What follows belongs to an exercise in optimizing a design on an open flow for small area and a short achievable clock period; a production flow would make more cautious choices. The RTL was checked by simulation tests, not by an equivalence proof against the original design. Some runs may be left out. An edit can pass the tests and still lose a function that they never use. No activity file was given, so power comes from the tool's default toggle rates.

### Cell area per tile, run 1

The die is cut into 20 by 20 equal tiles; dark purple is low, yellow is high, 0 to 100% covered.
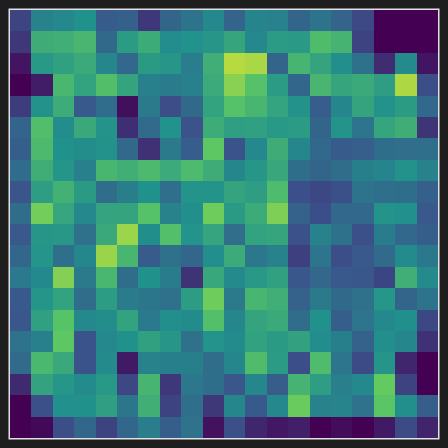
### Placed standard cells, run 1

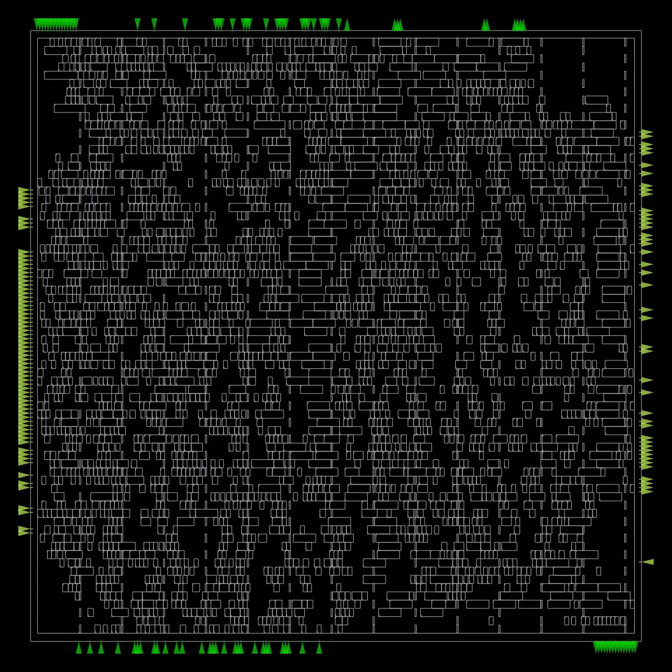
### Wiring by layer, run 1

The bar under the picture is 50 um long.
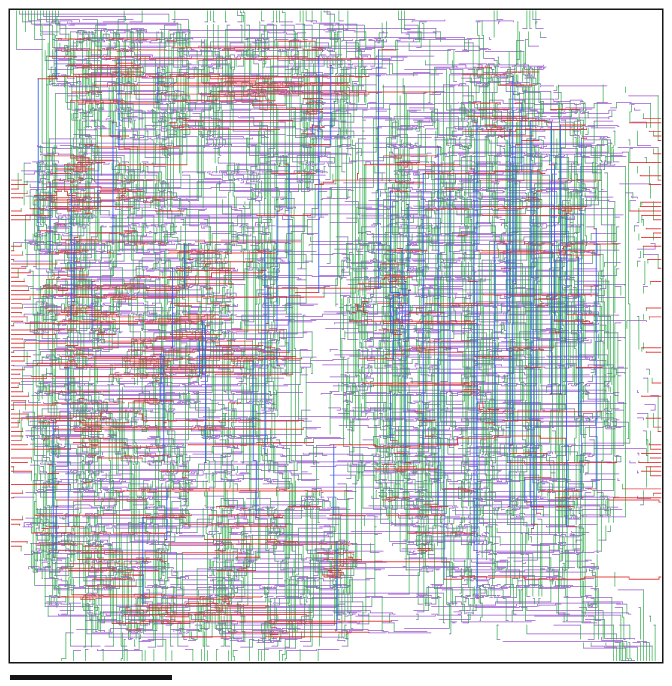
## flow/design.v in outline (module list and top-level ports)
// module and64: 7 lines
// module or64: 7 lines
// module xnor64: 7 lines
// module xor64_by_1: 7 lines
// module comp_sign_extend: 7 lines
// module set_lsb: 6 lines
// module vadder64: 15 lines
// module shift64: 464 lines
// module lt65: 7 lines
// module gt65: 7 lines
// module mux8_to_1_x64: 38 lines
// module alu64: 536 lines
// module alu64_sync: 49 lines
module alu64_sync(
    input clk,
    input en,
    input MD,
    input [2:0] OP,
    input [63:0] R1,
    input [63:0] R2,
    output reg EQ,
    output reg GT,
    output reg LT,
    output reg OVR,
    output reg [63:0] Q
    );
  // ...
==> flow/flow/run.sh <==
#!/bin/bash
# Standard ORFS layout (standard.sh), with the port buffers made from the
# smallest buffer cell instead of the one buffer_ports picks by default.
set -euo pipefail
bash standard.sh BUFFER_PORTS_ARGS="-buffer_cell sky130_fd_sc_hd__buf_1" finish > standard.log 2>&1
==> flow/standard.sh <==
#!/bin/bash
# synth_recipe.tcl (not shown) runs the flow's synth.tcl, then flattens the netlist and writes it again
# the make line also repeats each setting of config.mk as NAME=value (left out here)
make -C /OpenROAD-flow-scripts/flow DESIGN_CONFIG=/design/flow/config.mk WORK_HOME=/design/flow/orfs CLKGATE_MAP_FILE= SYNTH_SCRIPT=/design/flow/synth_recipe.tcl "${@:-finish}"
==> flow/config.mk <==
export PLATFORM = sky130hd
export DESIGN_NAME = alu64_sync
export DESIGN_NICKNAME = alu64_sync
export VERILOG_FILES = /design/flow/design.v
export SDC_FILE = /design/flow/constraint.sdc
export NUM_CORES = 4
export LEC_CHECK = 0
export ABC_AREA = 1
export CAP_MARGIN = 20
export CORE_MARGIN = 2
export CORE_UTILIZATION = 40
export CTS_BUF_LIST = sky130_fd_sc_hd__clkbuf_4 sky130_fd_sc_hd__clkbuf_8
export SETUP_SLACK_MARGIN = 1.7
export SLEW_MARGIN = 20
==> flow/constraint.sdc <==
create_clock -name core_clock -period 4.0 [get_ports {clk}]
set_input_delay 0.8000 -clock core_clock [delete_from_list [all_inputs] [get_ports {clk}]]
set_output_delay 0.8000 -clock core_clock [all_outputs]
set_load 0.01 [all_outputs]
==> impl_metrics.py, run 1 <==
metrics = {
    "status": {
        "status": "complete, no violations",
    },
    "place": {
        "port_buffers": 201,
        "gp_congestion": 1.02,
        "placed_area_um2": 16600,
    },
    "timing": {
        "period_share": 0.580,
        "slew_headroom": 0.485,
        "max_slew.worst_pin.slew_ns": 0.771,
        "fmax_ghz": 0.431,
        "period_needed_ns": 2.32,
        "setup-tns-final_ns": 0,
        "setup_viol": 0,
        "worst_hold_slack_ns": 0.403,
        "hold_violations": 0,
        "drv_slew": 0,
    },
    "clocking": {
        "cts-buffers-inserted": 17,
        "clkSinkCount": 160,
        "clk-insertion-delay-late_ns": 0.49,
        "clockBufferDepth": 2,
        "cts-root-buf": "clkbuf_8",
        "clk_pin_slew_ns": 0.10,
        "cts_tree": "built",
        "htree_levels": 4,
    },
    "drt": {
        "drtPass1Iterations": 6,
        "drtAntennaViolNets": 0,
        "drc": 0,
    },
    "logic_synthesis": {
        "yosysTopAreaCellShare": 0.243,
        "synthDistinctLibCells": 49,
        "ys_warn_count": 1,
        "synth_edf_count": 0,
        "netlist_instances": 2781,
        "yosys_most_used_dff": "dfxtp_1",
        "synthArstFlopShare": 0,
        "ys_ff_latch": 160,
        "syn_avg_cell_area_um2": 5.58,
        "synth_top_cells_by_area": "nand2_1 24%, dfxtp_1 21%, nand3_1 9.8%",
        "syn-num-nets": 2930,
        "syn_area_um2": 15500,
    },
    "critical_path": {
        "crit_fanout": 18,
        "r2r_cells": 11,
        "required_ns": 4.35,
        "cp_slowest_cell": "nor3_1",
        "r2r_slack_ns": 1.71,
        "path_class": "input port to flop",
        "start_kind": "input port",
        "arrival_ns": 2.67,
        "crit_buf_inv": 5,
        "crit_family": "buffers and inverters",
        "path_depth": 8,
    },
    "global_routing": {
        "grt_max_degree": 64,
        "antenna_found_initial": 4,
    },
    "final_layout": {
        "drive_gt1_frac": 0.107,
        "fillers": 4264,
        "antenna_cells": 0,
        "syn2layout_area_growth_pct": 16.1,
    },
    "hold_path": {
        "whs_path_depth": 0,
        "hp-class": "flop to flop",
    },
    "pwr": {
        "vdd_drop_max_mv": 0.219,
        "powerDensity_nw_per_um2": 298,
    },
    "job": {
        "maxCapViolCount": 0,
    },
    "floorplan": {
        "fp.dieH_um": 201,
    },
}
About 'Cell area per tile':
- tiles over 75% full: 3.3%
- fullest tile: 89%
- nearly empty tiles: 3.3%
- mean over tiles: 43%
initial core utilization: 0.404
post-layout util: 0.469
core box area: 38500 um^2

About 'Placed standard cells':
Cell Rows: 72
final std cells w/o fill: 3462
fraction of area in registers: 0.178

About 'Wiring by layer':
- M3: red (wire length 6740 um)
- M2: green (wire length 30.4 mm)
- M1: purple (wire length 31.0 mm)
- M4: blue (wire length 3050 um)
GRT Util Overall: 0.336
Vias: 20182
Routed WL: 71200 um

run 1: per-layer routing:
layer / share of wire / vias to the layer above / global-route usage
li1: - / 9642 / -
met1: 0.44 / 9261 / 0.459
met2: 0.43 / 1126 / 0.503
met3: 0.095 / 153 / 0.0682
met4: 0.043 / 0 / 0.158
met5: 0 / - / 0.00952
run 1: logic make-up (layout without fill, tap and decap cells):
| family | after synthesis | after routing | synth area share |
|---|---|---|---|
| buf+inv | 432 | 595 | 0.111 |
| xor+xnor | 19 | 19 | 0.0112 |
| flops | 160 | 160 | 0.206 |
| simple gates | 1500 | 1500 | 0.398 |
| fa+ha+maj | 15 | 15 | 0.0121 |
| mux | 28 | 28 | 0.0180 |
| compound gates | 627 | 627 | 0.243 |
run 1: area by class of cell:
type	count	area [um^2]	area share
tap	518	648	0.0359
clock buffer	18	241	0.0134
timing repair inverter	4	42.5	0.00236
sequential	160	3210	0.178
clock inverter	14	131	0.00728
multi-input combinational	2189	11100	0.617
inverter	290	1130	0.0626
timing repair buffer	269	1500	0.0830
run 1: cell usage in the layout (no fill, tap or decap), types with 24 or more instances in the layout:
cell type	n
nand2_1	992
nand3_1	301
inv_1	272
o21ai_0	194
dfxtp_1	156
buf_1	151
nor2_1	123
a21oi_1	117
o21ai_1	65
o22ai_1	61
buf_4	52
a221oi_1	41
clkbuf_2	39
o211ai_1	32
o2111ai_2	32
nand2_2	25
o2111ai_1	24
run 1: per-stage QoR:
step           power (uW)  worst slack (ns)
4_1_cts              5240              1.68
6_report             5370              1.68
2_1_floorplan        3230              1.70
5_1_grt              5690              1.61
3_5_place_dp         4000             0.643
3_3_place_gp         3990             0.725
run 1: synthesized netlist by cell type, drive strengths merged (6+ instances only):
library cell	count
a31oi	9
buf	53
o211ai	32
nand2	1018
o21ai	276
o2111ai	56
a22oi	8
a21oi	122
mux2i	28
nand4	10
ha	15
a221oi	44
dfxtp	160
clkbuf	89
nor2	139
nor3	15
inv	287
nand3	310
o221ai	6
o22ai	63
xor2	19
run 1: repair_timing:
| item | 4_1_cts | 5_1_grt |
|---|---|---|
| buffers inserted | 13 | 9 |
| gates resized for setup | 78 | 205 |
| gates cloned | 5 | 3 |
| hold buffers | 0 | 0 |
| pin swaps | 4 | 18 |
| setup endpoints to repair | 137 | 131 |
run 1: power breakdown:
group          internal [uW]  switching (uW)  total, uW
logic                    687            1580       2270
clock network            509             665       1170
registers               1810             121       1930
total                   3000            2360       5370
### Routed clock nets over the placement, run 1

The bar under the picture is 50 um long.
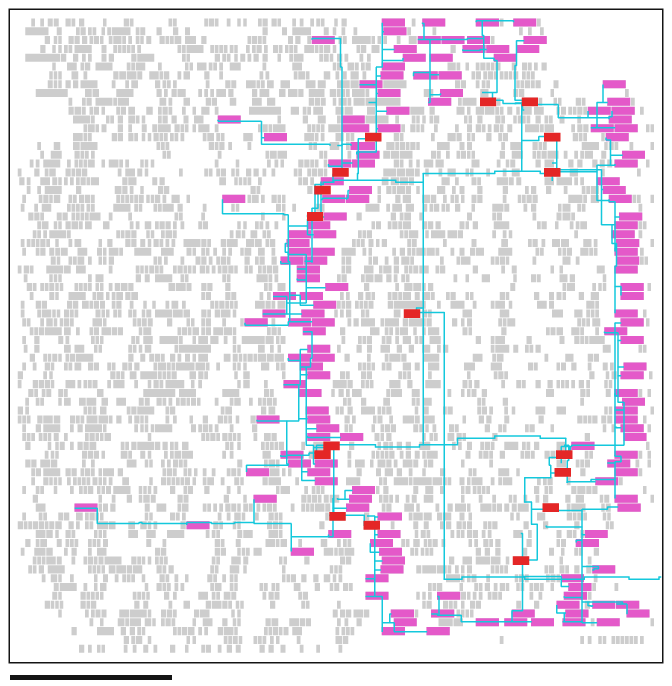

--- run 2 (diff from run 1) ---
--- a/flow/config.mk
+++ b/flow/config.mk
@@ -10,4 +10,5 @@
 export CORE_MARGIN = 2
-export CORE_UTILIZATION = 40
+export CORE_UTILIZATION = 50
 export CTS_BUF_LIST = sky130_fd_sc_hd__clkbuf_4 sky130_fd_sc_hd__clkbuf_8
+export PLACE_DENSITY = 0.75
 export SETUP_SLACK_MARGIN = 1.7
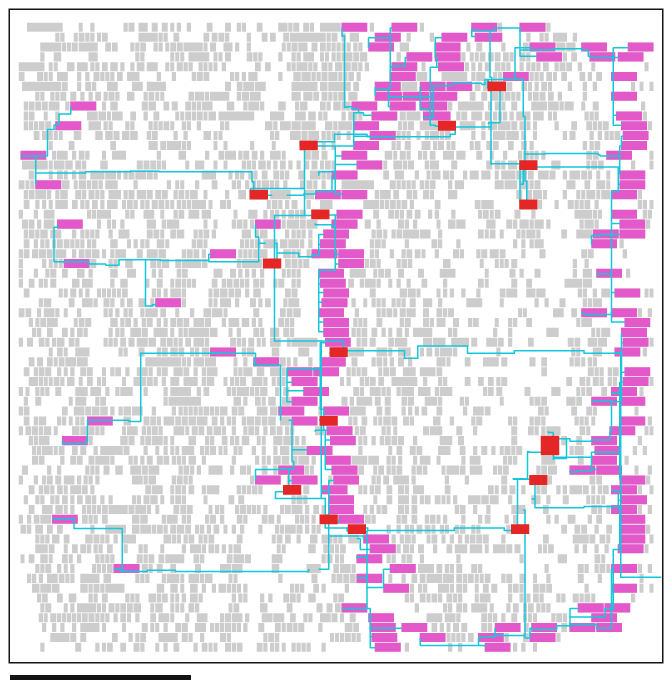
*Routed clock nets over the placement, run 2*
The bar under the picture is 50 um long.
- clock wires: cyan (length 2200 um)
- flip-flops: magenta (count 160)
- clock-net drivers: red (count 17)
- routed clock nets: 18
Clk. pwr: 1200 uW
Clock Skew: 0.0224 ns
clock network power share: 0.224

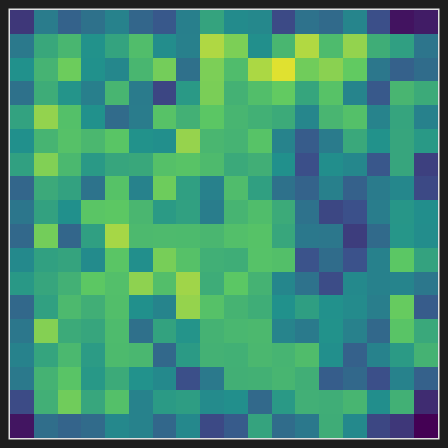
*Cell area per tile, run 2*
The die is cut into 18 by 18 equal tiles; dark purple is low, yellow is high, 0 to 100% covered.
- tiles over 75% full: 8.3%
- fullest tile: 95%
- emptiest ninth of the die: middle right
- nearly empty tiles: 0.30%
- mean over tiles: 53%
core box area: 30600 um^2
post-layout util: 0.583
initial core utilization: 0.508

==> impl_metrics.py, run 2 <==
metrics = {
    "clocking": {
        "clk-insertion-delay-late_ns": 0.50,
        "cts_tree": "built",
        "cts-buffers-inserted": 17,
        "clockBufferDepth": 2,
        "cts-root-buf": "clkbuf_8",
        "htree_levels": 4,
        "clkSinkCount": 160,
        "clk_pin_slew_ns": 0.12,
    },
    "status": {
        "status": "complete, no violations",
    },
    "logic_synthesis": {
        "synth_compound_area_frac": 0.243,
        "syn_area_um2": 15500,
        "yosys_most_used_dff": "dfxtp_1",
        "synth_top_cell_by_area": "nand2_1",
        "synth_edf_count": 0,
        "synth_fa_ha_area_frac": 0.0121,
        "syn_avg_cell_area_um2": 5.58,
        "synth_xor_area_frac": 0.0112,
        "post-synth-top-count-cell": "nand2_1",
        "ys_seq_area_frac": 0.206,
        "synthSimpleGateAreaFrac": 0.398,
        "synthDistinctLibCells": 49,
        "syn-num-nets": 2930,
        "yosysTopAreaCellShare": 0.243,
        "netlist_instances": 2781,
        "ys_warn_count": 1,
        "synthMuxAreaShare": 0.0180,
        "ys_top_cells_by_count": "1006 x nand2_1, 304 x nand3_1, 279 x inv_1",
        "synth_top_cells_by_area": "nand2_1 24%, dfxtp_1 21%, nand3_1 9.8%",
        "synthArstFlopShare": 0,
        "synth_top_family_by_area": "simple AND/OR/NAND/NOR gates",
        "ys_ff_latch": 160,
    },
    "critical_path": {
        "required_ns": 4.37,
        "crit_fanout": 18,
        "r2r_cells": 9,
        "critPathMaxStageDelay_ns": 0.30,
        "r2r_slack_ns": 1.71,
        "start_kind": "input port",
        "cpMostUsedCell": "nor2_1",
        "path_class": "input port to flop",
        "cp_slowest_cell": "a2111oi_1",
        "end_kind": "flop",
        "path_cells": "buf_1 > inv_1 > nand2_1 > nor2_1 > inv_1 > nor2_1 > nand2_1 > nand3_4 > inv_2 > buf_6 > nor2_1 > a2111oi_1 > o211ai_1",
        "arrival_ns": 2.71,
    },
    "timing": {
        "setup-tns-final_ns": 0,
        "period_needed_ns": 2.34,
        "hold_violations": 0,
        "slew_headroom": 0.377,
        "setup_viol": 0,
        "drv_slew": 0,
        "period_share": 0.584,
        "rsz0062_at_grt": "yes",
        "fmax_ghz": 0.428,
        "max_slew.worst_pin.slew_ns": 0.933,
    },
    "drt": {
        "drtPass1Iterations": 7,
        "drc": 0,
        "met3_length_um": 8630,
        "wl_met2_um": 28100,
        "top_layer": "met5",
        "drtAntennaViolNets": 0,
        "initialDrtViolationCount": 2779,
        "avgViaCountPerCell": 6.18,
        "wl_met1_um": 26700,
    },
    "floorplan": {
        "die_x_um": 180,
        "die_area_um2": 32500,
        "rows": 64,
        "ioPinCount": 202,
        "fp.dieH_um": 180,
    },
    "pwr": {
        "power_switching_uw": 2420,
        "powerDensity_nw_per_um2": 302,
        "p_leak_uw": 0.00862,
        "pwr-share-seq": 0.360,
        "netSwitchingFraction": 0.450,
        "p_int_uw": 2960,
        "vdd_drop_max_mv": 0.196,
        "pwr-share-comb": 0.416,
    },
    "final_layout": {
        "drive_gt1_frac": 0.112,
        "syn2layout_area_growth_pct": 14.8,
        "layout_commonest_cell": "nand2_1",
        "fin_nets": 3066,
        "stdcell_count": 3327,
        "layout_common_cells": "970 x nand2_1, 296 x nand3_1, 261 x inv_1",
    },
    "place": {
        "dp_hpwl_um": 48900,
        "dpl.cell_count": 3270,
        "port_buffers": 201,
        "gp_congestion": 1.00,
    },
    "global_routing": {
        "antenna_found_initial": 2,
        "grt_pass1_wl_um": 101000,
        "grt_max_degree": 61,
        "first_global_vias": 18092,
        "overflow": 0,
    },
    "hold_path": {
        "whs_path_depth": 0,
        "hp-class": "flop to flop",
    },
    "job": {
        "maxCapViolCount": 0,
    },
}
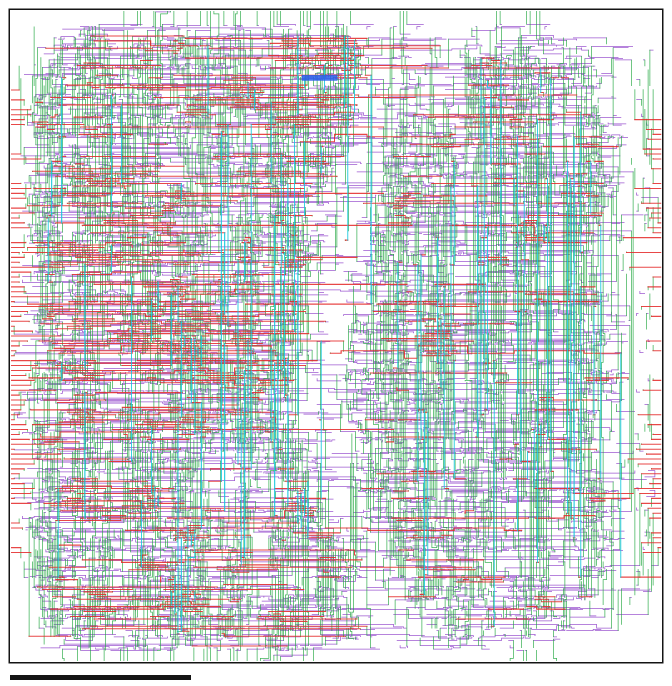
*Wiring by layer, run 2*
The bar under the picture is 50 um long.
- M2: green (wire length 28.1 mm)
- M1: purple (wire length 26.7 mm)
- M3: red (wire length 8630 um)
- M5: blue (wire length 8.30 um)
- M4: cyan (wire length 3850 um)
Routed WL: 67300 um
GRT Util Overall: 0.389
wire length per cell: 20.2 um
Vias: 20575

==> run 2: stage by stage <==
stage                      util  hold slack [ns]  worst slack, ns  area [um^2]  power [uW]
after global routing      0.583            0.415             1.57        17800        5660
after CTS                 0.559            0.411             1.52        17100        5190
after detailed placement  0.538            0.383            0.706        16500        3960
after floorplan               -            0.310             1.70        15500        3230
final                     0.583            0.413             1.66        17800        5380
after global placement    0.538            0.381            0.752        16500        3930
==> run 2: final cells by class <==
class                           count  area, um^2
Inverter                          290        1120
Clock buffer                       17         234
Antenna cell                        1        2.50
Tap cell                          396         495
Sequential cell                   160        3210
Timing Repair inverter              4        37.5
Clock inverter                     15         149
Fill cell                        3257       12800
Multi-Input combinational cell   2189       11100
Timing Repair Buffer              255        1450
==> run 2: kinds of logic (layout without fill, tap and decap cells) <==
| kind of cell | after synthesis | in the layout |
|---|---|---|
| and+or+nand+nor | 1500 | 1500 |
| AOI/OAI and AO/OA | 627 | 627 |
| buffers and inverters | 432 | 581 |
| DFF | 160 | 160 |
| muxes | 28 | 28 |
| xor gates and xnor gates | 19 | 19 |
| adders and majority gates | 15 | 15 |
| other | 0 | 1 |
==> run 2: power by group through the flow <==
stage / sequential, uW / combinational, uW / clock, uW
final: 1940 / 2240 / 1200
after global routing: 1960 / 2420 / 1280
after CTS: 1930 / 2040 / 1210
after detailed placement: 1970 / 1980 / 0
after global placement: 1970 / 1970 / 0
after floorplan: 1990 / 1240 / 0
==> run 2: critical path: cells and delay by family <==
family	cells	cell delay [ns]
AND/OR/NAND/NOR	6	0.63
buffers and inverters	5	0.82
AO/OA/AOI/OAI	2	0.44
==> run 2: metal layers <==
metal / GRT usage / up-vias
li1: - / 9623
met1: 0.528 / 9230
met2: 0.580 / 1460
met3: 0.0873 / 260
met4: 0.191 / 2
met5: 0 / -
==> run 2: repair_timing <==
action                     4_1_cts  5_1_grt
pin swaps                        3       17
setup buffers                    6       11
hold buffers                     0        0
resized for setup               76      223
setup endpoints to repair      130      131
cloned                           3        4
### Placed standard cells, run 2

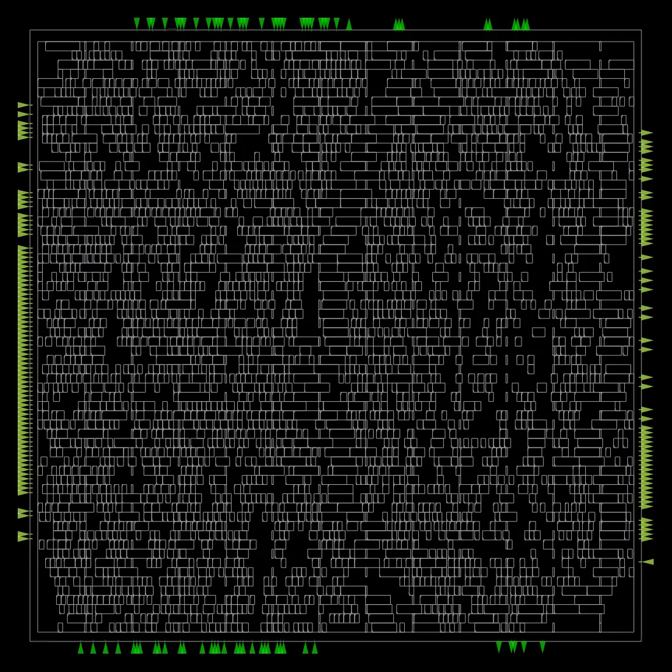

--- run 3 (diff from run 2) ---
--- a/flow/config.mk
+++ b/flow/config.mk
@@ -12,3 +12,2 @@
 export CTS_BUF_LIST = sky130_fd_sc_hd__clkbuf_4 sky130_fd_sc_hd__clkbuf_8
-export PLACE_DENSITY = 0.75
 export SETUP_SLACK_MARGIN = 1.7
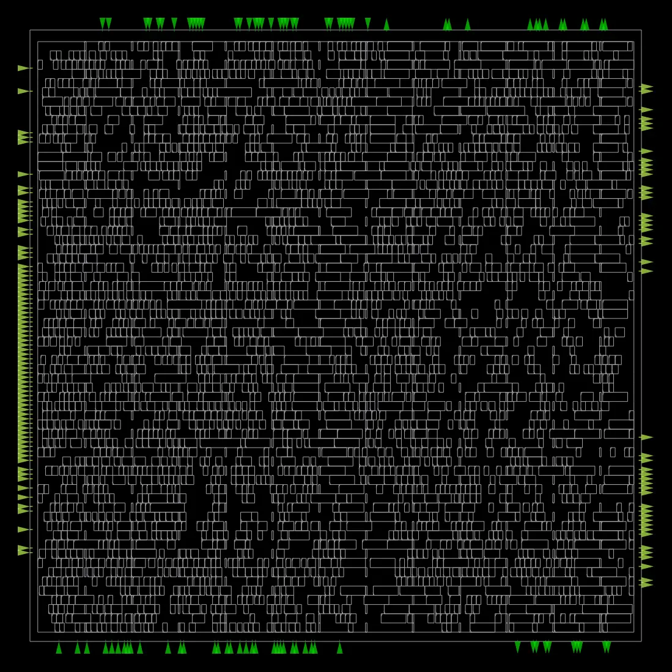
*Placed standard cells, run 3*
num sequential: 160
tap cells: 396
fill cell count: 3230
post-layout util: 0.584
fraction of area in registers: 0.180

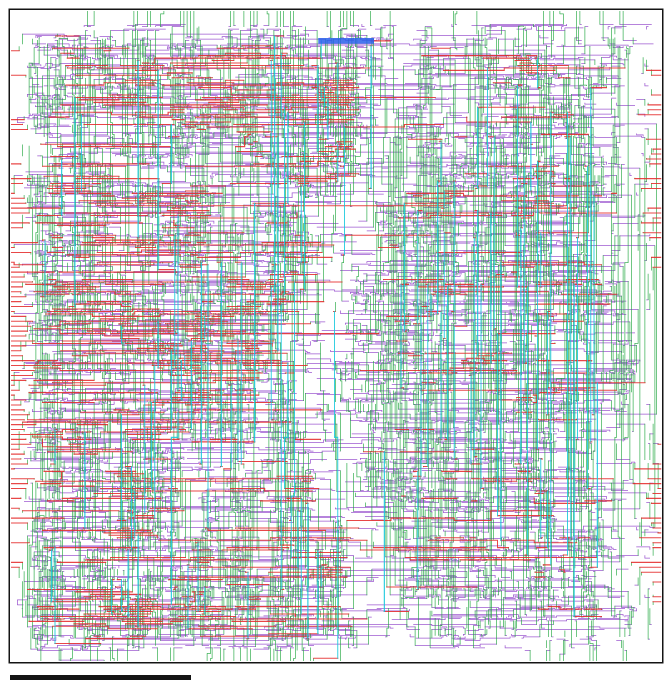
*Wiring by layer, run 3*
The bar under the picture is 50 um long.
- M4: cyan (wire length 4310 um)
- M5: blue (wire length 13.8 um)
- M3: red (wire length 8210 um)
- M2: green (wire length 27.7 mm)
- M1: purple (wire length 26.9 mm)
wire length per cell: 20.2 um
Routed WL: 67100 um

==> impl_metrics.py, run 3 <==
metrics = {
    "floorplan": {
        "rows": 64,
        "die_x_um": 180,
        "start_util": 0.508,
        "ioPinCount": 202,
        "die_area_um2": 32500,
        "core_um2": 30600,
        "fp.dieH_um": 180,
    },
    "global_routing": {
        "first_global_vias": 18257,
        "antenna_found_initial": 4,
        "grt_pass1_wl_um": 101000,
        "grt_max_degree": 64,
        "track_usage": 0.395,
        "overflow": 0,
    },
    "drt": {
        "drtAntennaViolNets": 0,
        "drc": 0,
        "avgViaCountPerCell": 6.20,
        "vias": 20618,
        "initialDrtViolationCount": 2912,
        "drtPass1Iterations": 7,
    },
    "place": {
        "port_buffers": 201,
        "placed_area_um2": 16500,
        "dp_hpwl_um": 49200,
        "dpl.cell_count": 3278,
        "gp_congestion": 1.03,
    },
    "logic_synthesis": {
        "yosys_most_used_dff": "dfxtp_1",
        "ys_warn_count": 1,
        "synth_top_cell_by_area": "nand2_1",
        "netlist_instances": 2781,
        "ys_ff_latch": 160,
        "ys_seq_area_frac": 0.206,
        "syn_avg_cell_area_um2": 5.58,
        "yosysTopAreaCellShare": 0.243,
        "post-synth-top-count-cell": "nand2_1",
        "ys_top_cells_by_count": "1006 x nand2_1, 304 x nand3_1, 279 x inv_1",
        "synth_top_cells_by_area": "nand2_1 24%, dfxtp_1 21%, nand3_1 9.8%",
        "syn-num-nets": 2930,
        "syn_area_um2": 15500,
        "synthArstFlopShare": 0,
        "synthDistinctLibCells": 49,
        "synth_edf_count": 0,
    },
    "final_layout": {
        "layout_commonest_cell": "nand2_1",
        "final_area_um2": 17900,
        "drive_gt1_frac": 0.108,
        "multi_input_area_um2": 11100,
        "syn2layout_area_growth_pct": 15.0,
        "fin_nets": 3067,
        "stdcell_count": 3328,
        "regArea_um2": 3210,
        "layout_common_cells": "972 x nand2_1, 301 x nand3_1, 264 x inv_1",
    },
    "critical_path": {
        "r2r_slack_ns": 1.73,
        "cp_slowest_cell": "dfxtp_2",
        "r2r_cells": 11,
        "arrival_ns": 2.70,
        "path_cells": "buf_12 > o21ai_0 > nor2_1 > a31oi_1 > nand2_1 > o21ai_0 > o21ai_0 > o21ai_2 > buf_4 > nand2_1 > nand3_1",
        "crit_family": "compound AO/OA/AOI/OAI gates",
        "start_kind": "flop",
        "path_class": "flop to flop",
        "required_ns": 4.43,
        "crit_buf_inv": 2,
        "critPathMaxStageDelay_ns": 0.36,
        "path_depth": 11,
        "end_kind": "flop",
        "crit_fanout": 28,
        "cpMostUsedCell": "o21ai_0",
    },
    "pwr": {
        "pwr-share-comb": 0.411,
        "netSwitchingFraction": 0.443,
        "powerDensity_nw_per_um2": 305,
        "pwr-share-seq": 0.355,
        "p_int_uw": 3040,
        "p_leak_uw": 0.00864,
        "vdd_drop_max_mv": 0.195,
        "power_switching_uw": 2410,
    },
    "timing": {
        "rsz0062_at_grt": "yes",
        "setup-tns-final_ns": 0,
        "period_share": 0.568,
        "worst_hold_slack_ns": 0.319,
        "hold_violations": 0,
        "fmax_ghz": 0.440,
        "setup_viol": 0,
        "max_slew.worst_pin.slew_ns": 0.952,
        "slew_headroom": 0.366,
        "period_needed_ns": 2.27,
        "drv_slew": 0,
    },
    "clocking": {
        "hold_buffers": 0,
        "htree_levels": 4,
        "cts_tree": "built",
        "cts-root-buf": "clkbuf_8",
        "clk_pin_slew_ns": 0.11,
        "clkSinkCount": 160,
        "cts-buffers-inserted": 17,
        "clockBufferDepth": 2,
    },
    "hold_path": {
        "whs_path_depth": 0,
        "hp-class": "flop to flop",
    },
    "status": {
        "status": "complete, no violations",
    },
    "job": {
        "maxCapViolCount": 0,
    },
}
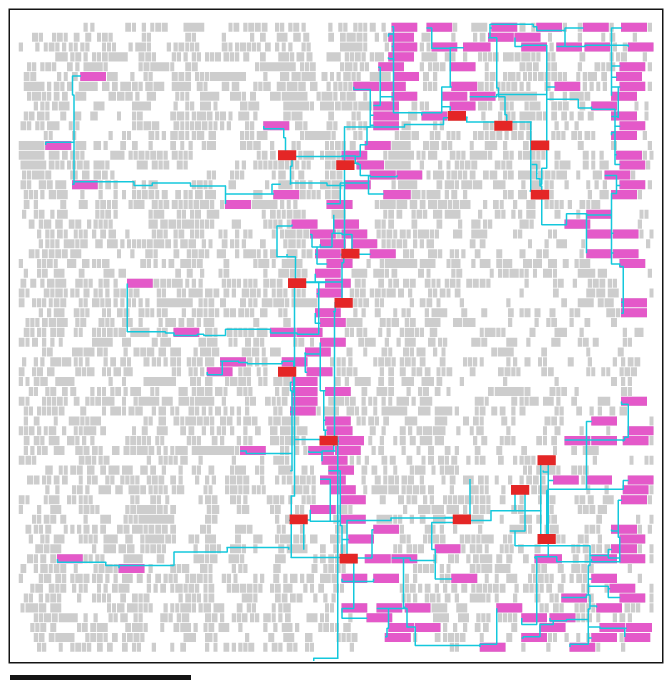
*Routed clock nets over the placement, run 3*
The bar under the picture is 50 um long.
clock network power share: 0.235
Clock Skew: 0.0271 ns
Clk. pwr: 1280 uW
worst-skew pair later-pin latency: 0.49 ns

[run 3: worst reg2reg max path: stages, from the launching register on]
cell,delay (ns)
dfxtp_2,0.36
buf_12,0.17
o21ai_0,0.31
nor2_1,0.07
a31oi_1,0.30
nand2_1,0.13
o21ai_0,0.20
o21ai_0,0.23
o21ai_2,0.18
buf_4,0.16
nand2_1,0.05
nand3_1,0.08
[run 3: area by class of cell]
class | count | area share
multi-input combinational | 2189 | 0.621
sequential | 160 | 0.180
timing repair buffer | 259 | 0.0852
inverter | 290 | 0.0633
tap | 396 | 0.0277
clock buffer | 18 | 0.0139
clock inverter | 14 | 0.00897
timing repair inverter | 1 | 0.000630
antenna | 1 | 0.000140
[run 3: logic make-up after synthesis]
group	after synthesis	synth area share
fa+ha+maj	15	0.0121
buf+inv	432	0.111
xor+xnor	19	0.0112
flops	160	0.206
simple gates	1500	0.398
compound gates	627	0.243
mux	28	0.0180
[run 3: power groups by stage]
stage	clock network (uW)	logic [uW]	registers, uW
global route	1360	2440	1950
finish	1280	2240	1930
CTS	1290	2060	1930
floorplan	0	1240	1990
global placement	0	1980	1960
detailed placement	0	1990	1970
[run 3: routing by layer]
metal / vias up / track usage / part of all wire
met3: 257 / 0.0750 / 0.12
met2: 1473 / 0.580 / 0.41
met1: 9281 / 0.540 / 0.40
met4: 2 / 0.229 / 0.064
met5: - / 0 / 0.00019
li1: 9605 / - / -
[run 3: timing repair]
item | CTS | global route
gates resized for setup | 63 | 213
pin swaps | 3 | 13
buffers inserted | 5 | 6
endpoints found under the hold margin | 0 | 0
endpoints found under the setup margin | 136 | 130
cloned | 4 | 2
[run 3: metrics by stage]
stage	total power, uW	setup slack [ns]
after global placement	3940	0.791
after floorplan	3230	1.70
after global routing	5760	1.66
after detailed placement	3960	0.710
final	5450	1.73
after CTS	5290	1.66
### Port wiring, run 3

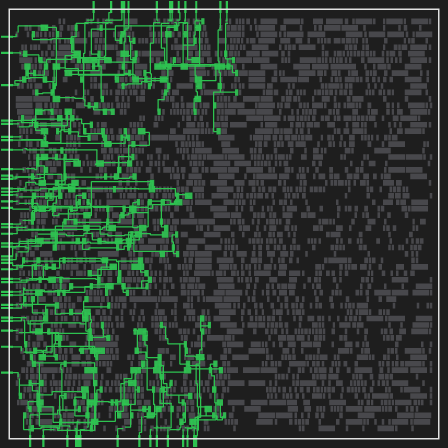

--- run 4 (diff from run 3) ---
--- a/flow/config.mk
+++ b/flow/config.mk
@@ -12,3 +12,3 @@
 export CTS_BUF_LIST = sky130_fd_sc_hd__clkbuf_4 sky130_fd_sc_hd__clkbuf_8
-export SETUP_SLACK_MARGIN = 1.7
+export SETUP_SLACK_MARGIN = 1.6
 export SLEW_MARGIN = 20
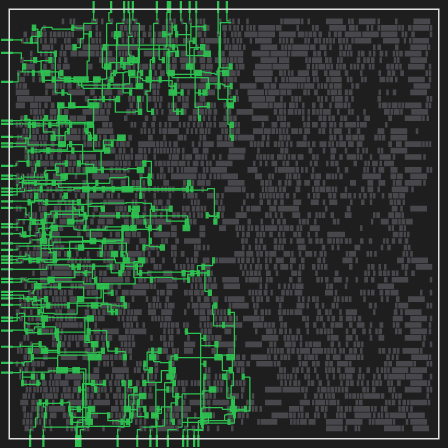
*Port wiring, run 4*
- R1: green (bits 64; direction input; edge 37 left, 14 bottom, 13 top; end cells 330; buffers 64; wire 4400 um)
num ports: 202
Port Buffer Count: 201

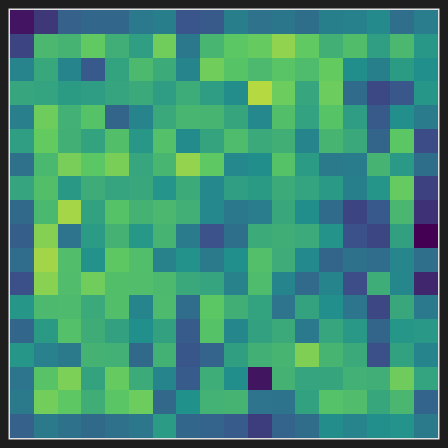
*Cell area per tile, run 4*
The die is cut into 18 by 18 equal tiles; dark purple is low, yellow is high, 0 to 100% covered.
- emptiest ninth of the die: middle right
- nearly empty tiles: 0.30%
- mean over tiles: 53%
- tiles over 75% full: 8.3%
- fullest tile: 89%
post-layout util: 0.580

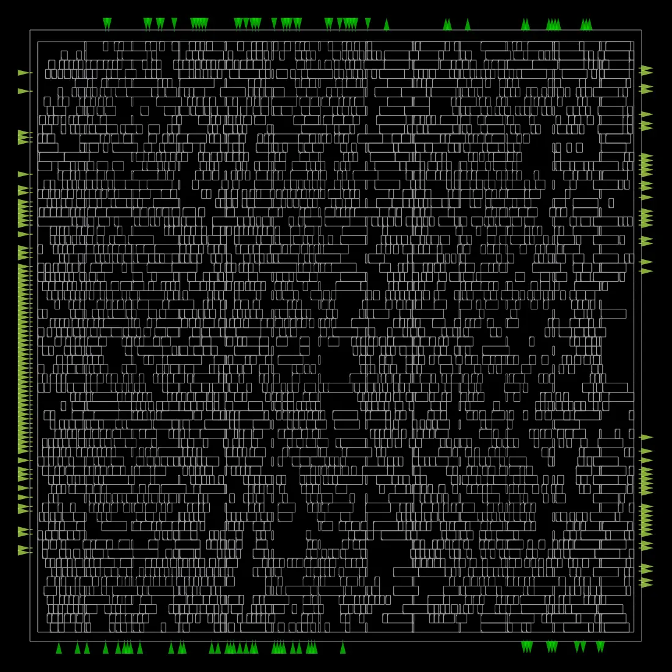
*Placed standard cells, run 4*
Cell Rows: 64
final std cells w/o fill: 3340
fraction of area in registers: 0.181
fill cell count: 3189

==> impl_metrics.py, run 4 <==
metrics = {
    "logic_synthesis": {
        "synthArstFlopShare": 0,
        "ys_seq_area_frac": 0.206,
        "ys_ff_latch": 160,
        "yosysTopAreaCellShare": 0.243,
        "synthDistinctLibCells": 49,
        "netlist_instances": 2781,
        "syn_avg_cell_area_um2": 5.58,
        "post-synth-top-count-cell": "nand2_1",
        "ys_top_cells_by_count": "1006 x nand2_1, 304 x nand3_1, 279 x inv_1",
        "ys_warn_count": 1,
        "syn_area_um2": 15500,
        "yosys_most_used_dff": "dfxtp_1",
        "synth_top_cells_by_area": "nand2_1 24%, dfxtp_1 21%, nand3_1 9.8%",
        "syn-num-nets": 2930,
        "synth_top_cell_by_area": "nand2_1",
        "synth_edf_count": 0,
    },
    "place": {
        "dp_hpwl_um": 50500,
        "dp_slack_ns": 0.856,
        "gp_congestion": 1.06,
    },
    "global_routing": {
        "overflow": 0,
        "antenna_found_initial": 1,
        "first_global_vias": 18048,
        "track_usage": 0.391,
        "grt_pass1_wl_um": 101000,
        "grt_max_degree": 86,
    },
    "timing": {
        "period_share": 0.600,
        "layout_setup_ws_ns": 1.60,
        "setup_viol": 0,
        "period_needed_ns": 2.40,
        "setup-tns-final_ns": 0,
        "hold_violations": 0,
        "max_slew.worst_pin.slew_ns": 1.14,
        "fmax_ghz": 0.417,
        "rsz0062_at_grt": "yes",
        "drv_slew": 0,
        "worst_hold_slack_ns": 0.334,
        "slew_headroom": 0.241,
        "worst_clock_skew_ns": 0.0200,
    },
    "floorplan": {
        "die_area_um2": 32500,
        "core_um2": 30600,
        "start_util": 0.508,
        "die_x_um": 180,
        "fp.dieH_um": 180,
    },
    "critical_path": {
        "arrival_ns": 2.75,
        "path_class": "input port to flop",
        "end_kind": "flop",
        "crit_fanout": 11,
        "required_ns": 4.35,
        "r2r_cells": 10,
        "r2r_slack_ns": 1.66,
        "start_kind": "input port",
    },
    "final_layout": {
        "layout_common_cells": "984 x nand2_1, 298 x nand3_1, 270 x inv_1",
        "fin_nets": 3081,
        "layout_commonest_cell": "nand2_1",
        "multi_input_area_um2": 11000,
        "drive_gt1_frac": 0.0989,
        "regArea_um2": 3210,
        "syn2layout_area_growth_pct": 14.2,
    },
    "drt": {
        "wl_um": 68000,
        "drtPass1Iterations": 17,
        "drtAntennaViolNets": 0,
        "drc": 0,
        "vias": 20748,
        "wl_per_cell_um": 20.4,
        "avgViaCountPerCell": 6.21,
        "initialDrtViolationCount": 2828,
    },
    "pwr": {
        "p_leak_uw": 0.00863,
        "fin_total_pwr_uw": 5380,
        "powerDensity_nw_per_um2": 303,
        "vdd_drop_max_mv": 0.215,
    },
    "clocking": {
        "clkSinkCount": 160,
        "cts-buffers-inserted": 17,
        "cts-root-buf": "clkbuf_8",
        "htree_levels": 4,
        "clk-insertion-delay-late_ns": 0.50,
        "cts_tree": "built",
        "clockBufferDepth": 2,
        "clk_pin_slew_ns": 0.09,
    },
    "job": {
        "maxCapViolCount": 0,
    },
    "status": {
        "status": "complete, no violations",
    },
    "hold_path": {
        "hp-class": "flop to flop",
        "whs_path_depth": 0,
    },
}
## run 4: changes by cell type in the layout (fill, tap and decap cells not counted), sizes merged
| cell | previous run | this run |
|---|---|---|
| buf | 212 | 223 |
| bufbuf | 1 | 0 |
| clkbuf | 64 | 67 |
| clkinv | 1 | 7 |
| clkinvlp | 4 | 8 |
| inv | 299 | 288 |
## run 4: timing repair
| action | 4_1_cts | 5_1_grt |
|---|---|---|
| hold endpoints to repair | 0 | 0 |
| setup buffers | 10 | 16 |
| hold buffers | 0 | 0 |
| cloned | 1 | 4 |
| gates resized for setup | 43 | 169 |
| endpoints found under the setup margin | 108 | 95 |
| pin swaps | 2 | 13 |
## run 4: area by class of cell
cell class                      count  share of cell area
Clock inverter                     13             0.00741
Tap cell                          396              0.0279
Timing Repair Buffer              273              0.0880
Timing Repair inverter              1            0.000282
Multi-Input combinational cell   2189               0.619
Inverter                          290              0.0630
Antenna cell                        1            0.000141
Clock buffer                       17              0.0132
Sequential cell                   160               0.181
## run 4: logic make-up after synthesis
logic type / count (synthesis) / share of synthesized area
muxes: 28 / 0.0180
xor gates and xnor gates: 19 / 0.0112
adders and majority gates: 15 / 0.0121
buffers and inverters: 432 / 0.111
and+or+nand+nor: 1500 / 0.398
DFF: 160 / 0.206
AOI/OAI and AO/OA: 627 / 0.243
## run 4: critical path, cell delays in order
cell	delay, ns
buf_1	0.23
nand2_1	0.11
nor2_1	0.10
inv_1	0.13
nor2_1	0.16
nand2_1	0.12
o211ai_1	0.19
buf_4	0.28
inv_1	0.24
o221ai_1	0.39
## run 4: report_power, final
group / switching [uW] / internal [uW] / total [uW]
logic: 1520 / 677 / 2200
clock network: 719 / 498 / 1220
registers: 161 / 1810 / 1970
total: 2400 / 2980 / 5380
## run 4: per-layer routing
layer | wire (um) | global-route usage | up-vias
li1 | - | - | 9659
met1 | 27000 | 0.538 | 9336
met2 | 28500 | 0.583 | 1519
met3 | 8740 | 0.0760 | 234
met4 | 3710 | 0.195 | 0
met5 | 0 | 0 | -
## run 4: per-stage QoR
| stage | instance area (um^2) | instances |
|---|---|---|
| global route | 17700 | 3340 |
| finish | 17700 | 3340 |
| global placement | 16500 | 3278 |
| CTS | 17100 | 3319 |
| floorplan | 15500 | 2781 |
| detailed placement | 16500 | 3278 |
### Routed clock nets over the placement, run 4

The bar under the picture is 50 um long.
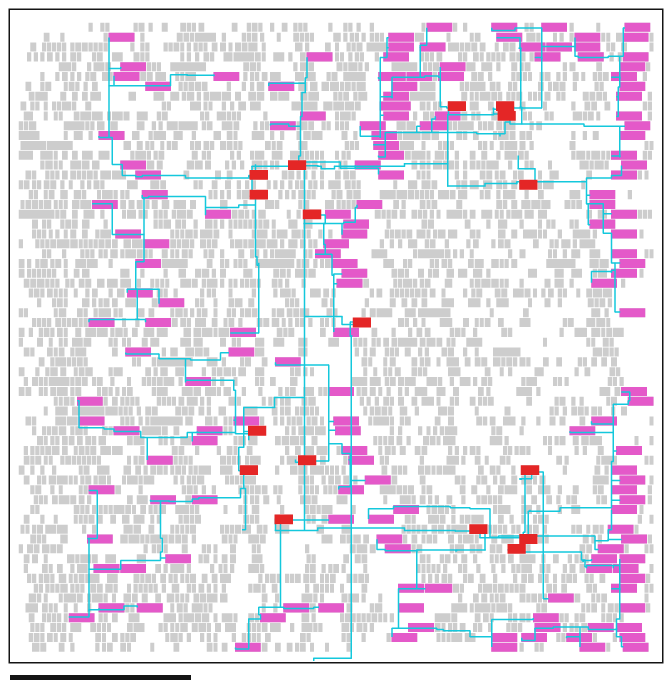

--- run 5 (diff from run 4) ---
--- a/flow/config.mk
+++ b/flow/config.mk
@@ -8,3 +8,3 @@
 export ABC_AREA = 1
-export CAP_MARGIN = 20
+export CAP_MARGIN = 5
 export CORE_MARGIN = 2
@@ -12,3 +12,3 @@
 export CTS_BUF_LIST = sky130_fd_sc_hd__clkbuf_4 sky130_fd_sc_hd__clkbuf_8
-export SETUP_SLACK_MARGIN = 1.6
-export SLEW_MARGIN = 20
+export SETUP_SLACK_MARGIN = 1.7
+export SLEW_MARGIN = 5
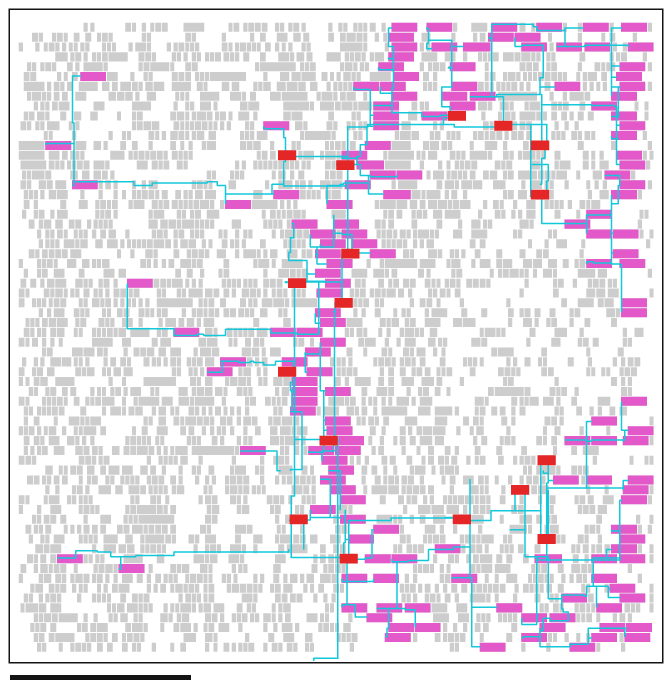
*Routed clock nets over the placement, run 5*
The bar under the picture is 50 um long.
- clock wires: cyan (length 2160 um)
- clock-net drivers: red (count 17)
- flip-flops: magenta (count 160)
- routed clock nets: 18
Clock Skew: 0.0258 ns

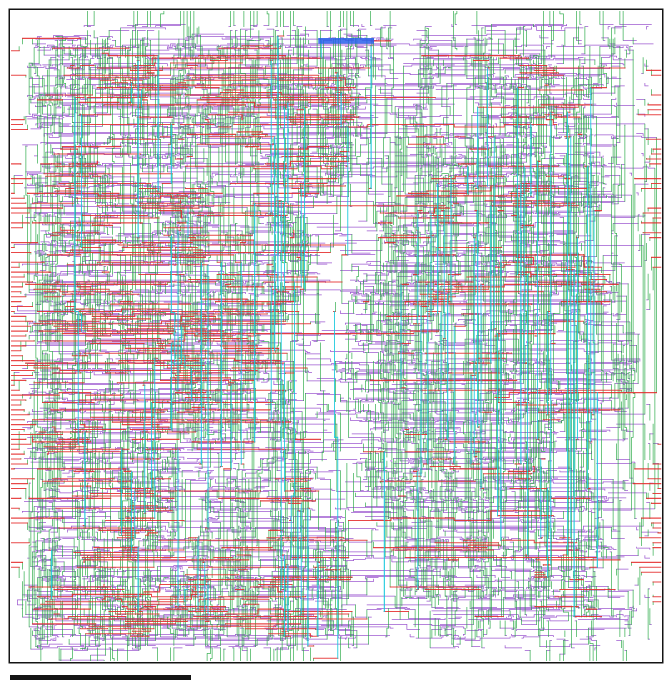
*Wiring by layer, run 5*
The bar under the picture is 50 um long.
Vias: 20411
wire length per cell: 20.2 um
GRT Util Overall: 0.395

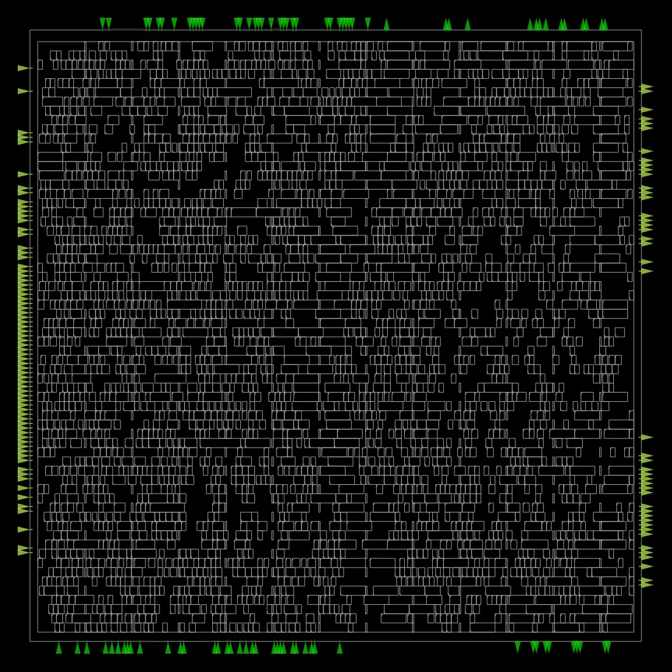
*Placed standard cells, run 5*
fraction of area in registers: 0.180
final std cells w/o fill: 3329
fill cell count: 3231
post-layout util: 0.584

==> impl_metrics.py, run 5 <==
metrics = {
    "status": {
        "status": "complete, no violations",
    },
    "pwr": {
        "vdd_drop_max_mv": 0.199,
        "powerDensity_nw_per_um2": 305,
        "p_leak_uw": 0.00865,
    },
    "logic_synthesis": {
        "yosys_most_used_dff": "dfxtp_1",
        "synthDistinctLibCells": 49,
        "ys_seq_area_frac": 0.206,
        "synth_top_cells_by_area": "nand2_1 24%, dfxtp_1 21%, nand3_1 9.8%",
        "ys_warn_count": 1,
        "synth_top_cell_by_area": "nand2_1",
        "syn-num-nets": 2930,
        "synthArstFlopShare": 0,
        "syn_area_um2": 15500,
        "netlist_instances": 2781,
        "yosysTopAreaCellShare": 0.243,
        "ys_ff_latch": 160,
        "syn_avg_cell_area_um2": 5.58,
        "post-synth-top-count-cell": "nand2_1",
        "synth_edf_count": 0,
        "ys_top_cells_by_count": "1006 x nand2_1, 304 x nand3_1, 279 x inv_1",
    },
    "drt": {
        "wl_um": 67100,
        "avgViaCountPerCell": 6.13,
        "drc": 0,
        "initialDrtViolationCount": 2895,
        "drtAntennaViolNets": 0,
        "drtPass1Iterations": 7,
    },
    "place": {
        "dp_hpwl_um": 49200,
        "port_buffers": 201,
        "gp_congestion": 1.03,
    },
    "floorplan": {
        "core_um2": 30600,
        "fp.dieH_um": 180,
        "die_area_um2": 32500,
        "rows": 64,
        "start_util": 0.508,
        "die_x_um": 180,
        "ioPinCount": 202,
    },
    "hold_path": {
        "whs_path_depth": 0,
        "hp-class": "flop to flop",
    },
    "timing": {
        "period_needed_ns": 2.28,
        "max_slew.worst_pin.slew_ns": 0.942,
        "hold_violations": 0,
        "setup_viol": 0,
        "setup-tns-final_ns": 0,
        "period_share": 0.571,
        "rsz0062_at_grt": "yes",
        "drv_slew": 0,
        "fmax_ghz": 0.438,
        "slew_headroom": 0.372,
    },
    "critical_path": {
        "crit_fanout": 28,
        "path_class": "flop to flop",
        "start_kind": "flop",
        "r2r_slack_ns": 1.72,
        "required_ns": 4.43,
        "arrival_ns": 2.72,
        "r2r_cells": 11,
        "end_kind": "flop",
    },
    "clocking": {
        "cts-buffers-inserted": 17,
        "clkSinkCount": 160,
        "hold_buffers": 0,
        "cts_tree": "built",
        "clockBufferDepth": 2,
        "cts-root-buf": "clkbuf_8",
        "clk_pin_slew_ns": 0.11,
        "clk-insertion-delay-late_ns": 0.49,
        "htree_levels": 4,
    },
    "final_layout": {
        "drive_gt1_frac": 0.107,
        "fin_nets": 3068,
        "syn2layout_area_growth_pct": 15.0,
        "layout_commonest_cell": "nand2_1",
        "layout_common_cells": "972 x nand2_1, 301 x nand3_1, 264 x inv_1",
    },
    "global_routing": {
        "overflow": 0,
        "first_global_vias": 18257,
        "grt_max_degree": 64,
        "grt_pass1_wl_um": 101000,
        "antenna_found_initial": 4,
    },
    "job": {
        "maxCapViolCount": 0,
    },
}
==> run 5: per-layer routing <==
| metal | vias to the layer above | track usage | wire length (um) |
|---|---|---|---|
| met5 | - | 0 | 13 |
| met4 | 2 | 0.229 | 4150 |
| met3 | 232 | 0.0750 | 8140 |
| met2 | 1356 | 0.580 | 27900 |
| met1 | 9204 | 0.540 | 27000 |
| li1 | 9617 | - | - |
==> run 5: timing repair <==
item | CTS | global route
setup buffers | 5 | 7
cloned | 4 | 2
setup endpoints to repair | 136 | 130
gates resized for setup | 63 | 214
pin swaps | 3 | 13
==> run 5: area by class of cell <==
| type | instances | area, um^2 |
|---|---|---|
| fillers | 3231 | 12700 |
| multi-input cells | 2189 | 11100 |
| flip-flops and latches | 160 | 3210 |
| repair buffers | 260 | 1530 |
| inverters | 290 | 1130 |
| well taps | 396 | 495 |
| clock buffers | 18 | 248 |
| clock inverters | 14 | 160 |
| repair inverters | 1 | 11.3 |
| diodes | 1 | 2.50 |
==> run 5: cell families after synthesis <==
kind of cell,after synthesis,share of synthesized area
xor gates and xnor gates,19,0.0112
adders and majority gates,15,0.0121
AOI/OAI and AO/OA,627,0.243
muxes,28,0.0180
and+or+nand+nor,1500,0.398
buffers and inverters,432,0.111
DFF,160,0.206
==> run 5: power breakdown <==
| group | total [uW] | switching, uW | internal [uW] |
|---|---|---|---|
| Sequential | 1930 | 125 | 1810 |
| Combinational | 2240 | 1550 | 687 |
| Clock | 1280 | 738 | 544 |
==> run 5: stage by stage <==
stage | instances | hold WS (ns) | setup WS, ns | cell area (um^2) | total power, uW
after CTS | 3319 | 0.323 | 1.66 | 17300 | 5290
after detailed placement | 3278 | 0.319 | 0.710 | 16500 | 3960
after global routing | 3328 | 0.335 | 1.66 | 17900 | 5760
after floorplan | 2781 | 0.310 | 1.70 | 15500 | 3230
final | 3329 | 0.318 | 1.72 | 17900 | 5450
after global placement | 3278 | 0.323 | 0.791 | 16500 | 3940
==> run 5: worst max-delay path: stages, from the launching register on <==
cell	delay (ns)
dfxtp_2	0.36
buf_12	0.17
o21ai_0	0.31
nor2_1	0.07
a31oi_1	0.30
nand2_1	0.13
o21ai_0	0.20
o21ai_0	0.23
o21ai_2	0.18
buf_4	0.16
nand2_1	0.05
nand3_1	0.08
### Cell area per tile, run 5

The die is cut into 18 by 18 equal tiles; dark purple is low, yellow is high, 0 to 100% covered.
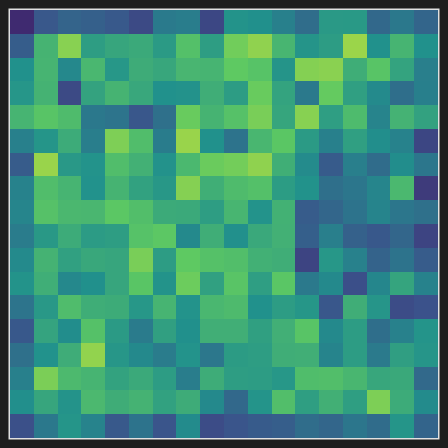

--- run 6 (diff from run 5) ---
--- a/flow/config.mk
+++ b/flow/config.mk
@@ -8,7 +8,7 @@
 export ABC_AREA = 1
-export CAP_MARGIN = 5
+export CAP_MARGIN = 20
 export CORE_MARGIN = 2
 export CORE_UTILIZATION = 50
-export CTS_BUF_LIST = sky130_fd_sc_hd__clkbuf_4 sky130_fd_sc_hd__clkbuf_8
+export CTS_BUF_LIST = sky130_fd_sc_hd__clkbuf_8
 export SETUP_SLACK_MARGIN = 1.7
-export SLEW_MARGIN = 5
+export SLEW_MARGIN = 20
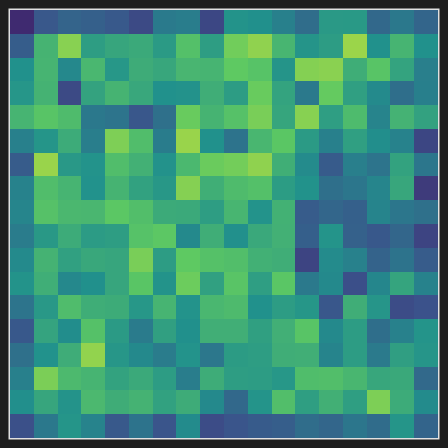
*Cell area per tile, run 6*
The die is cut into 18 by 18 equal tiles; dark purple is low, yellow is high, 0 to 100% covered.

==> impl_metrics.py, run 6 <==
metrics = {
    "status": {
        "status": "complete, no violations",
    },
    "clocking": {
        "cts_tree": "built",
        "htree_levels": 4,
        "hold_buffers": 0,
        "cts-buffers-inserted": 17,
        "clkSinkCount": 160,
        "clockBufferDepth": 2,
        "cts-root-buf": "clkbuf_8",
        "clk_pin_slew_ns": 0.11,
        "clk-insertion-delay-late_ns": 0.49,
    },
    "global_routing": {
        "overflow": 0,
        "grt_pass1_wl_um": 101000,
        "antenna_found_initial": 4,
        "track_usage": 0.395,
        "grt_max_degree": 64,
        "first_global_vias": 18257,
    },
    "logic_synthesis": {
        "ys_top_cells_by_count": "1006 x nand2_1, 304 x nand3_1, 279 x inv_1",
        "synth_top_cell_by_area": "nand2_1",
        "netlist_instances": 2781,
        "ys_seq_area_frac": 0.206,
        "synthArstFlopShare": 0,
        "ys_ff_latch": 160,
        "yosysTopAreaCellShare": 0.243,
        "syn-num-nets": 2930,
        "synth_top_cells_by_area": "nand2_1 24%, dfxtp_1 21%, nand3_1 9.8%",
        "synthDistinctLibCells": 49,
        "syn_avg_cell_area_um2": 5.58,
        "synth_edf_count": 0,
        "post-synth-top-count-cell": "nand2_1",
        "syn_area_um2": 15500,
        "ys_warn_count": 1,
        "yosys_most_used_dff": "dfxtp_1",
    },
    "place": {
        "port_buffers": 201,
        "placed_area_um2": 16500,
        "gp_congestion": 1.03,
        "dp_slack_ns": 0.710,
        "dp_hpwl_um": 49200,
    },
    "floorplan": {
        "ioPinCount": 202,
        "fp.dieH_um": 180,
        "rows": 64,
        "core_um2": 30600,
        "die_area_um2": 32500,
        "start_util": 0.508,
        "die_x_um": 180,
    },
    "pwr": {
        "netSwitchingFraction": 0.443,
        "powerDensity_nw_per_um2": 305,
        "p_int_uw": 3040,
        "p_clk_frac": 0.235,
        "vdd_drop_max_mv": 0.195,
        "pwr-share-comb": 0.411,
        "pwr-share-seq": 0.355,
        "p_leak_uw": 0.00864,
        "fin_total_pwr_uw": 5450,
        "power_switching_uw": 2410,
    },
    "critical_path": {
        "arrival_ns": 2.70,
        "start_kind": "flop",
        "required_ns": 4.43,
        "r2r_cells": 11,
        "crit_fanout": 28,
        "path_class": "flop to flop",
        "r2r_slack_ns": 1.73,
        "end_kind": "flop",
    },
    "timing": {
        "setup-tns-final_ns": 0,
        "period_needed_ns": 2.27,
        "hold_violations": 0,
        "rsz0062_at_grt": "yes",
        "worst_hold_slack_ns": 0.319,
        "drv_slew": 0,
        "worst_clock_skew_ns": 0.0271,
        "max_slew.worst_pin.slew_ns": 0.952,
        "fmax_ghz": 0.440,
        "slew_headroom": 0.366,
        "period_share": 0.568,
        "setup_viol": 0,
        "layout_setup_ws_ns": 1.73,
    },
    "drt": {
        "drc": 0,
        "initialDrtViolationCount": 2912,
        "wl_um": 67100,
        "avgViaCountPerCell": 6.20,
        "drtAntennaViolNets": 0,
        "drtPass1Iterations": 7,
        "vias": 20618,
        "wl_per_cell_um": 20.2,
    },
    "final_layout": {
        "syn2layout_area_growth_pct": 15.0,
        "final_area_um2": 17900,
        "drive_gt1_frac": 0.108,
        "fin_nets": 3067,
        "layout_common_cells": "972 x nand2_1, 301 x nand3_1, 264 x inv_1",
        "layout_commonest_cell": "nand2_1",
    },
    "hold_path": {
        "hp-class": "flop to flop",
        "whs_path_depth": 0,
    },
    "job": {
        "maxCapViolCount": 0,
    },
}
run 6: cell types whose count changed in the layout (fill, tap and decap cells not counted), sizes merged:
| cell | change |
|---|---|
| buf | -1 |
run 6: layout make-up:
class | instances | area, um^2
fill | 3230 | 12700
multi-input combinational | 2189 | 11100
sequential | 160 | 3210
timing repair buffer | 259 | 1520
inverter | 290 | 1130
tap | 396 | 495
clock buffer | 18 | 248
clock inverter | 14 | 160
timing repair inverter | 1 | 11.3
antenna | 1 | 2.50
run 6: timing repair:
item                       in CTS  in global routing
setup endpoints to repair     136                130
setup buffers                   5                  6
resized for setup              63                213
pin swaps                       3                 13
cloned                          4                  2
run 6: critical path, cell delays in order, from the launching register on:
cell     delay, ns
dfxtp_2       0.36
buf_12        0.17
o21ai_0       0.31
nor2_1        0.07
a31oi_1       0.30
nand2_1       0.13
o21ai_0       0.19
o21ai_0       0.23
o21ai_2       0.18
buf_4         0.16
nand2_1       0.05
nand3_1       0.08
run 6: layer usage:
metal  share of wire  GRT usage
met1            0.40      0.540
met2            0.41      0.580
met3            0.12     0.0750
met4           0.064      0.229
met5         0.00019          0
run 6: metrics by stage:
stage	instances	utilization
2_1_floorplan	2781	-
3_3_place_gp	3278	0.540
3_5_place_dp	3278	0.540
4_1_cts	3319	0.564
5_1_grt	3327	0.584
6_report	3328	0.584
run 6: power by group through the flow:
stage	Sequential [uW]	Clock [uW]	Combinational (uW)
after global placement	1960	0	1980
after floorplan	1990	0	1240
after detailed placement	1970	0	1990
after global routing	1950	1360	2440
after CTS	1930	1290	2060
final	1930	1280	2240
run 6: logic make-up after synthesis:
group	count (synthesis)	synth area share
AND/OR/NAND/NOR	1500	0.398
AO/OA/AOI/OAI	627	0.243
adder cells (fa/ha/maj)	15	0.0121
flip-flops	160	0.206
multiplexers	28	0.0180
buffers and inverters	432	0.111
XOR/XNOR	19	0.0112
--- run 7 (diff from run 6) ---
--- a/flow/design.v
+++ b/flow/design.v
@@ -883,7 +883,8 @@
     assign OVR = bc[16];
-    wire [63:0] lg;
-    wire [63:0] le;
-    assign lg[62:0] = ~a[62:0] & p[62:0];
-    assign lg[63] = a[63] & p[63];
-    assign le = ~p;
+    wire [63:0] x = a ^ b;
+    wire [63:0] lg;    
+    wire [63:0] le;    
+    assign lg[62:0] = ~a[62:0] & x[62:0];
+    assign lg[63] = x[63] & (a[63] ^ MD);
+    assign le = ~x;
     wire CL0_0 = lg[1] | (le[1] & lg[0]);
@@ -1014,7 +1015,4 @@
     wire CE5_0 = CE4_1 & CE4_0;
-    wire lt0 = CL5_0;
-    wire eq0 = CE5_0;
-    wire eq1 = &p;
-    assign LT = MD ? ~OVR : lt0;
-    assign EQ = MD ? eq1 : eq0;
+    assign LT = CL5_0;
+    assign EQ = CE5_0;
     wire s_add = en & (OP == 3'b000);
--- a/flow/config.mk
+++ b/flow/config.mk
@@ -11,3 +11,3 @@
 export CORE_UTILIZATION = 50
-export CTS_BUF_LIST = sky130_fd_sc_hd__clkbuf_8
+export CTS_BUF_LIST = sky130_fd_sc_hd__clkbuf_4 sky130_fd_sc_hd__clkbuf_8
 export SETUP_SLACK_MARGIN = 1.7
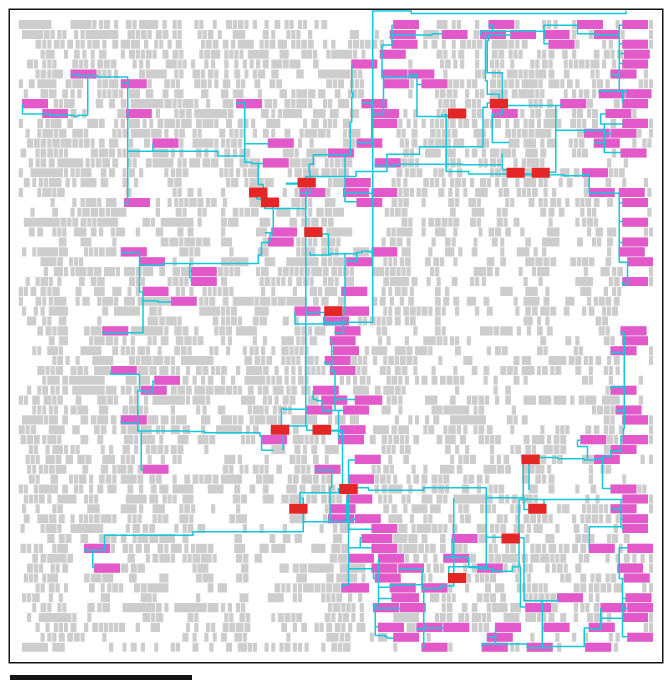
*Routed clock nets over the placement, run 7*
The bar under the picture is 50 um long.
clock network power share: 0.230
Clk. pwr: 1270 uW
Clock Skew: 0.0202 ns

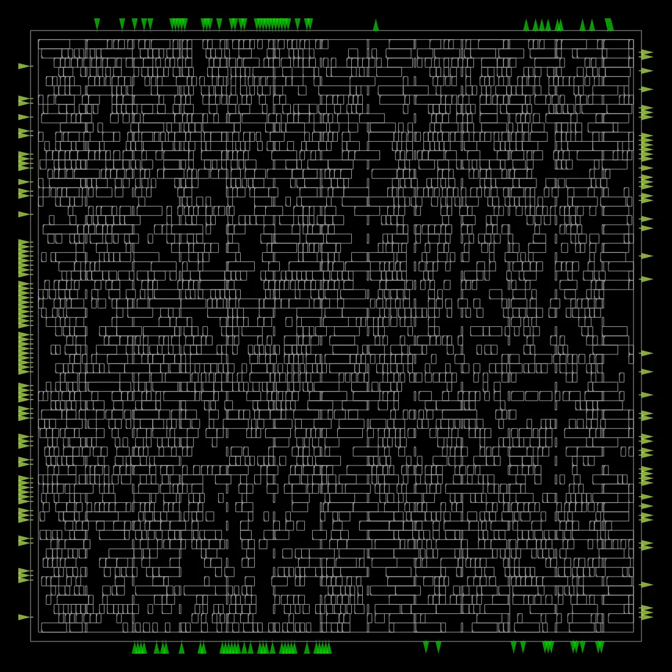
*Placed standard cells, run 7*
fill cell count: 3175
fraction of area in registers: 0.180
final std cells w/o fill: 3175
post-layout util: 0.585
core box area: 30400 um^2

==> impl_metrics.py, run 7 <==
metrics = {
    "floorplan": {
        "die_x_um": 179,
        "die_area_um2": 32200,
        "ioPinCount": 202,
        "rows": 64,
        "fp.dieH_um": 179,
        "start_util": 0.506,
    },
    "logic_synthesis": {
        "post-synth-top-count-cell": "nand2_1",
        "synthDistinctLibCells": 52,
        "synth_top_cells_by_area": "dfxtp_1 21%, nand2_1 20%, nand3_1 11%",
        "yosysTopAreaCellShare": 0.208,
        "syn-num-nets": 2808,
        "syn_area_um2": 15400,
        "yosys_most_used_dff": "dfxtp_1",
        "ys_top_cells_by_count": "803 x nand2_1, 326 x nand3_1, 254 x o21ai_0",
        "synth_top_cell_by_area": "dfxtp_1",
        "syn_avg_cell_area_um2": 5.86,
        "ys_warn_count": 1,
        "netlist_instances": 2627,
        "ys_ff_latch": 160,
        "ys_seq_area_frac": 0.208,
        "synthArstFlopShare": 0,
        "synth_edf_count": 0,
    },
    "clocking": {
        "clockBufferDepth": 2,
        "cts-buffers-inserted": 17,
        "clk-insertion-delay-late_ns": 0.49,
        "clk_pin_slew_ns": 0.10,
        "hold_buffers": 0,
        "cts-root-buf": "clkbuf_8",
        "cts_tree": "built",
        "htree_levels": 4,
        "clkSinkCount": 160,
    },
    "timing": {
        "max_slew.worst_pin.slew_ns": 0.852,
        "period_needed_ns": 2.35,
        "period_share": 0.588,
        "rsz0062_at_grt": "yes",
        "hold_violations": 0,
        "setup_viol": 0,
        "fmax_ghz": 0.425,
        "drv_slew": 0,
        "setup-tns-final_ns": 0,
        "slew_headroom": 0.431,
    },
    "global_routing": {
        "overflow": 0,
        "grt_max_degree": 72,
        "antenna_found_initial": 0,
        "grt_pass1_wl_um": 101000,
        "first_global_vias": 17852,
        "track_usage": 0.402,
    },
    "final_layout": {
        "fin_nets": 2947,
        "layout_common_cells": "783 x nand2_1, 314 x nand3_1, 227 x inv_1",
        "syn2layout_area_growth_pct": 15.7,
        "final_area_um2": 17800,
        "antenna_cells": 0,
        "drive_gt1_frac": 0.113,
        "layout_commonest_cell": "nand2_1",
    },
    "pwr": {
        "p_leak_uw": 0.00821,
        "vdd_drop_max_mv": 0.195,
        "powerDensity_nw_per_um2": 310,
    },
    "drt": {
        "vias": 19653,
        "avgViaCountPerCell": 6.19,
        "drtAntennaViolNets": 0,
        "drc": 0,
        "drtPass1Iterations": 6,
        "wl_per_cell_um": 21.4,
        "wl_um": 67900,
        "initialDrtViolationCount": 2490,
    },
    "place": {
        "dp_hpwl_um": 50400,
        "port_buffers": 201,
        "gp_congestion": 1.02,
        "placed_area_um2": 16400,
    },
    "critical_path": {
        "r2r_cells": 8,
        "crit_fanout": 21,
        "required_ns": 4.43,
        "end_kind": "flop",
        "path_class": "flop to flop",
        "arrival_ns": 2.79,
        "r2r_slack_ns": 1.65,
        "start_kind": "flop",
    },
    "hold_path": {
        "whs_path_depth": 0,
        "hp-class": "flop to flop",
    },
    "job": {
        "maxCapViolCount": 0,
    },
    "status": {
        "status": "complete, no violations",
    },
}
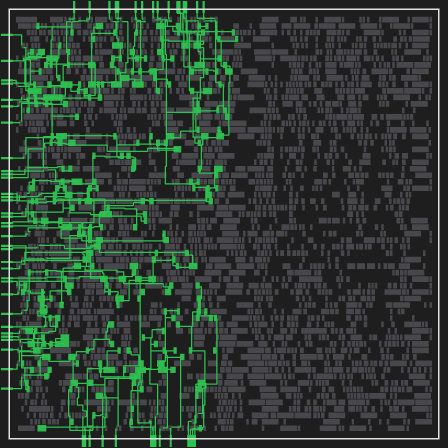
*Port wiring, run 7*
- R1: green (bits 64; direction input; edge 34 left, 16 top, 14 bottom; end cells 303; buffers 64; wire 4040 um)

## run 7: layer usage
| metal | share of wire | track usage |
|---|---|---|
| met1 | 0.38 | 0.520 |
| met2 | 0.43 | 0.624 |
| met3 | 0.13 | 0.0853 |
| met4 | 0.058 | 0.217 |
| met5 | 0 | 0 |
## run 7: layout make-up
| type | count | area, um^2 | area share |
|---|---|---|---|
| multi-input combinational | 2062 | 11200 | 0.630 |
| clock buffer | 18 | 248 | 0.0139 |
| inverter | 264 | 1030 | 0.0578 |
| tap | 396 | 495 | 0.0278 |
| clock inverter | 14 | 149 | 0.00836 |
| timing repair buffer | 261 | 1470 | 0.0823 |
| sequential | 160 | 3210 | 0.180 |
## run 7: power breakdown
part	total (uW)	internal [uW]	switching (uW)
clock network	1270	535	736
logic	2300	739	1560
registers	1950	1810	146
## run 7: what timing repair did
action / in CTS / in global routing
setup endpoints to repair: 106 / 124
endpoints found under the hold margin: 0 / 0
pin swaps: 6 / 36
gates cloned: 0 / 1
setup buffers: 4 / 13
gates resized for setup: 69 / 182
## run 7: cell families after synthesis
logic type | synth area share
buffers and inverters | 0.107
flip-flops | 0.208
adder cells (fa/ha/maj) | 0.0382
multiplexers | 0.0208
AO/OA/AOI/OAI | 0.224
XOR/XNOR | 0.0307
AND/OR/NAND/NOR | 0.371
## run 7: critical path, stage by stage, from the launching register on
cell	delay, ns
dfxtp_4	0.53
buf_6	0.24
buf_4	0.20
o21ai_0	0.13
o21ai_0	0.30
a21oi_1	0.07
o311ai_1	0.54
nand3_1	0.17
nand3_1	0.12
## run 7: through the flow
| stage | std cells | utilization | power (uW) | hold slack, ns | setup slack [ns] |
|---|---|---|---|---|---|
| 6_report | 3175 | 0.585 | 5530 | 0.376 | 1.65 |
| 5_1_grt | 3175 | 0.585 | 5800 | 0.384 | 1.58 |
| 4_1_cts | 3160 | 0.560 | 5310 | 0.381 | 1.68 |
| 3_5_place_dp | 3124 | 0.540 | 4030 | 0.369 | 0.838 |
| 3_3_place_gp | 3124 | 0.540 | 4020 | 0.364 | 0.839 |
| 2_1_floorplan | 2627 | - | 3250 | 0.310 | 1.70 |
### Wiring by layer, run 7

The bar under the picture is 50 um long.
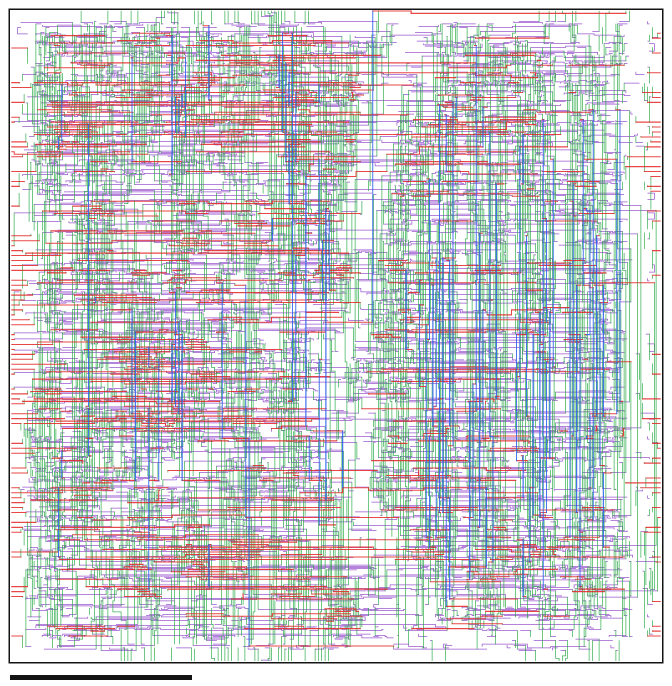

--- run 8 (diff from run 7) ---
--- a/flow/config.mk
+++ b/flow/config.mk
@@ -10,3 +10,3 @@
 export CORE_MARGIN = 2
-export CORE_UTILIZATION = 50
+export CORE_UTILIZATION = 60
 export CTS_BUF_LIST = sky130_fd_sc_hd__clkbuf_4 sky130_fd_sc_hd__clkbuf_8
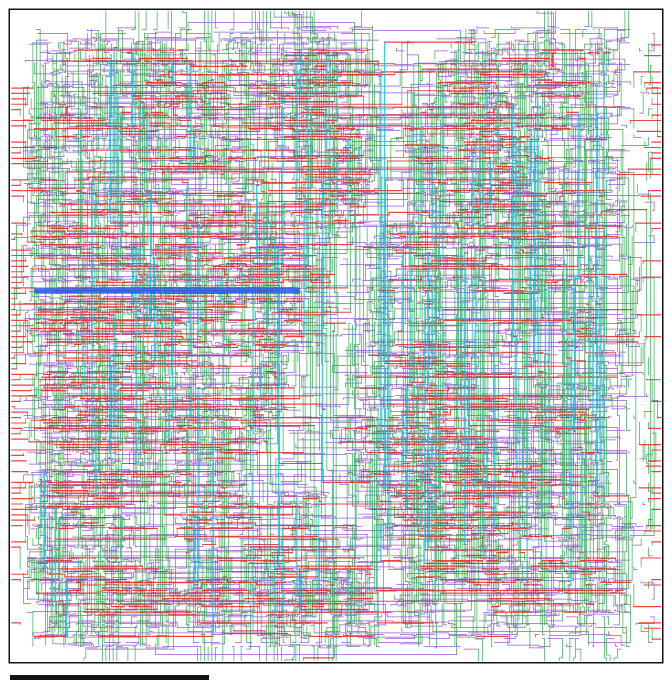
*Wiring by layer, run 8*
The bar under the picture is 50 um long.
Routed WL: 67700 um
GRT Util Overall: 0.473
wire length per cell: 21.7 um
Vias: 20708

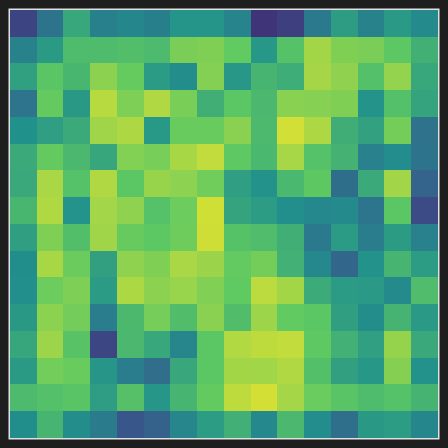
*Cell area per tile, run 8*
The die is cut into 16 by 16 equal tiles; dark purple is low, yellow is high, 0 to 100% covered.
- fullest tile: 94%
- mean over tiles: 65%
- tiles over 75% full: 35%
core box area: 25200 um^2
post-layout util: 0.716

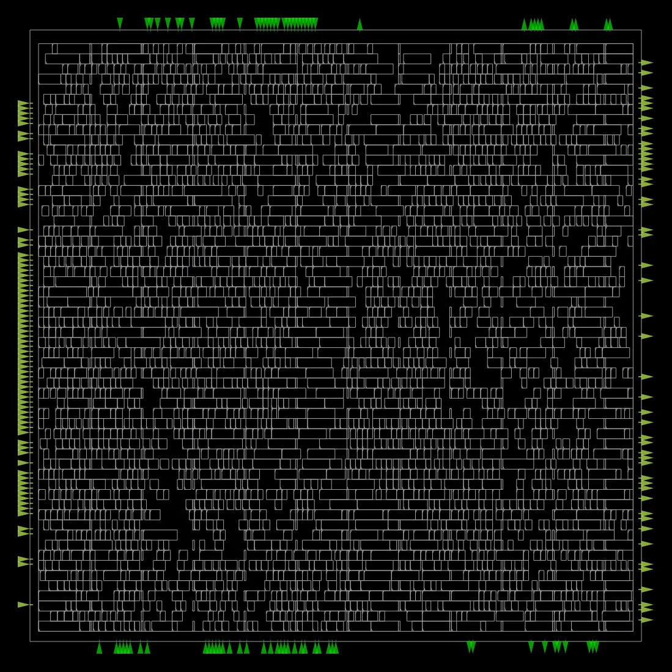
*Placed standard cells, run 8*
tap cells: 330
Cell Rows: 58
final std cells w/o fill: 3125

==> impl_metrics.py, run 8 <==
metrics = {
    "status": {
        "status": "complete, no violations",
    },
    "critical_path": {
        "start_kind": "flop",
        "r2r_cells": 10,
        "required_ns": 4.38,
        "r2r_slack_ns": 1.55,
        "crit_fanout": 32,
        "end_kind": "flop",
        "arrival_ns": 2.83,
        "path_class": "flop to flop",
    },
    "floorplan": {
        "ioPinCount": 202,
        "die_area_um2": 26900,
        "die_x_um": 164,
        "start_util": 0.611,
        "fp.dieH_um": 164,
    },
    "drt": {
        "avgViaCountPerCell": 6.63,
        "drtAntennaViolNets": 0,
        "drc": 0,
        "drtPass1Iterations": 17,
        "initialDrtViolationCount": 3781,
    },
    "timing": {
        "setup-tns-final_ns": 0,
        "fmax_ghz": 0.409,
        "period_needed_ns": 2.45,
        "slew_headroom": 0.229,
        "rsz0062_at_grt": "yes",
        "setup_viol": 0,
        "worst_hold_slack_ns": 0.342,
        "hold_violations": 0,
        "layout_setup_ws_ns": 1.55,
        "worst_clock_skew_ns": 0.0240,
        "max_slew.worst_pin.slew_ns": 1.16,
        "drv_slew": 0,
        "period_share": 0.611,
    },
    "global_routing": {
        "overflow": 0,
        "first_global_vias": 18000,
        "grt_pass1_wl_um": 98400,
        "antenna_found_initial": 2,
        "grt_max_degree": 72,
    },
    "final_layout": {
        "fillers": 2189,
        "layout_common_cells": "780 x nand2_1, 318 x nand3_1, 229 x inv_1",
        "antenna_cells": 0,
        "layout_commonest_cell": "nand2_1",
        "drive_gt1_frac": 0.124,
        "fin_nets": 2963,
        "syn2layout_area_growth_pct": 17.1,
    },
    "hold_path": {
        "whs_path_depth": 0,
        "hp-class": "flop to flop",
    },
    "clocking": {
        "cts-buffers-inserted": 17,
        "clkSinkCount": 160,
        "cts_tree": "built",
        "htree_levels": 4,
        "clk-insertion-delay-late_ns": 0.49,
        "cts-root-buf": "clkbuf_8",
        "clockBufferDepth": 2,
        "clk_pin_slew_ns": 0.11,
    },
    "logic_synthesis": {
        "ys_warn_count": 1,
        "synth_top_cell_by_area": "dfxtp_1",
        "synthArstFlopShare": 0,
        "synth_edf_count": 0,
        "post-synth-top-count-cell": "nand2_1",
        "yosys_most_used_dff": "dfxtp_1",
        "ys_ff_latch": 160,
        "yosysTopAreaCellShare": 0.208,
        "synth_top_cells_by_area": "dfxtp_1 21%, nand2_1 20%, nand3_1 11%",
        "ys_seq_area_frac": 0.208,
        "synthDistinctLibCells": 52,
        "netlist_instances": 2627,
        "ys_top_cells_by_count": "803 x nand2_1, 326 x nand3_1, 254 x o21ai_0",
        "syn_avg_cell_area_um2": 5.86,
        "syn_area_um2": 15400,
        "syn-num-nets": 2808,
    },
    "pwr": {
        "p_leak_uw": 0.00830,
        "vdd_drop_max_mv": 0.256,
        "powerDensity_nw_per_um2": 309,
    },
    "place": {
        "dp_slack_ns": 0.916,
        "port_buffers": 201,
        "gp_congestion": 1.05,
        "dp_hpwl_um": 47900,
    },
    "job": {
        "maxCapViolCount": 0,
    },
}
## run 8: area by class of cell
cell class,instances,area [um^2],area share
timing repair buffer,275,1590,0.0884
clock buffer,18,248,0.0137
sequential,160,3210,0.178
tap,330,413,0.0229
clock inverter,14,145,0.00805
timing repair inverter,2,18.8,0.00104
multi-input combinational,2062,11300,0.628
inverter,264,1080,0.0600
## run 8: logic make-up (layout without fill, tap and decap cells)
logic type	count (synthesis)	after routing	synth area share
adders and majority gates	47	47	0.0382
buffers and inverters	405	573	0.107
muxes	32	32	0.0208
AOI/OAI and AO/OA	577	577	0.224
xor gates and xnor gates	47	47	0.0307
and+or+nand+nor	1359	1359	0.371
DFF	160	160	0.208
## run 8: where the power goes
part           switching, uW  internal, uW
Clock                    766           482
Sequential               135          1810
Combinational           1620           761
## run 8: critical path, stage by stage, from the launching register on
cell and delay [ns]:
dfxtp_4 0.41, buf_12 0.14, clkbuf_16 0.19, nand2_1 0.07, nand2_1 0.07, o21ai_0 0.42
o21ai_0 0.24, o21ai_1 0.38, nand2_1 0.21, nand3_1 0.14, nand3_1 0.09
## run 8: stage by stage
stage / util / area (um^2) / cells / power [uW]
after floorplan: - / 15500 / 2627 / 3250
after global placement: 0.649 / 16300 / 3058 / 3950
after detailed placement: 0.649 / 16300 / 3058 / 3990
after CTS: 0.675 / 17000 / 3095 / 5240
after global routing: 0.716 / 18000 / 3125 / 5790
final: 0.716 / 18000 / 3125 / 5570
## run 8: what timing repair did
item	4_1_cts	5_1_grt
gates cloned	2	3
hold buffers	0	0
pin swaps	5	37
endpoints found under the setup margin	122	130
gates resized for setup	79	223
buffers inserted	3	27
## run 8: metal layers
metal | vias to the layer above | track usage | wire length (um)
li1 | 9196 | - | -
met1 | 9142 | 0.602 | 23700
met2 | 1919 | 0.700 | 28100
met3 | 449 | 0.134 | 10600
met4 | 2 | 0.301 | 5310
met5 | - | 0 | 65
### Port wiring, run 8

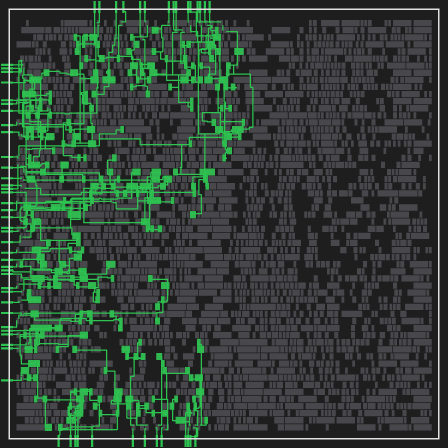

--- run 9 (diff from run 8) ---
--- a/flow/config.mk
+++ b/flow/config.mk
@@ -10,3 +10,3 @@
 export CORE_MARGIN = 2
-export CORE_UTILIZATION = 60
+export CORE_UTILIZATION = 55
 export CTS_BUF_LIST = sky130_fd_sc_hd__clkbuf_4 sky130_fd_sc_hd__clkbuf_8
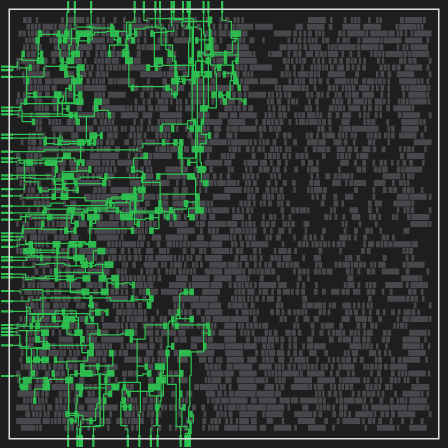
*Port wiring, run 9*

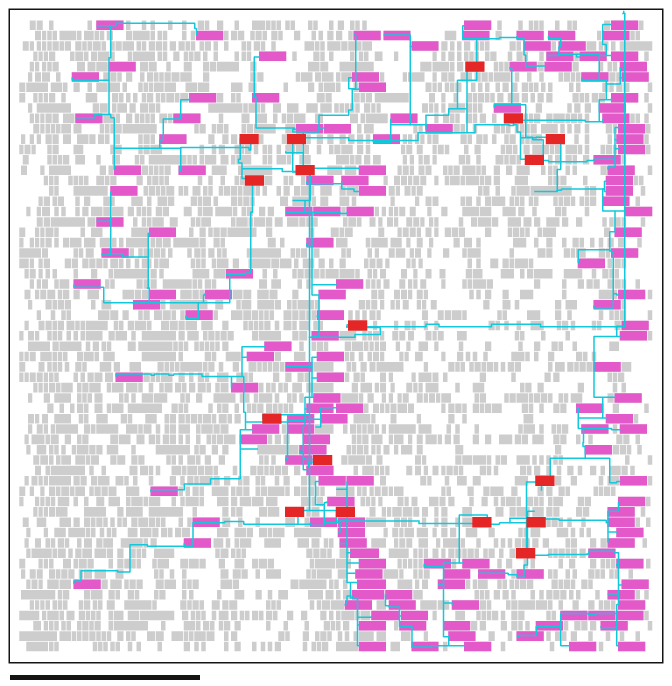
*Routed clock nets over the placement, run 9*
The bar under the picture is 50 um long.
- flip-flops: magenta (count 160)
- clock wires: cyan (length 2220 um)
- clock-net drivers: red (count 17)
- flops lie: widely spread
- routed clock nets: 18
Clock Skew: 0.0219 ns
clock network power share: 0.227
Clk. pwr: 1240 uW

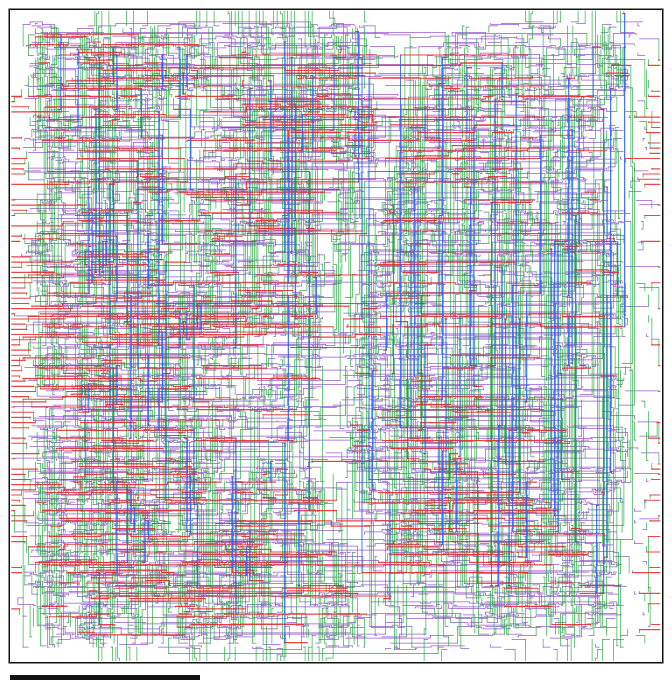
*Wiring by layer, run 9*
The bar under the picture is 50 um long.
- M2: green (wire length 27.7 mm)
- M4: blue (wire length 4460 um)
- M1: purple (wire length 25.2 mm)
- M3: red (wire length 8740 um)
Routed WL: 66100 um
wire length per cell: 21.0 um
GRT Util Overall: 0.431
Vias: 19884

==> impl_metrics.py, run 9 <==
metrics = {
    "status": {
        "status": "complete, no violations",
    },
    "drt": {
        "wl_met2_um": 27700,
        "wl_met1_um": 25200,
        "drtPass1Iterations": 7,
        "top_layer": "met4",
        "drc": 0,
        "met3_length_um": 8740,
        "avgViaCountPerCell": 6.31,
        "initialDrtViolationCount": 2696,
        "drtAntennaViolNets": 0,
    },
    "place": {
        "port_buffers": 201,
        "dp_slack_ns": 0.934,
        "dp_hpwl_um": 48100,
        "gp_congestion": 1.03,
    },
    "floorplan": {
        "core_um2": 27600,
        "die_x_um": 171,
        "ioPinCount": 202,
        "rows": 61,
        "start_util": 0.557,
        "fp.dieH_um": 171,
        "die_area_um2": 29300,
    },
    "timing": {
        "worst_hold_slack_ns": 0.403,
        "setup_viol": 0,
        "rsz0062_at_grt": "yes",
        "drv_slew": 0,
        "period_needed_ns": 2.31,
        "max_slew.worst_pin.slew_ns": 0.820,
        "slew_headroom": 0.453,
        "setup-tns-final_ns": 0,
        "layout_setup_ws_ns": 1.69,
        "period_share": 0.577,
        "fmax_ghz": 0.433,
        "hold_violations": 0,
    },
    "final_layout": {
        "syn2layout_area_growth_pct": 15.4,
        "fin_nets": 2945,
        "layout_common_cells": "784 x nand2_1, 319 x nand3_1, 219 x inv_1",
        "layout_commonest_cell": "nand2_1",
        "drive_gt1_frac": 0.116,
        "postLayoutCoreUtil": 0.643,
        "antenna_cells": 0,
    },
    "pwr": {
        "fin_total_pwr_uw": 5490,
        "powerDensity_nw_per_um2": 309,
        "p_leak_uw": 0.00819,
        "vdd_drop_max_mv": 0.198,
    },
    "critical_path": {
        "cpMostUsedCell": "nand2_1",
        "arrival_ns": 2.67,
        "required_ns": 4.36,
        "crit_fanout": 41,
        "critPathMaxStageDelay_ns": 0.51,
        "path_class": "flop to flop",
        "r2r_cells": 9,
        "end_kind": "flop",
        "r2r_slack_ns": 1.69,
        "start_kind": "flop",
        "path_cells": "inv_8 > mux2i_1 > nand2_1 > o21ai_1 > nand2_1 > o21ai_0 > nand2_1 > nand3_1 > nand3_1",
        "cp_slowest_cell": "mux2i_1",
    },
    "logic_synthesis": {
        "yosysTopAreaCellShare": 0.208,
        "post-synth-top-count-cell": "nand2_1",
        "ys_ff_latch": 160,
        "synthArstFlopShare": 0,
        "synth_edf_count": 0,
        "netlist_instances": 2627,
        "syn_avg_cell_area_um2": 5.86,
        "ys_seq_area_frac": 0.208,
        "yosys_most_used_dff": "dfxtp_1",
        "syn_area_um2": 15400,
        "synth_top_cell_by_area": "dfxtp_1",
        "synthDistinctLibCells": 52,
        "synth_top_cells_by_area": "dfxtp_1 21%, nand2_1 20%, nand3_1 11%",
        "ys_top_cells_by_count": "803 x nand2_1, 326 x nand3_1, 254 x o21ai_0",
        "ys_warn_count": 1,
        "syn-num-nets": 2808,
    },
    "global_routing": {
        "overflow": 0,
        "grt_max_degree": 65,
        "antenna_found_initial": 1,
        "first_global_vias": 17349,
        "grt_pass1_wl_um": 97200,
    },
    "job": {
        "maxCapViolCount": 0,
    },
    "clocking": {
        "clk_pin_slew_ns": 0.09,
        "clk-insertion-delay-late_ns": 0.49,
        "clockBufferDepth": 2,
        "htree_levels": 4,
        "clkSinkCount": 160,
        "cts_tree": "built",
        "cts-root-buf": "clkbuf_8",
        "cts-buffers-inserted": 17,
    },
    "hold_path": {
        "hp-class": "flop to flop",
        "whs_path_depth": 0,
    },
}
==> run 9: changes by cell type in the layout (fill, tap and decap cells not counted), moves of 5 or more <==
| cell | previous run | this run |
|---|---|---|
| inv_2 | 21 | 35 |
| buf_4 | 55 | 36 |
| clkbuf_4 | 1 | 6 |
| o21ai_0 | 203 | 212 |
| inv_8 | 6 | 1 |
| inv_1 | 229 | 219 |
| buf_2 | 15 | 9 |
==> run 9: cell type report <==
cell class	instances	area [um^2]
clock buffer	20	275
clock inverter	10	113
fill	2766	9870
inverter	264	1040
multi-input combinational	2062	11200
sequential	160	3210
tap	378	473
timing repair buffer	257	1470
timing repair inverter	2	13.8
==> run 9: per-layer routing <==
layer	vias to the layer above	GRT usage
li1	9151	-
met1	8930	0.572
met2	1494	0.655
met4	0	0.238
met3	309	0.0881
met5	-	0
==> run 9: critical path, delay by kind of cell (launching register included) <==
family | cells | cell delay [ns]
muxes | 1 | 0.51
DFF | 1 | 0.39
and+or+nand+nor | 5 | 0.72
buffers and inverters | 1 | 0.25
AOI/OAI and AO/OA | 2 | 0.33
==> run 9: where the power goes <==
part	switching [uW]	total, uW	leakage [uW]	internal (uW)
Clock	650	1240	0.000196	595
Combinational	1550	2280	0.00666	736
Sequential	154	1960	0.00134	1810
Total	2350	5490	0.00819	3140
==> run 9: what timing repair did <==
| item | 4_1_cts | 5_1_grt |
|---|---|---|
| gates resized for setup | 78 | 198 |
| gates cloned | 1 | 4 |
| setup endpoints to repair | 126 | 127 |
| hold buffers | 0 | 0 |
| setup buffers | 2 | 18 |
| pin swaps | 6 | 40 |
==> run 9: cells by family after synthesis <==
kind of cell | synth area share
adder cells (fa/ha/maj) | 0.0382
flip-flops | 0.208
AO/OA/AOI/OAI | 0.224
XOR/XNOR | 0.0307
buffers and inverters | 0.107
AND/OR/NAND/NOR | 0.371
multiplexers | 0.0208
==> run 9: through the flow <==
stage / instances / instance area (um^2)
floorplan: 2627 / 15500
global placement: 3098 / 16300
detailed placement: 3098 / 16300
CTS: 3131 / 17000
global route: 3153 / 17800
finish: 3153 / 17800
### Cell area per tile, run 9

The die is cut into 17 by 17 equal tiles; dark purple is low, yellow is high, 0 to 100% covered.
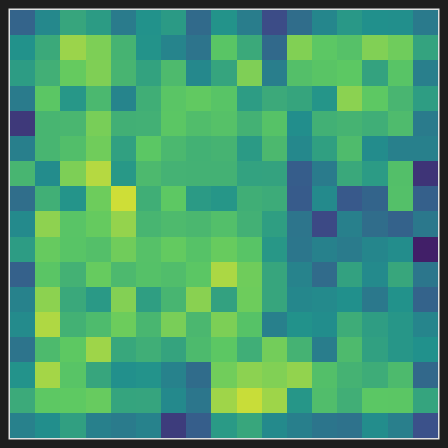

--- run 10 (diff from run 9) ---
--- a/flow/config.mk
+++ b/flow/config.mk
@@ -14 +14,2 @@
 export SLEW_MARGIN = 20
+export SYNTH_HIERARCHICAL = 1
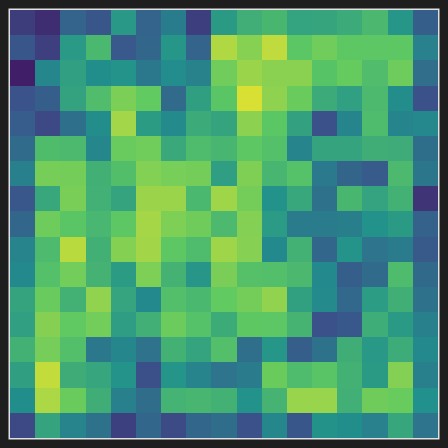
*Cell area per tile, run 10*
The die is cut into 17 by 17 equal tiles; dark purple is low, yellow is high, 0 to 100% covered.
- mean over tiles: 57%
- fullest tile: 94%
- tiles over 75% full: 22%
core box area: 28500 um^2
post-layout util: 0.624

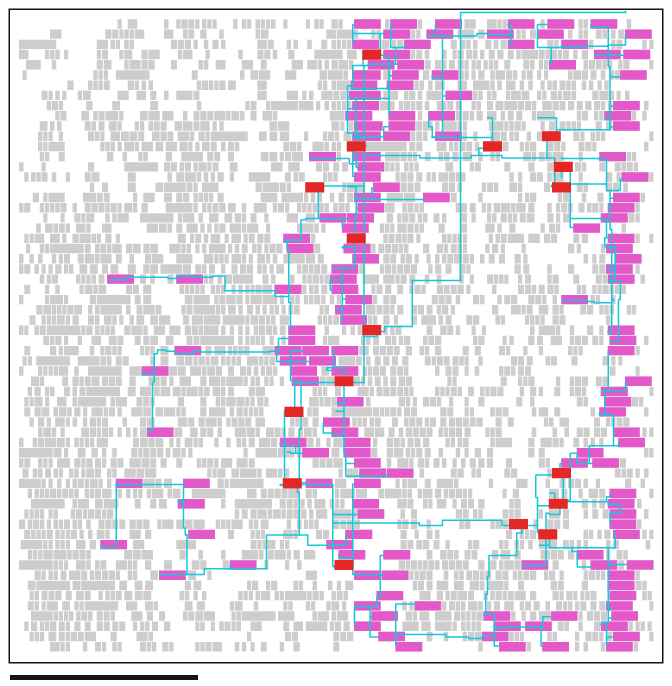
*Routed clock nets over the placement, run 10*
The bar under the picture is 50 um long.
- clock wires: cyan (length 2070 um)
- flip-flops: magenta (count 160)
- clock-net drivers: red (count 17)
- routed clock nets: 18
Clk. pwr: 1290 uW
Clock Skew: 0.0228 ns
worst-skew pair later-pin latency: 0.48 ns
clock network power share: 0.235

==> impl_metrics.py, run 10 <==
metrics = {
    "final_layout": {
        "drive_gt1_frac": 0.0976,
        "fillers": 2833,
        "syn2layout_area_growth_pct": 12.5,
        "regArea_um2": 3210,
        "fin_nets": 3038,
        "layout_commonest_cell": "nand2_1",
        "layout_common_cells": "845 x nand2_1, 617 x nand3_1, 184 x inv_1",
        "stdcell_count": 3256,
        "final_area_um2": 17800,
        "multi_input_area_um2": 11500,
    },
    "timing": {
        "drv_slew": 0,
        "setup_viol": 0,
        "max_slew.worst_pin.slew_ns": 0.983,
        "period_share": 0.564,
        "fmax_ghz": 0.443,
        "rsz0062_at_grt": "yes",
        "layout_setup_ws_ns": 1.74,
        "slew_headroom": 0.345,
        "period_needed_ns": 2.26,
        "setup-tns-final_ns": 0,
        "hold_violations": 0,
    },
    "pwr": {
        "pwr-share-comb": 0.404,
        "p_int_uw": 3140,
        "power_switching_uw": 2330,
        "pwr-share-seq": 0.360,
        "powerDensity_nw_per_um2": 307,
        "vdd_drop_max_mv": 0.220,
        "netSwitchingFraction": 0.426,
        "p_leak_uw": 0.00861,
    },
    "floorplan": {
        "ioPinCount": 202,
        "die_area_um2": 30200,
        "die_x_um": 174,
        "rows": 62,
        "start_util": 0.555,
        "fp.dieH_um": 174,
    },
    "drt": {
        "drtPass1Iterations": 8,
        "initialDrtViolationCount": 3331,
        "vias": 20889,
        "drc": 0,
        "wl_um": 70100,
        "avgViaCountPerCell": 6.42,
        "drtAntennaViolNets": 0,
        "wl_per_cell_um": 21.5,
    },
    "critical_path": {
        "end_kind": "flop",
        "r2r_cells": 8,
        "start_kind": "input port",
        "crit_fanout": 28,
        "arrival_ns": 2.53,
        "required_ns": 4.27,
        "path_class": "input port to flop",
        "r2r_slack_ns": 1.77,
    },
    "global_routing": {
        "track_usage": 0.437,
        "overflow": 0,
        "grt_pass1_wl_um": 103000,
        "grt_max_degree": 68,
        "first_global_vias": 18129,
        "antenna_found_initial": 3,
    },
    "clocking": {
        "cts_tree": "built",
        "cts-root-buf": "clkbuf_8",
        "clkSinkCount": 160,
        "clockBufferDepth": 2,
        "cts-buffers-inserted": 17,
        "clk_pin_slew_ns": 0.09,
        "hold_buffers": 0,
        "htree_levels": 4,
    },
    "logic_synthesis": {
        "syn-num-nets": 2909,
        "syn_area_um2": 15800,
        "netlist_instances": 2728,
        "ys_warn_count": 7,
        "syn_avg_cell_area_um2": 5.81,
    },
    "place": {
        "dpl.cell_count": 3204,
        "gp_congestion": 1.02,
        "placed_area_um2": 16700,
        "dp_slack_ns": 0.941,
        "port_buffers": 201,
        "dp_hpwl_um": 51700,
    },
    "hold_path": {
        "whs_path_depth": 0,
        "hp-class": "flop to flop",
    },
    "job": {
        "maxCapViolCount": 0,
    },
    "status": {
        "status": "complete, no violations",
    },
}
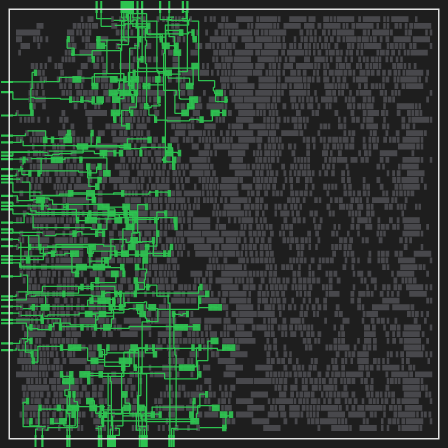
*Port wiring, run 10*
- R1: green (bits 64; direction input; edge 33 left, 17 bottom, 14 top; end cells 286; buffers 64; wire 4190 um)

[run 10: critical path, cell delays in order]
cell and delay (ns):
buf_1 0.20, nor2_1 0.10, nand2_2 0.15, nor2_1 0.09
nand2_1 0.18, buf_4 0.38, o22ai_1 0.12, a221oi_1 0.22
o2111ai_1 0.27
[run 10: final cells by class]
| class | count | area share |
|---|---|---|
| Timing Repair Buffer | 252 | 0.0741 |
| Clock buffer | 22 | 0.0166 |
| Inverter | 218 | 0.0482 |
| Multi-Input combinational cell | 2208 | 0.647 |
| Clock inverter | 10 | 0.00695 |
| Antenna cell | 2 | 0.000281 |
| Tap cell | 384 | 0.0270 |
| Sequential cell | 160 | 0.180 |
[run 10: power by group through the flow]
| stage | sequential [uW] | combinational (uW) | clock, uW |
|---|---|---|---|
| after floorplan | 2000 | 1300 | 0 |
| after global placement | 1990 | 1970 | 0 |
| after detailed placement | 2000 | 2000 | 0 |
| after CTS | 1960 | 2020 | 1290 |
| after global routing | 1980 | 2400 | 1350 |
| final | 1970 | 2210 | 1290 |
[run 10: metal layers]
| metal | up-vias | global-route usage | wire (um) |
|---|---|---|---|
| met5 | - | 0 | 22 |
| met4 | 4 | 0.240 | 4440 |
| met3 | 317 | 0.0996 | 9930 |
| met2 | 1675 | 0.648 | 29300 |
| met1 | 9326 | 0.587 | 26500 |
| li1 | 9567 | - | - |
[run 10: through the flow]
stage               hold slack (ns)  power (uW)
floorplan                     0.310        3300
global placement              0.316        3960
detailed placement            0.335        3990
CTS                           0.345        5270
global route                  0.349        5730
finish                        0.342        5470
[run 10: timing repair]
action,4_1_cts,5_1_grt
buffers inserted,3,12
gates resized for setup,28,132
pin swaps,4,20
endpoints found under the setup margin,70,95
gates cloned,0,3
### Wiring by layer, run 10

The bar under the picture is 50 um long.
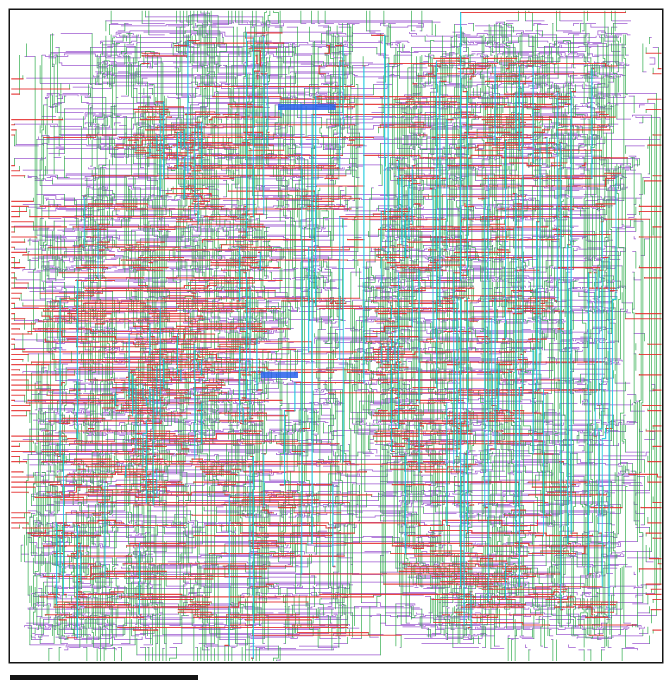

--- run 11 (diff from run 10) ---
--- a/flow/config.mk
+++ b/flow/config.mk
@@ -12,4 +12,3 @@
 export CTS_BUF_LIST = sky130_fd_sc_hd__clkbuf_4 sky130_fd_sc_hd__clkbuf_8
-export SETUP_SLACK_MARGIN = 1.7
+export SETUP_SLACK_MARGIN = 1.8
 export SLEW_MARGIN = 20
-export SYNTH_HIERARCHICAL = 1
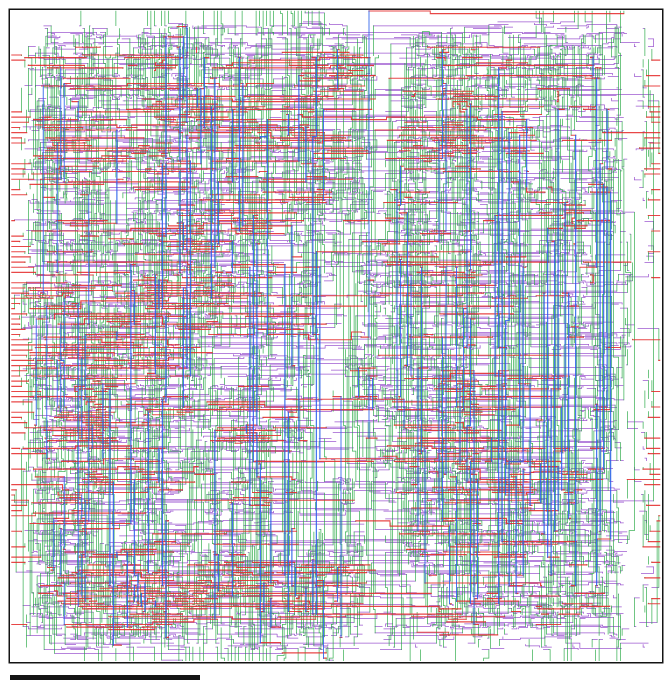
*Wiring by layer, run 11*
The bar under the picture is 50 um long.
Routed WL: 68500 um
Vias: 20363
wire length per cell: 21.6 um
GRT Util Overall: 0.447

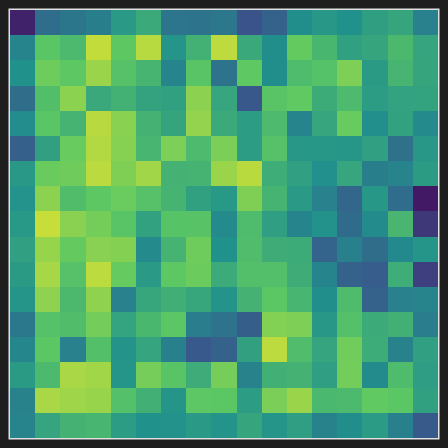
*Cell area per tile, run 11*
The die is cut into 17 by 17 equal tiles; dark purple is low, yellow is high, 0 to 100% covered.
- emptiest ninth of the die: middle right
- fullest tile: 91%
- mean over tiles: 61%
initial core utilization: 0.557
core box area: 27600 um^2
post-layout util: 0.660

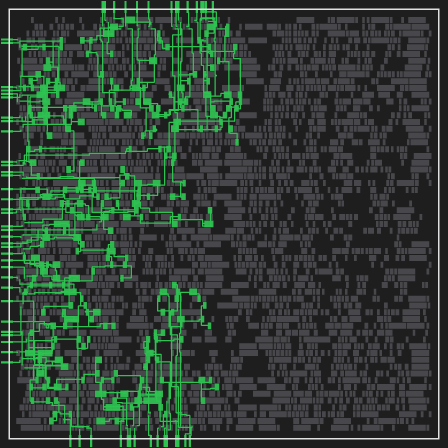
*Port wiring, run 11*

==> impl_metrics.py, run 11 <==
metrics = {
    "floorplan": {
        "fp.dieH_um": 171,
        "die_area_um2": 29300,
        "ioPinCount": 202,
    },
    "place": {
        "gp_congestion": 1.05,
        "dp_hpwl_um": 49800,
        "placed_area_um2": 16500,
    },
    "logic_synthesis": {
        "synth_top_family_by_area": "simple AND/OR/NAND/NOR gates",
        "synth_top_cells_by_area": "dfxtp_1 21%, nand2_1 20%, nand3_1 11%",
        "ys_ff_latch": 160,
        "yosysTopAreaCellShare": 0.208,
        "synth_compound_area_frac": 0.224,
        "ys_seq_area_frac": 0.208,
        "synth_top_cell_by_area": "dfxtp_1",
        "synth_fa_ha_area_frac": 0.0382,
        "syn_area_um2": 15400,
        "synth_edf_count": 0,
        "syn_avg_cell_area_um2": 5.86,
        "netlist_instances": 2627,
        "synth_xor_area_frac": 0.0307,
    },
    "timing": {
        "hold_violations": 0,
        "rsz0062_at_grt": "yes",
        "drv_slew": 0,
        "worst_clock_skew_ns": 0.0255,
        "slew_headroom": 0.455,
        "setup_viol": 0,
        "setup-tns-final_ns": 0,
        "period_needed_ns": 2.26,
        "max_slew.worst_pin.slew_ns": 0.817,
    },
    "critical_path": {
        "crit_buf_inv": 3,
        "crit_family": "compound AO/OA/AOI/OAI gates",
        "r2r_cells": 11,
        "end_kind": "flop",
        "critPathMaxStageDelay_ns": 0.36,
        "path_depth": 11,
        "cp_slowest_cell": "clkbuf_8",
        "cpMostUsedCell": "nand2_1",
        "arrival_ns": 2.58,
        "r2r_slack_ns": 1.79,
    },
    "final_layout": {
        "layout_commonest_cell": "nand2_1",
        "syn2layout_area_growth_pct": 18.5,
        "layout_common_cells": "770 x nand2_1, 314 x nand3_1, 227 x inv_1",
        "fin_nets": 2968,
        "drive_gt1_frac": 0.141,
        "final_area_um2": 18200,
    },
    "global_routing": {
        "overflow": 0,
        "grt_max_degree": 71,
        "antenna_found_initial": 3,
        "grt_pass1_wl_um": 100000,
    },
    "clocking": {
        "cts-buffers-inserted": 17,
        "cts-root-buf": "clkbuf_8",
        "clockBufferDepth": 2,
        "htree_levels": 4,
        "hold_buffers": 0,
    },
    "drt": {
        "wl_met1_um": 25000,
        "drtAntennaViolNets": 0,
        "initialDrtViolationCount": 2845,
        "wl_met2_um": 29300,
        "met3_length_um": 8690,
    },
    "pwr": {
        "p_leak_uw": 0.00836,
        "vdd_drop_max_mv": 0.214,
    },
    "status": {
        "status": "complete, no violations",
    },
}
[run 11: cell types whose count changed in the layout (fill, tap and decap cells not counted), sizes merged, moves of 18 or more]
cell,change
mux2i,+32
nand2,-70
o221ai,+20
buf,+34
nor2,+33
nand3,-297
o21ai,+138
o22ai,-18
a21oi,+27
inv,+45
[run 11: layout make-up]
cell class | count | area [um^2]
inverter | 264 | 1070
clock inverter | 14 | 156
sequential | 160 | 3210
fill | 2659 | 9400
timing repair buffer | 281 | 1630
clock buffer | 18 | 241
timing repair inverter | 1 | 7.51
multi-input combinational | 2062 | 11400
tap | 378 | 473
[run 11: cells by family after synthesis]
| logic type | count (synthesis) |
|---|---|
| AND/OR/NAND/NOR | 1359 |
| AO/OA/AOI/OAI | 577 |
| adder cells (fa/ha/maj) | 47 |
| XOR/XNOR | 47 |
| buffers and inverters | 405 |
| flip-flops | 160 |
| multiplexers | 32 |
[run 11: repair_timing]
| action | in CTS | in global routing |
|---|---|---|
| setup buffers | 17 | 22 |
| pin swaps | 19 | 46 |
| gates resized for setup | 141 | 202 |
| endpoints found under the setup margin | 129 | 126 |
| gates cloned | 3 | 1 |
[run 11: worst register-to-register path: stages (launching register included)]
cell,delay (ns)
dfxtp_4,0.41
buf_12,0.16
o21ai_0,0.38
nand2_1,0.10
o21ai_1,0.17
o21ai_0,0.12
inv_1,0.11
nand2_1,0.09
o21ai_2,0.18
o21ai_0,0.16
nand2_1,0.11
nand3_1,0.10
[run 11: routing by layer]
metal  global-route usage  vias to the layer above
li1                     -                     9214
met1                0.575                     9195
met2                0.688                     1592
met3               0.0870                      362
met4                0.281                        0
met5                    0                        -
[run 11: through the flow]
step           power (uW)  instances  setup WS [ns]  hold slack [ns]
2_1_floorplan        3270       2627           1.75            0.310
6_report             5650       3178           1.74            0.340
5_1_grt              5900       3178           1.70            0.341
3_3_place_gp         3990       3103          0.749            0.311
4_1_cts              5390       3155           1.76            0.341
3_5_place_dp         4030       3103          0.768            0.322
[run 11: power breakdown]
group	internal (uW)	switching, uW
logic	778	1600
clock network	572	718
registers	1810	172
### Routed clock nets over the placement, run 11

The bar under the picture is 50 um long.
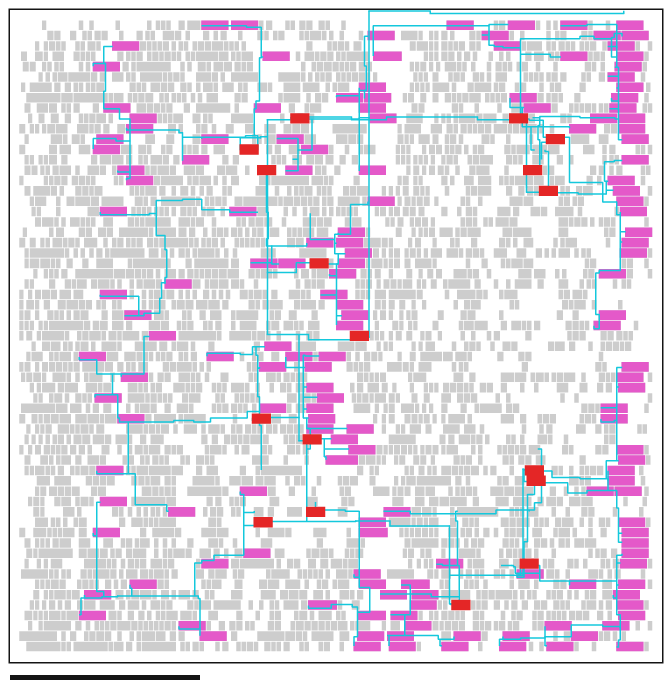

--- run 12 (diff from run 11) ---
--- a/flow/config.mk
+++ b/flow/config.mk
@@ -12,3 +12,3 @@
 export CTS_BUF_LIST = sky130_fd_sc_hd__clkbuf_4 sky130_fd_sc_hd__clkbuf_8
-export SETUP_SLACK_MARGIN = 1.8
+export SETUP_SLACK_MARGIN = 1.6
 export SLEW_MARGIN = 20
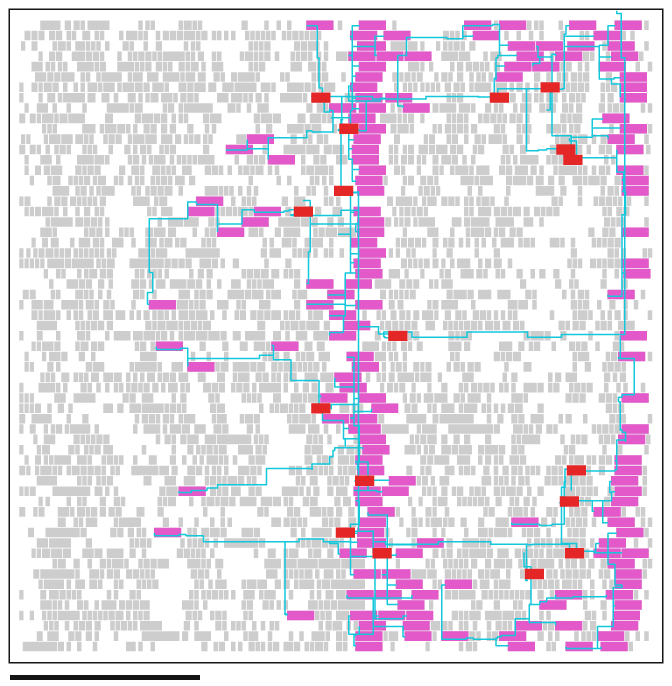
*Routed clock nets over the placement, run 12*
The bar under the picture is 50 um long.
- clock wires: cyan (length 1990 um)
- flip-flops: magenta (count 160)
- clock-net drivers: red (count 17)
- routed clock nets: 18
Clock Skew: 0.0246 ns
worst-skew pair later-pin latency: 0.49 ns
clock network power share: 0.214

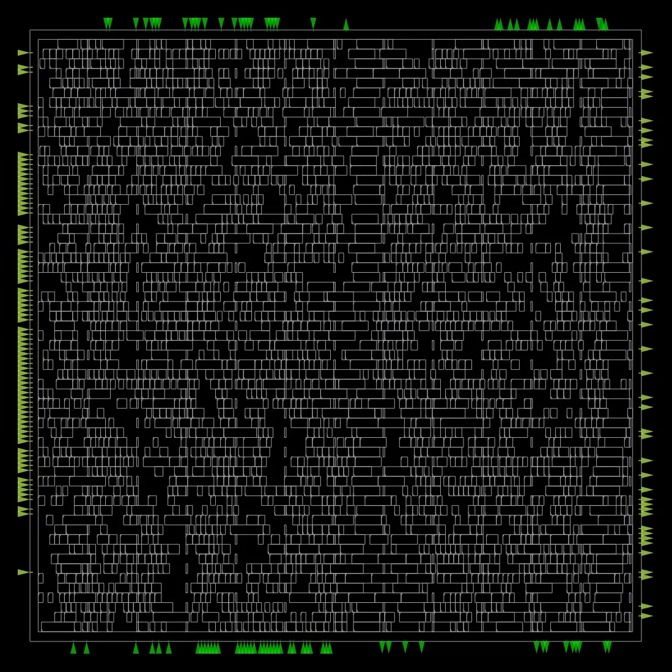
*Placed standard cells, run 12*
post-layout util: 0.632
fill cell count: 2707
final std cells w/o fill: 3155
Cell Rows: 61

==> impl_metrics.py, run 12 <==
metrics = {
    "timing": {
        "period_share": 0.611,
        "setup-tns-final_ns": 0,
        "fmax_ghz": 0.409,
        "slew_headroom": 0.379,
        "hold_violations": 0,
        "period_needed_ns": 2.44,
        "rsz0062_at_grt": "yes",
        "setup_viol": 0,
        "worst_hold_slack_ns": 0.385,
        "max_slew.worst_pin.slew_ns": 0.930,
        "drv_slew": 0,
    },
    "floorplan": {
        "ioPinCount": 202,
        "fp.dieH_um": 171,
        "die_area_um2": 29300,
        "core_um2": 27600,
        "start_util": 0.557,
        "die_x_um": 171,
    },
    "hold_path": {
        "whs_path_depth": 0,
        "hp-class": "flop to flop",
    },
    "clocking": {
        "htree_levels": 4,
        "clockBufferDepth": 2,
        "clkSinkCount": 160,
        "cts-root-buf": "clkbuf_8",
        "hold_buffers": 0,
        "cts_tree": "built",
        "clk_pin_slew_ns": 0.09,
        "cts-buffers-inserted": 17,
    },
    "pwr": {
        "pwr-share-comb": 0.427,
        "fin_total_pwr_uw": 5400,
        "p_int_uw": 2990,
        "power_switching_uw": 2410,
        "p_leak_uw": 0.00811,
        "pwr-share-seq": 0.359,
        "powerDensity_nw_per_um2": 309,
        "netSwitchingFraction": 0.446,
        "vdd_drop_max_mv": 0.213,
    },
    "logic_synthesis": {
        "yosysTopAreaCellShare": 0.208,
        "ys_warn_count": 1,
        "synthArstFlopShare": 0,
        "ys_ff_latch": 160,
        "synth_edf_count": 0,
        "syn_area_um2": 15400,
        "netlist_instances": 2627,
        "synthDistinctLibCells": 52,
        "ys_top_cells_by_count": "803 x nand2_1, 326 x nand3_1, 254 x o21ai_0",
        "synth_top_cells_by_area": "dfxtp_1 21%, nand2_1 20%, nand3_1 11%",
        "syn_avg_cell_area_um2": 5.86,
        "synth_top_cell_by_area": "dfxtp_1",
        "post-synth-top-count-cell": "nand2_1",
        "syn-num-nets": 2808,
        "yosys_most_used_dff": "dfxtp_1",
        "ys_seq_area_frac": 0.208,
    },
    "place": {
        "dp_hpwl_um": 53300,
        "dpl.cell_count": 3107,
        "gp_congestion": 1.11,
        "port_buffers": 201,
    },
    "global_routing": {
        "met1_usage": 0.563,
        "grt_pass1_wl_um": 106000,
        "antenna_found_initial": 8,
        "use_met2": 0.741,
        "grt_max_degree": 66,
        "overflow": 0,
        "gr-usage-met3": 0.124,
        "busiest_layer": "met2",
        "track_usage": 0.479,
        "first_global_vias": 18240,
    },
    "drt": {
        "drc": 0,
        "initialDrtViolationCount": 3209,
        "avgViaCountPerCell": 6.56,
        "drtAntennaViolNets": 0,
        "drtPass1Iterations": 14,
    },
    "critical_path": {
        "end_kind": "flop",
        "arrival_ns": 2.77,
        "r2r_cells": 10,
        "required_ns": 4.33,
        "start_kind": "input port",
        "crit_fanout": 47,
        "path_class": "input port to flop",
        "r2r_slack_ns": 1.57,
    },
    "job": {
        "maxCapViolCount": 0,
    },
    "status": {
        "status": "complete, no violations",
    },
    "final_layout": {
        "syn2layout_area_growth_pct": 13.5,
        "layout_common_cells": "794 x nand2_1, 316 x nand3_1, 234 x inv_1",
        "drive_gt1_frac": 0.0944,
        "layout_commonest_cell": "nand2_1",
        "fin_nets": 2942,
    },
}
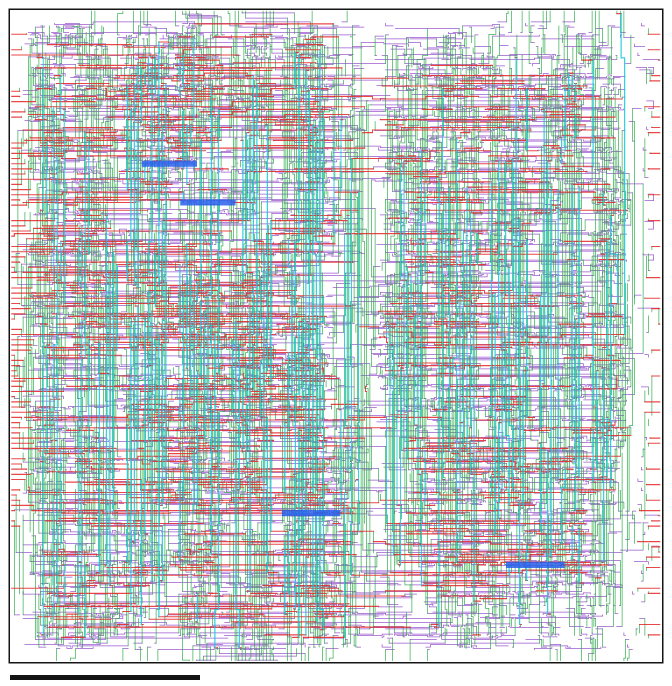
*Wiring by layer, run 12*
The bar under the picture is 50 um long.
- M1: purple (wire length 24.4 mm)
- M2: green (wire length 30.2 mm)
- M4: cyan (wire length 8210 um)
- M3: red (wire length 10000 um)
- M5: blue (wire length 53.4 um)
Routed WL: 72900 um
Vias: 20686
wire length per cell: 23.1 um

==> run 12: cell counts after synthesis <==
No cell type changed its count.
==> run 12: what timing repair did <==
action,4_1_cts,5_1_grt
setup buffers,1,7
endpoints found under the setup margin,101,126
resized for setup,46,153
pin swaps,2,15
gates cloned,1,4
==> run 12: per-layer routing <==
layer | up-vias | share of wire
li1 | 9158 | -
met1 | 9163 | 0.33
met2 | 1799 | 0.41
met3 | 558 | 0.14
met4 | 8 | 0.11
met5 | - | 0.00073
==> run 12: final cells by class <==
class	count	area, um^2
antenna	3	7.51
clock buffer	20	269
clock inverter	12	103
fill	2707	10200
inverter	264	1050
multi-input combinational	2062	11000
sequential	160	3210
tap	378	473
timing repair buffer	255	1390
timing repair inverter	1	8.76
==> run 12: per-stage QoR <==
stage          area [um^2]  setup slack, ns
2_1_floorplan        15400             1.61
3_3_place_gp         16300            0.881
3_5_place_dp         16300            0.828
4_1_cts              16900             1.59
5_1_grt              17500             1.52
6_report             17500             1.56
==> run 12: power groups by stage <==
stage	clock network, uW	registers [uW]	logic (uW)
floorplan	0	1990	1260
global placement	0	1970	2020
detailed placement	0	1970	2050
CTS	1150	1930	2090
global route	1230	1960	2470
finish	1150	1940	2310
==> run 12: logic make-up (layout without fill, tap and decap cells) <==
kind of cell,Yosys count,count (layout),synth area share
simple gates,1359,1359,0.371
compound gates,577,577,0.224
buf+inv,405,552,0.107
flops,160,160,0.208
fa+ha+maj,47,47,0.0382
xor+xnor,47,47,0.0307
mux,32,32,0.0208
other cells,0,3,0
==> run 12: critical path, cell delays in order <==
cell and delay (ns):
clkbuf_2 0.18, inv_2 0.08, nor2_1 0.13, nand2_2 0.15
nor2_1 0.25, nand2_1 0.12, nand4_1 0.19, clkbuf_16 0.31
nor2_1 0.07, o221ai_1 0.43

==> screenshots <==
Port wiring.
panel A
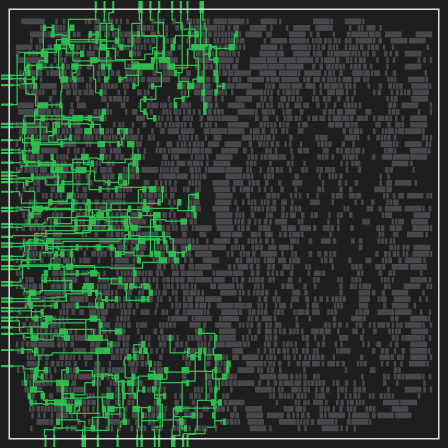
panel B
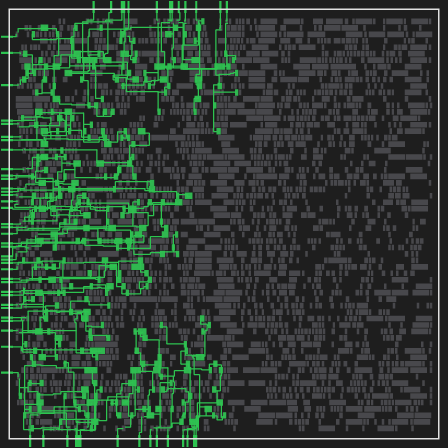
panel C
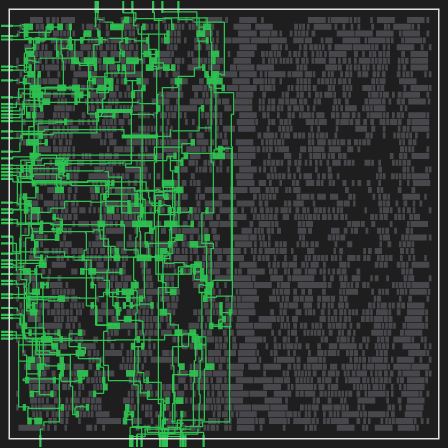
panel D
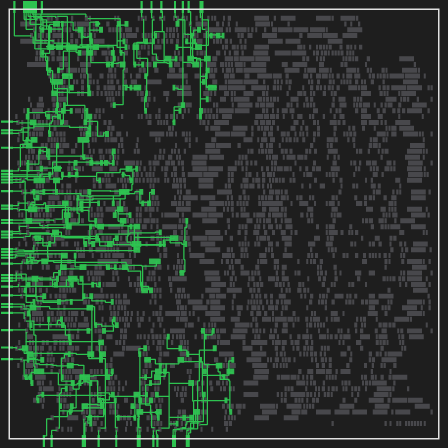
| from | picture |
|---|---|
| run 5 | panel B |
| run 2 | panel A |
| run 12 | panel C |
| run 1 | panel D |

Key to panel D:
- R1: green (bits 64; direction input; edge 33 left, 17 top, 14 bottom; end cells 330; buffers 64; wire 4430 um)

[afterwards: timing with drivers on the ports]
Ports are ideal in the flow. The routed layouts listed here were re-timed in OpenROAD.
Step 1 assumes that a clkbuf_16 drives the clock port and a buf_2 every other input.
Step 2 moves the port delays by t, midway between the first and last clock arrival at a register: inputs arrive t later, outputs are due t later. That takes back most of the time a late clock gives input paths.
Three values: ideal, step 1, step 2; two values: the first two.
run | shift t [ns] | setup WS [ns] | worst register clock-pin slew, ns
run 1 | 0.532 | 1.679 / 1.707 / 1.175 | 0.10 / 0.10
run 2 | 0.532 | 1.663 / 1.682 / 1.150 | 0.12 / 0.12
run 3 | 0.510 | 1.729 / 1.729 / 1.257 | 0.11 / 0.11
run 4 | 0.516 | 1.602 / 1.615 / 1.099 | 0.11 / 0.11
run 5 | 0.515 | 1.716 / 1.716 / 1.273 | 0.11 / 0.11
run 6 | 0.510 | 1.729 / 1.729 / 1.257 | 0.11 / 0.11
run 7 | 0.530 | 1.648 / 1.648 / 1.183 | 0.11 / 0.11
run 8 | 0.510 | 1.554 / 1.554 / 1.113 | 0.11 / 0.11
run 9 | 0.524 | 1.692 / 1.692 / 1.226 | 0.10 / 0.10
run 10 | 0.516 | 1.743 / 1.768 / 1.252 | 0.11 / 0.11
run 11 | 0.538 | 1.738 / 1.734 / 1.196 | 0.12 / 0.12
run 12 | 0.530 | 1.555 / 1.570 / 1.051 | 0.11 / 0.11
After both steps setup and hold are still met in every run listed. The setup slack of run 11, which loses most, moves by -0.004 ns with the drivers and by -0.542 ns with both steps.
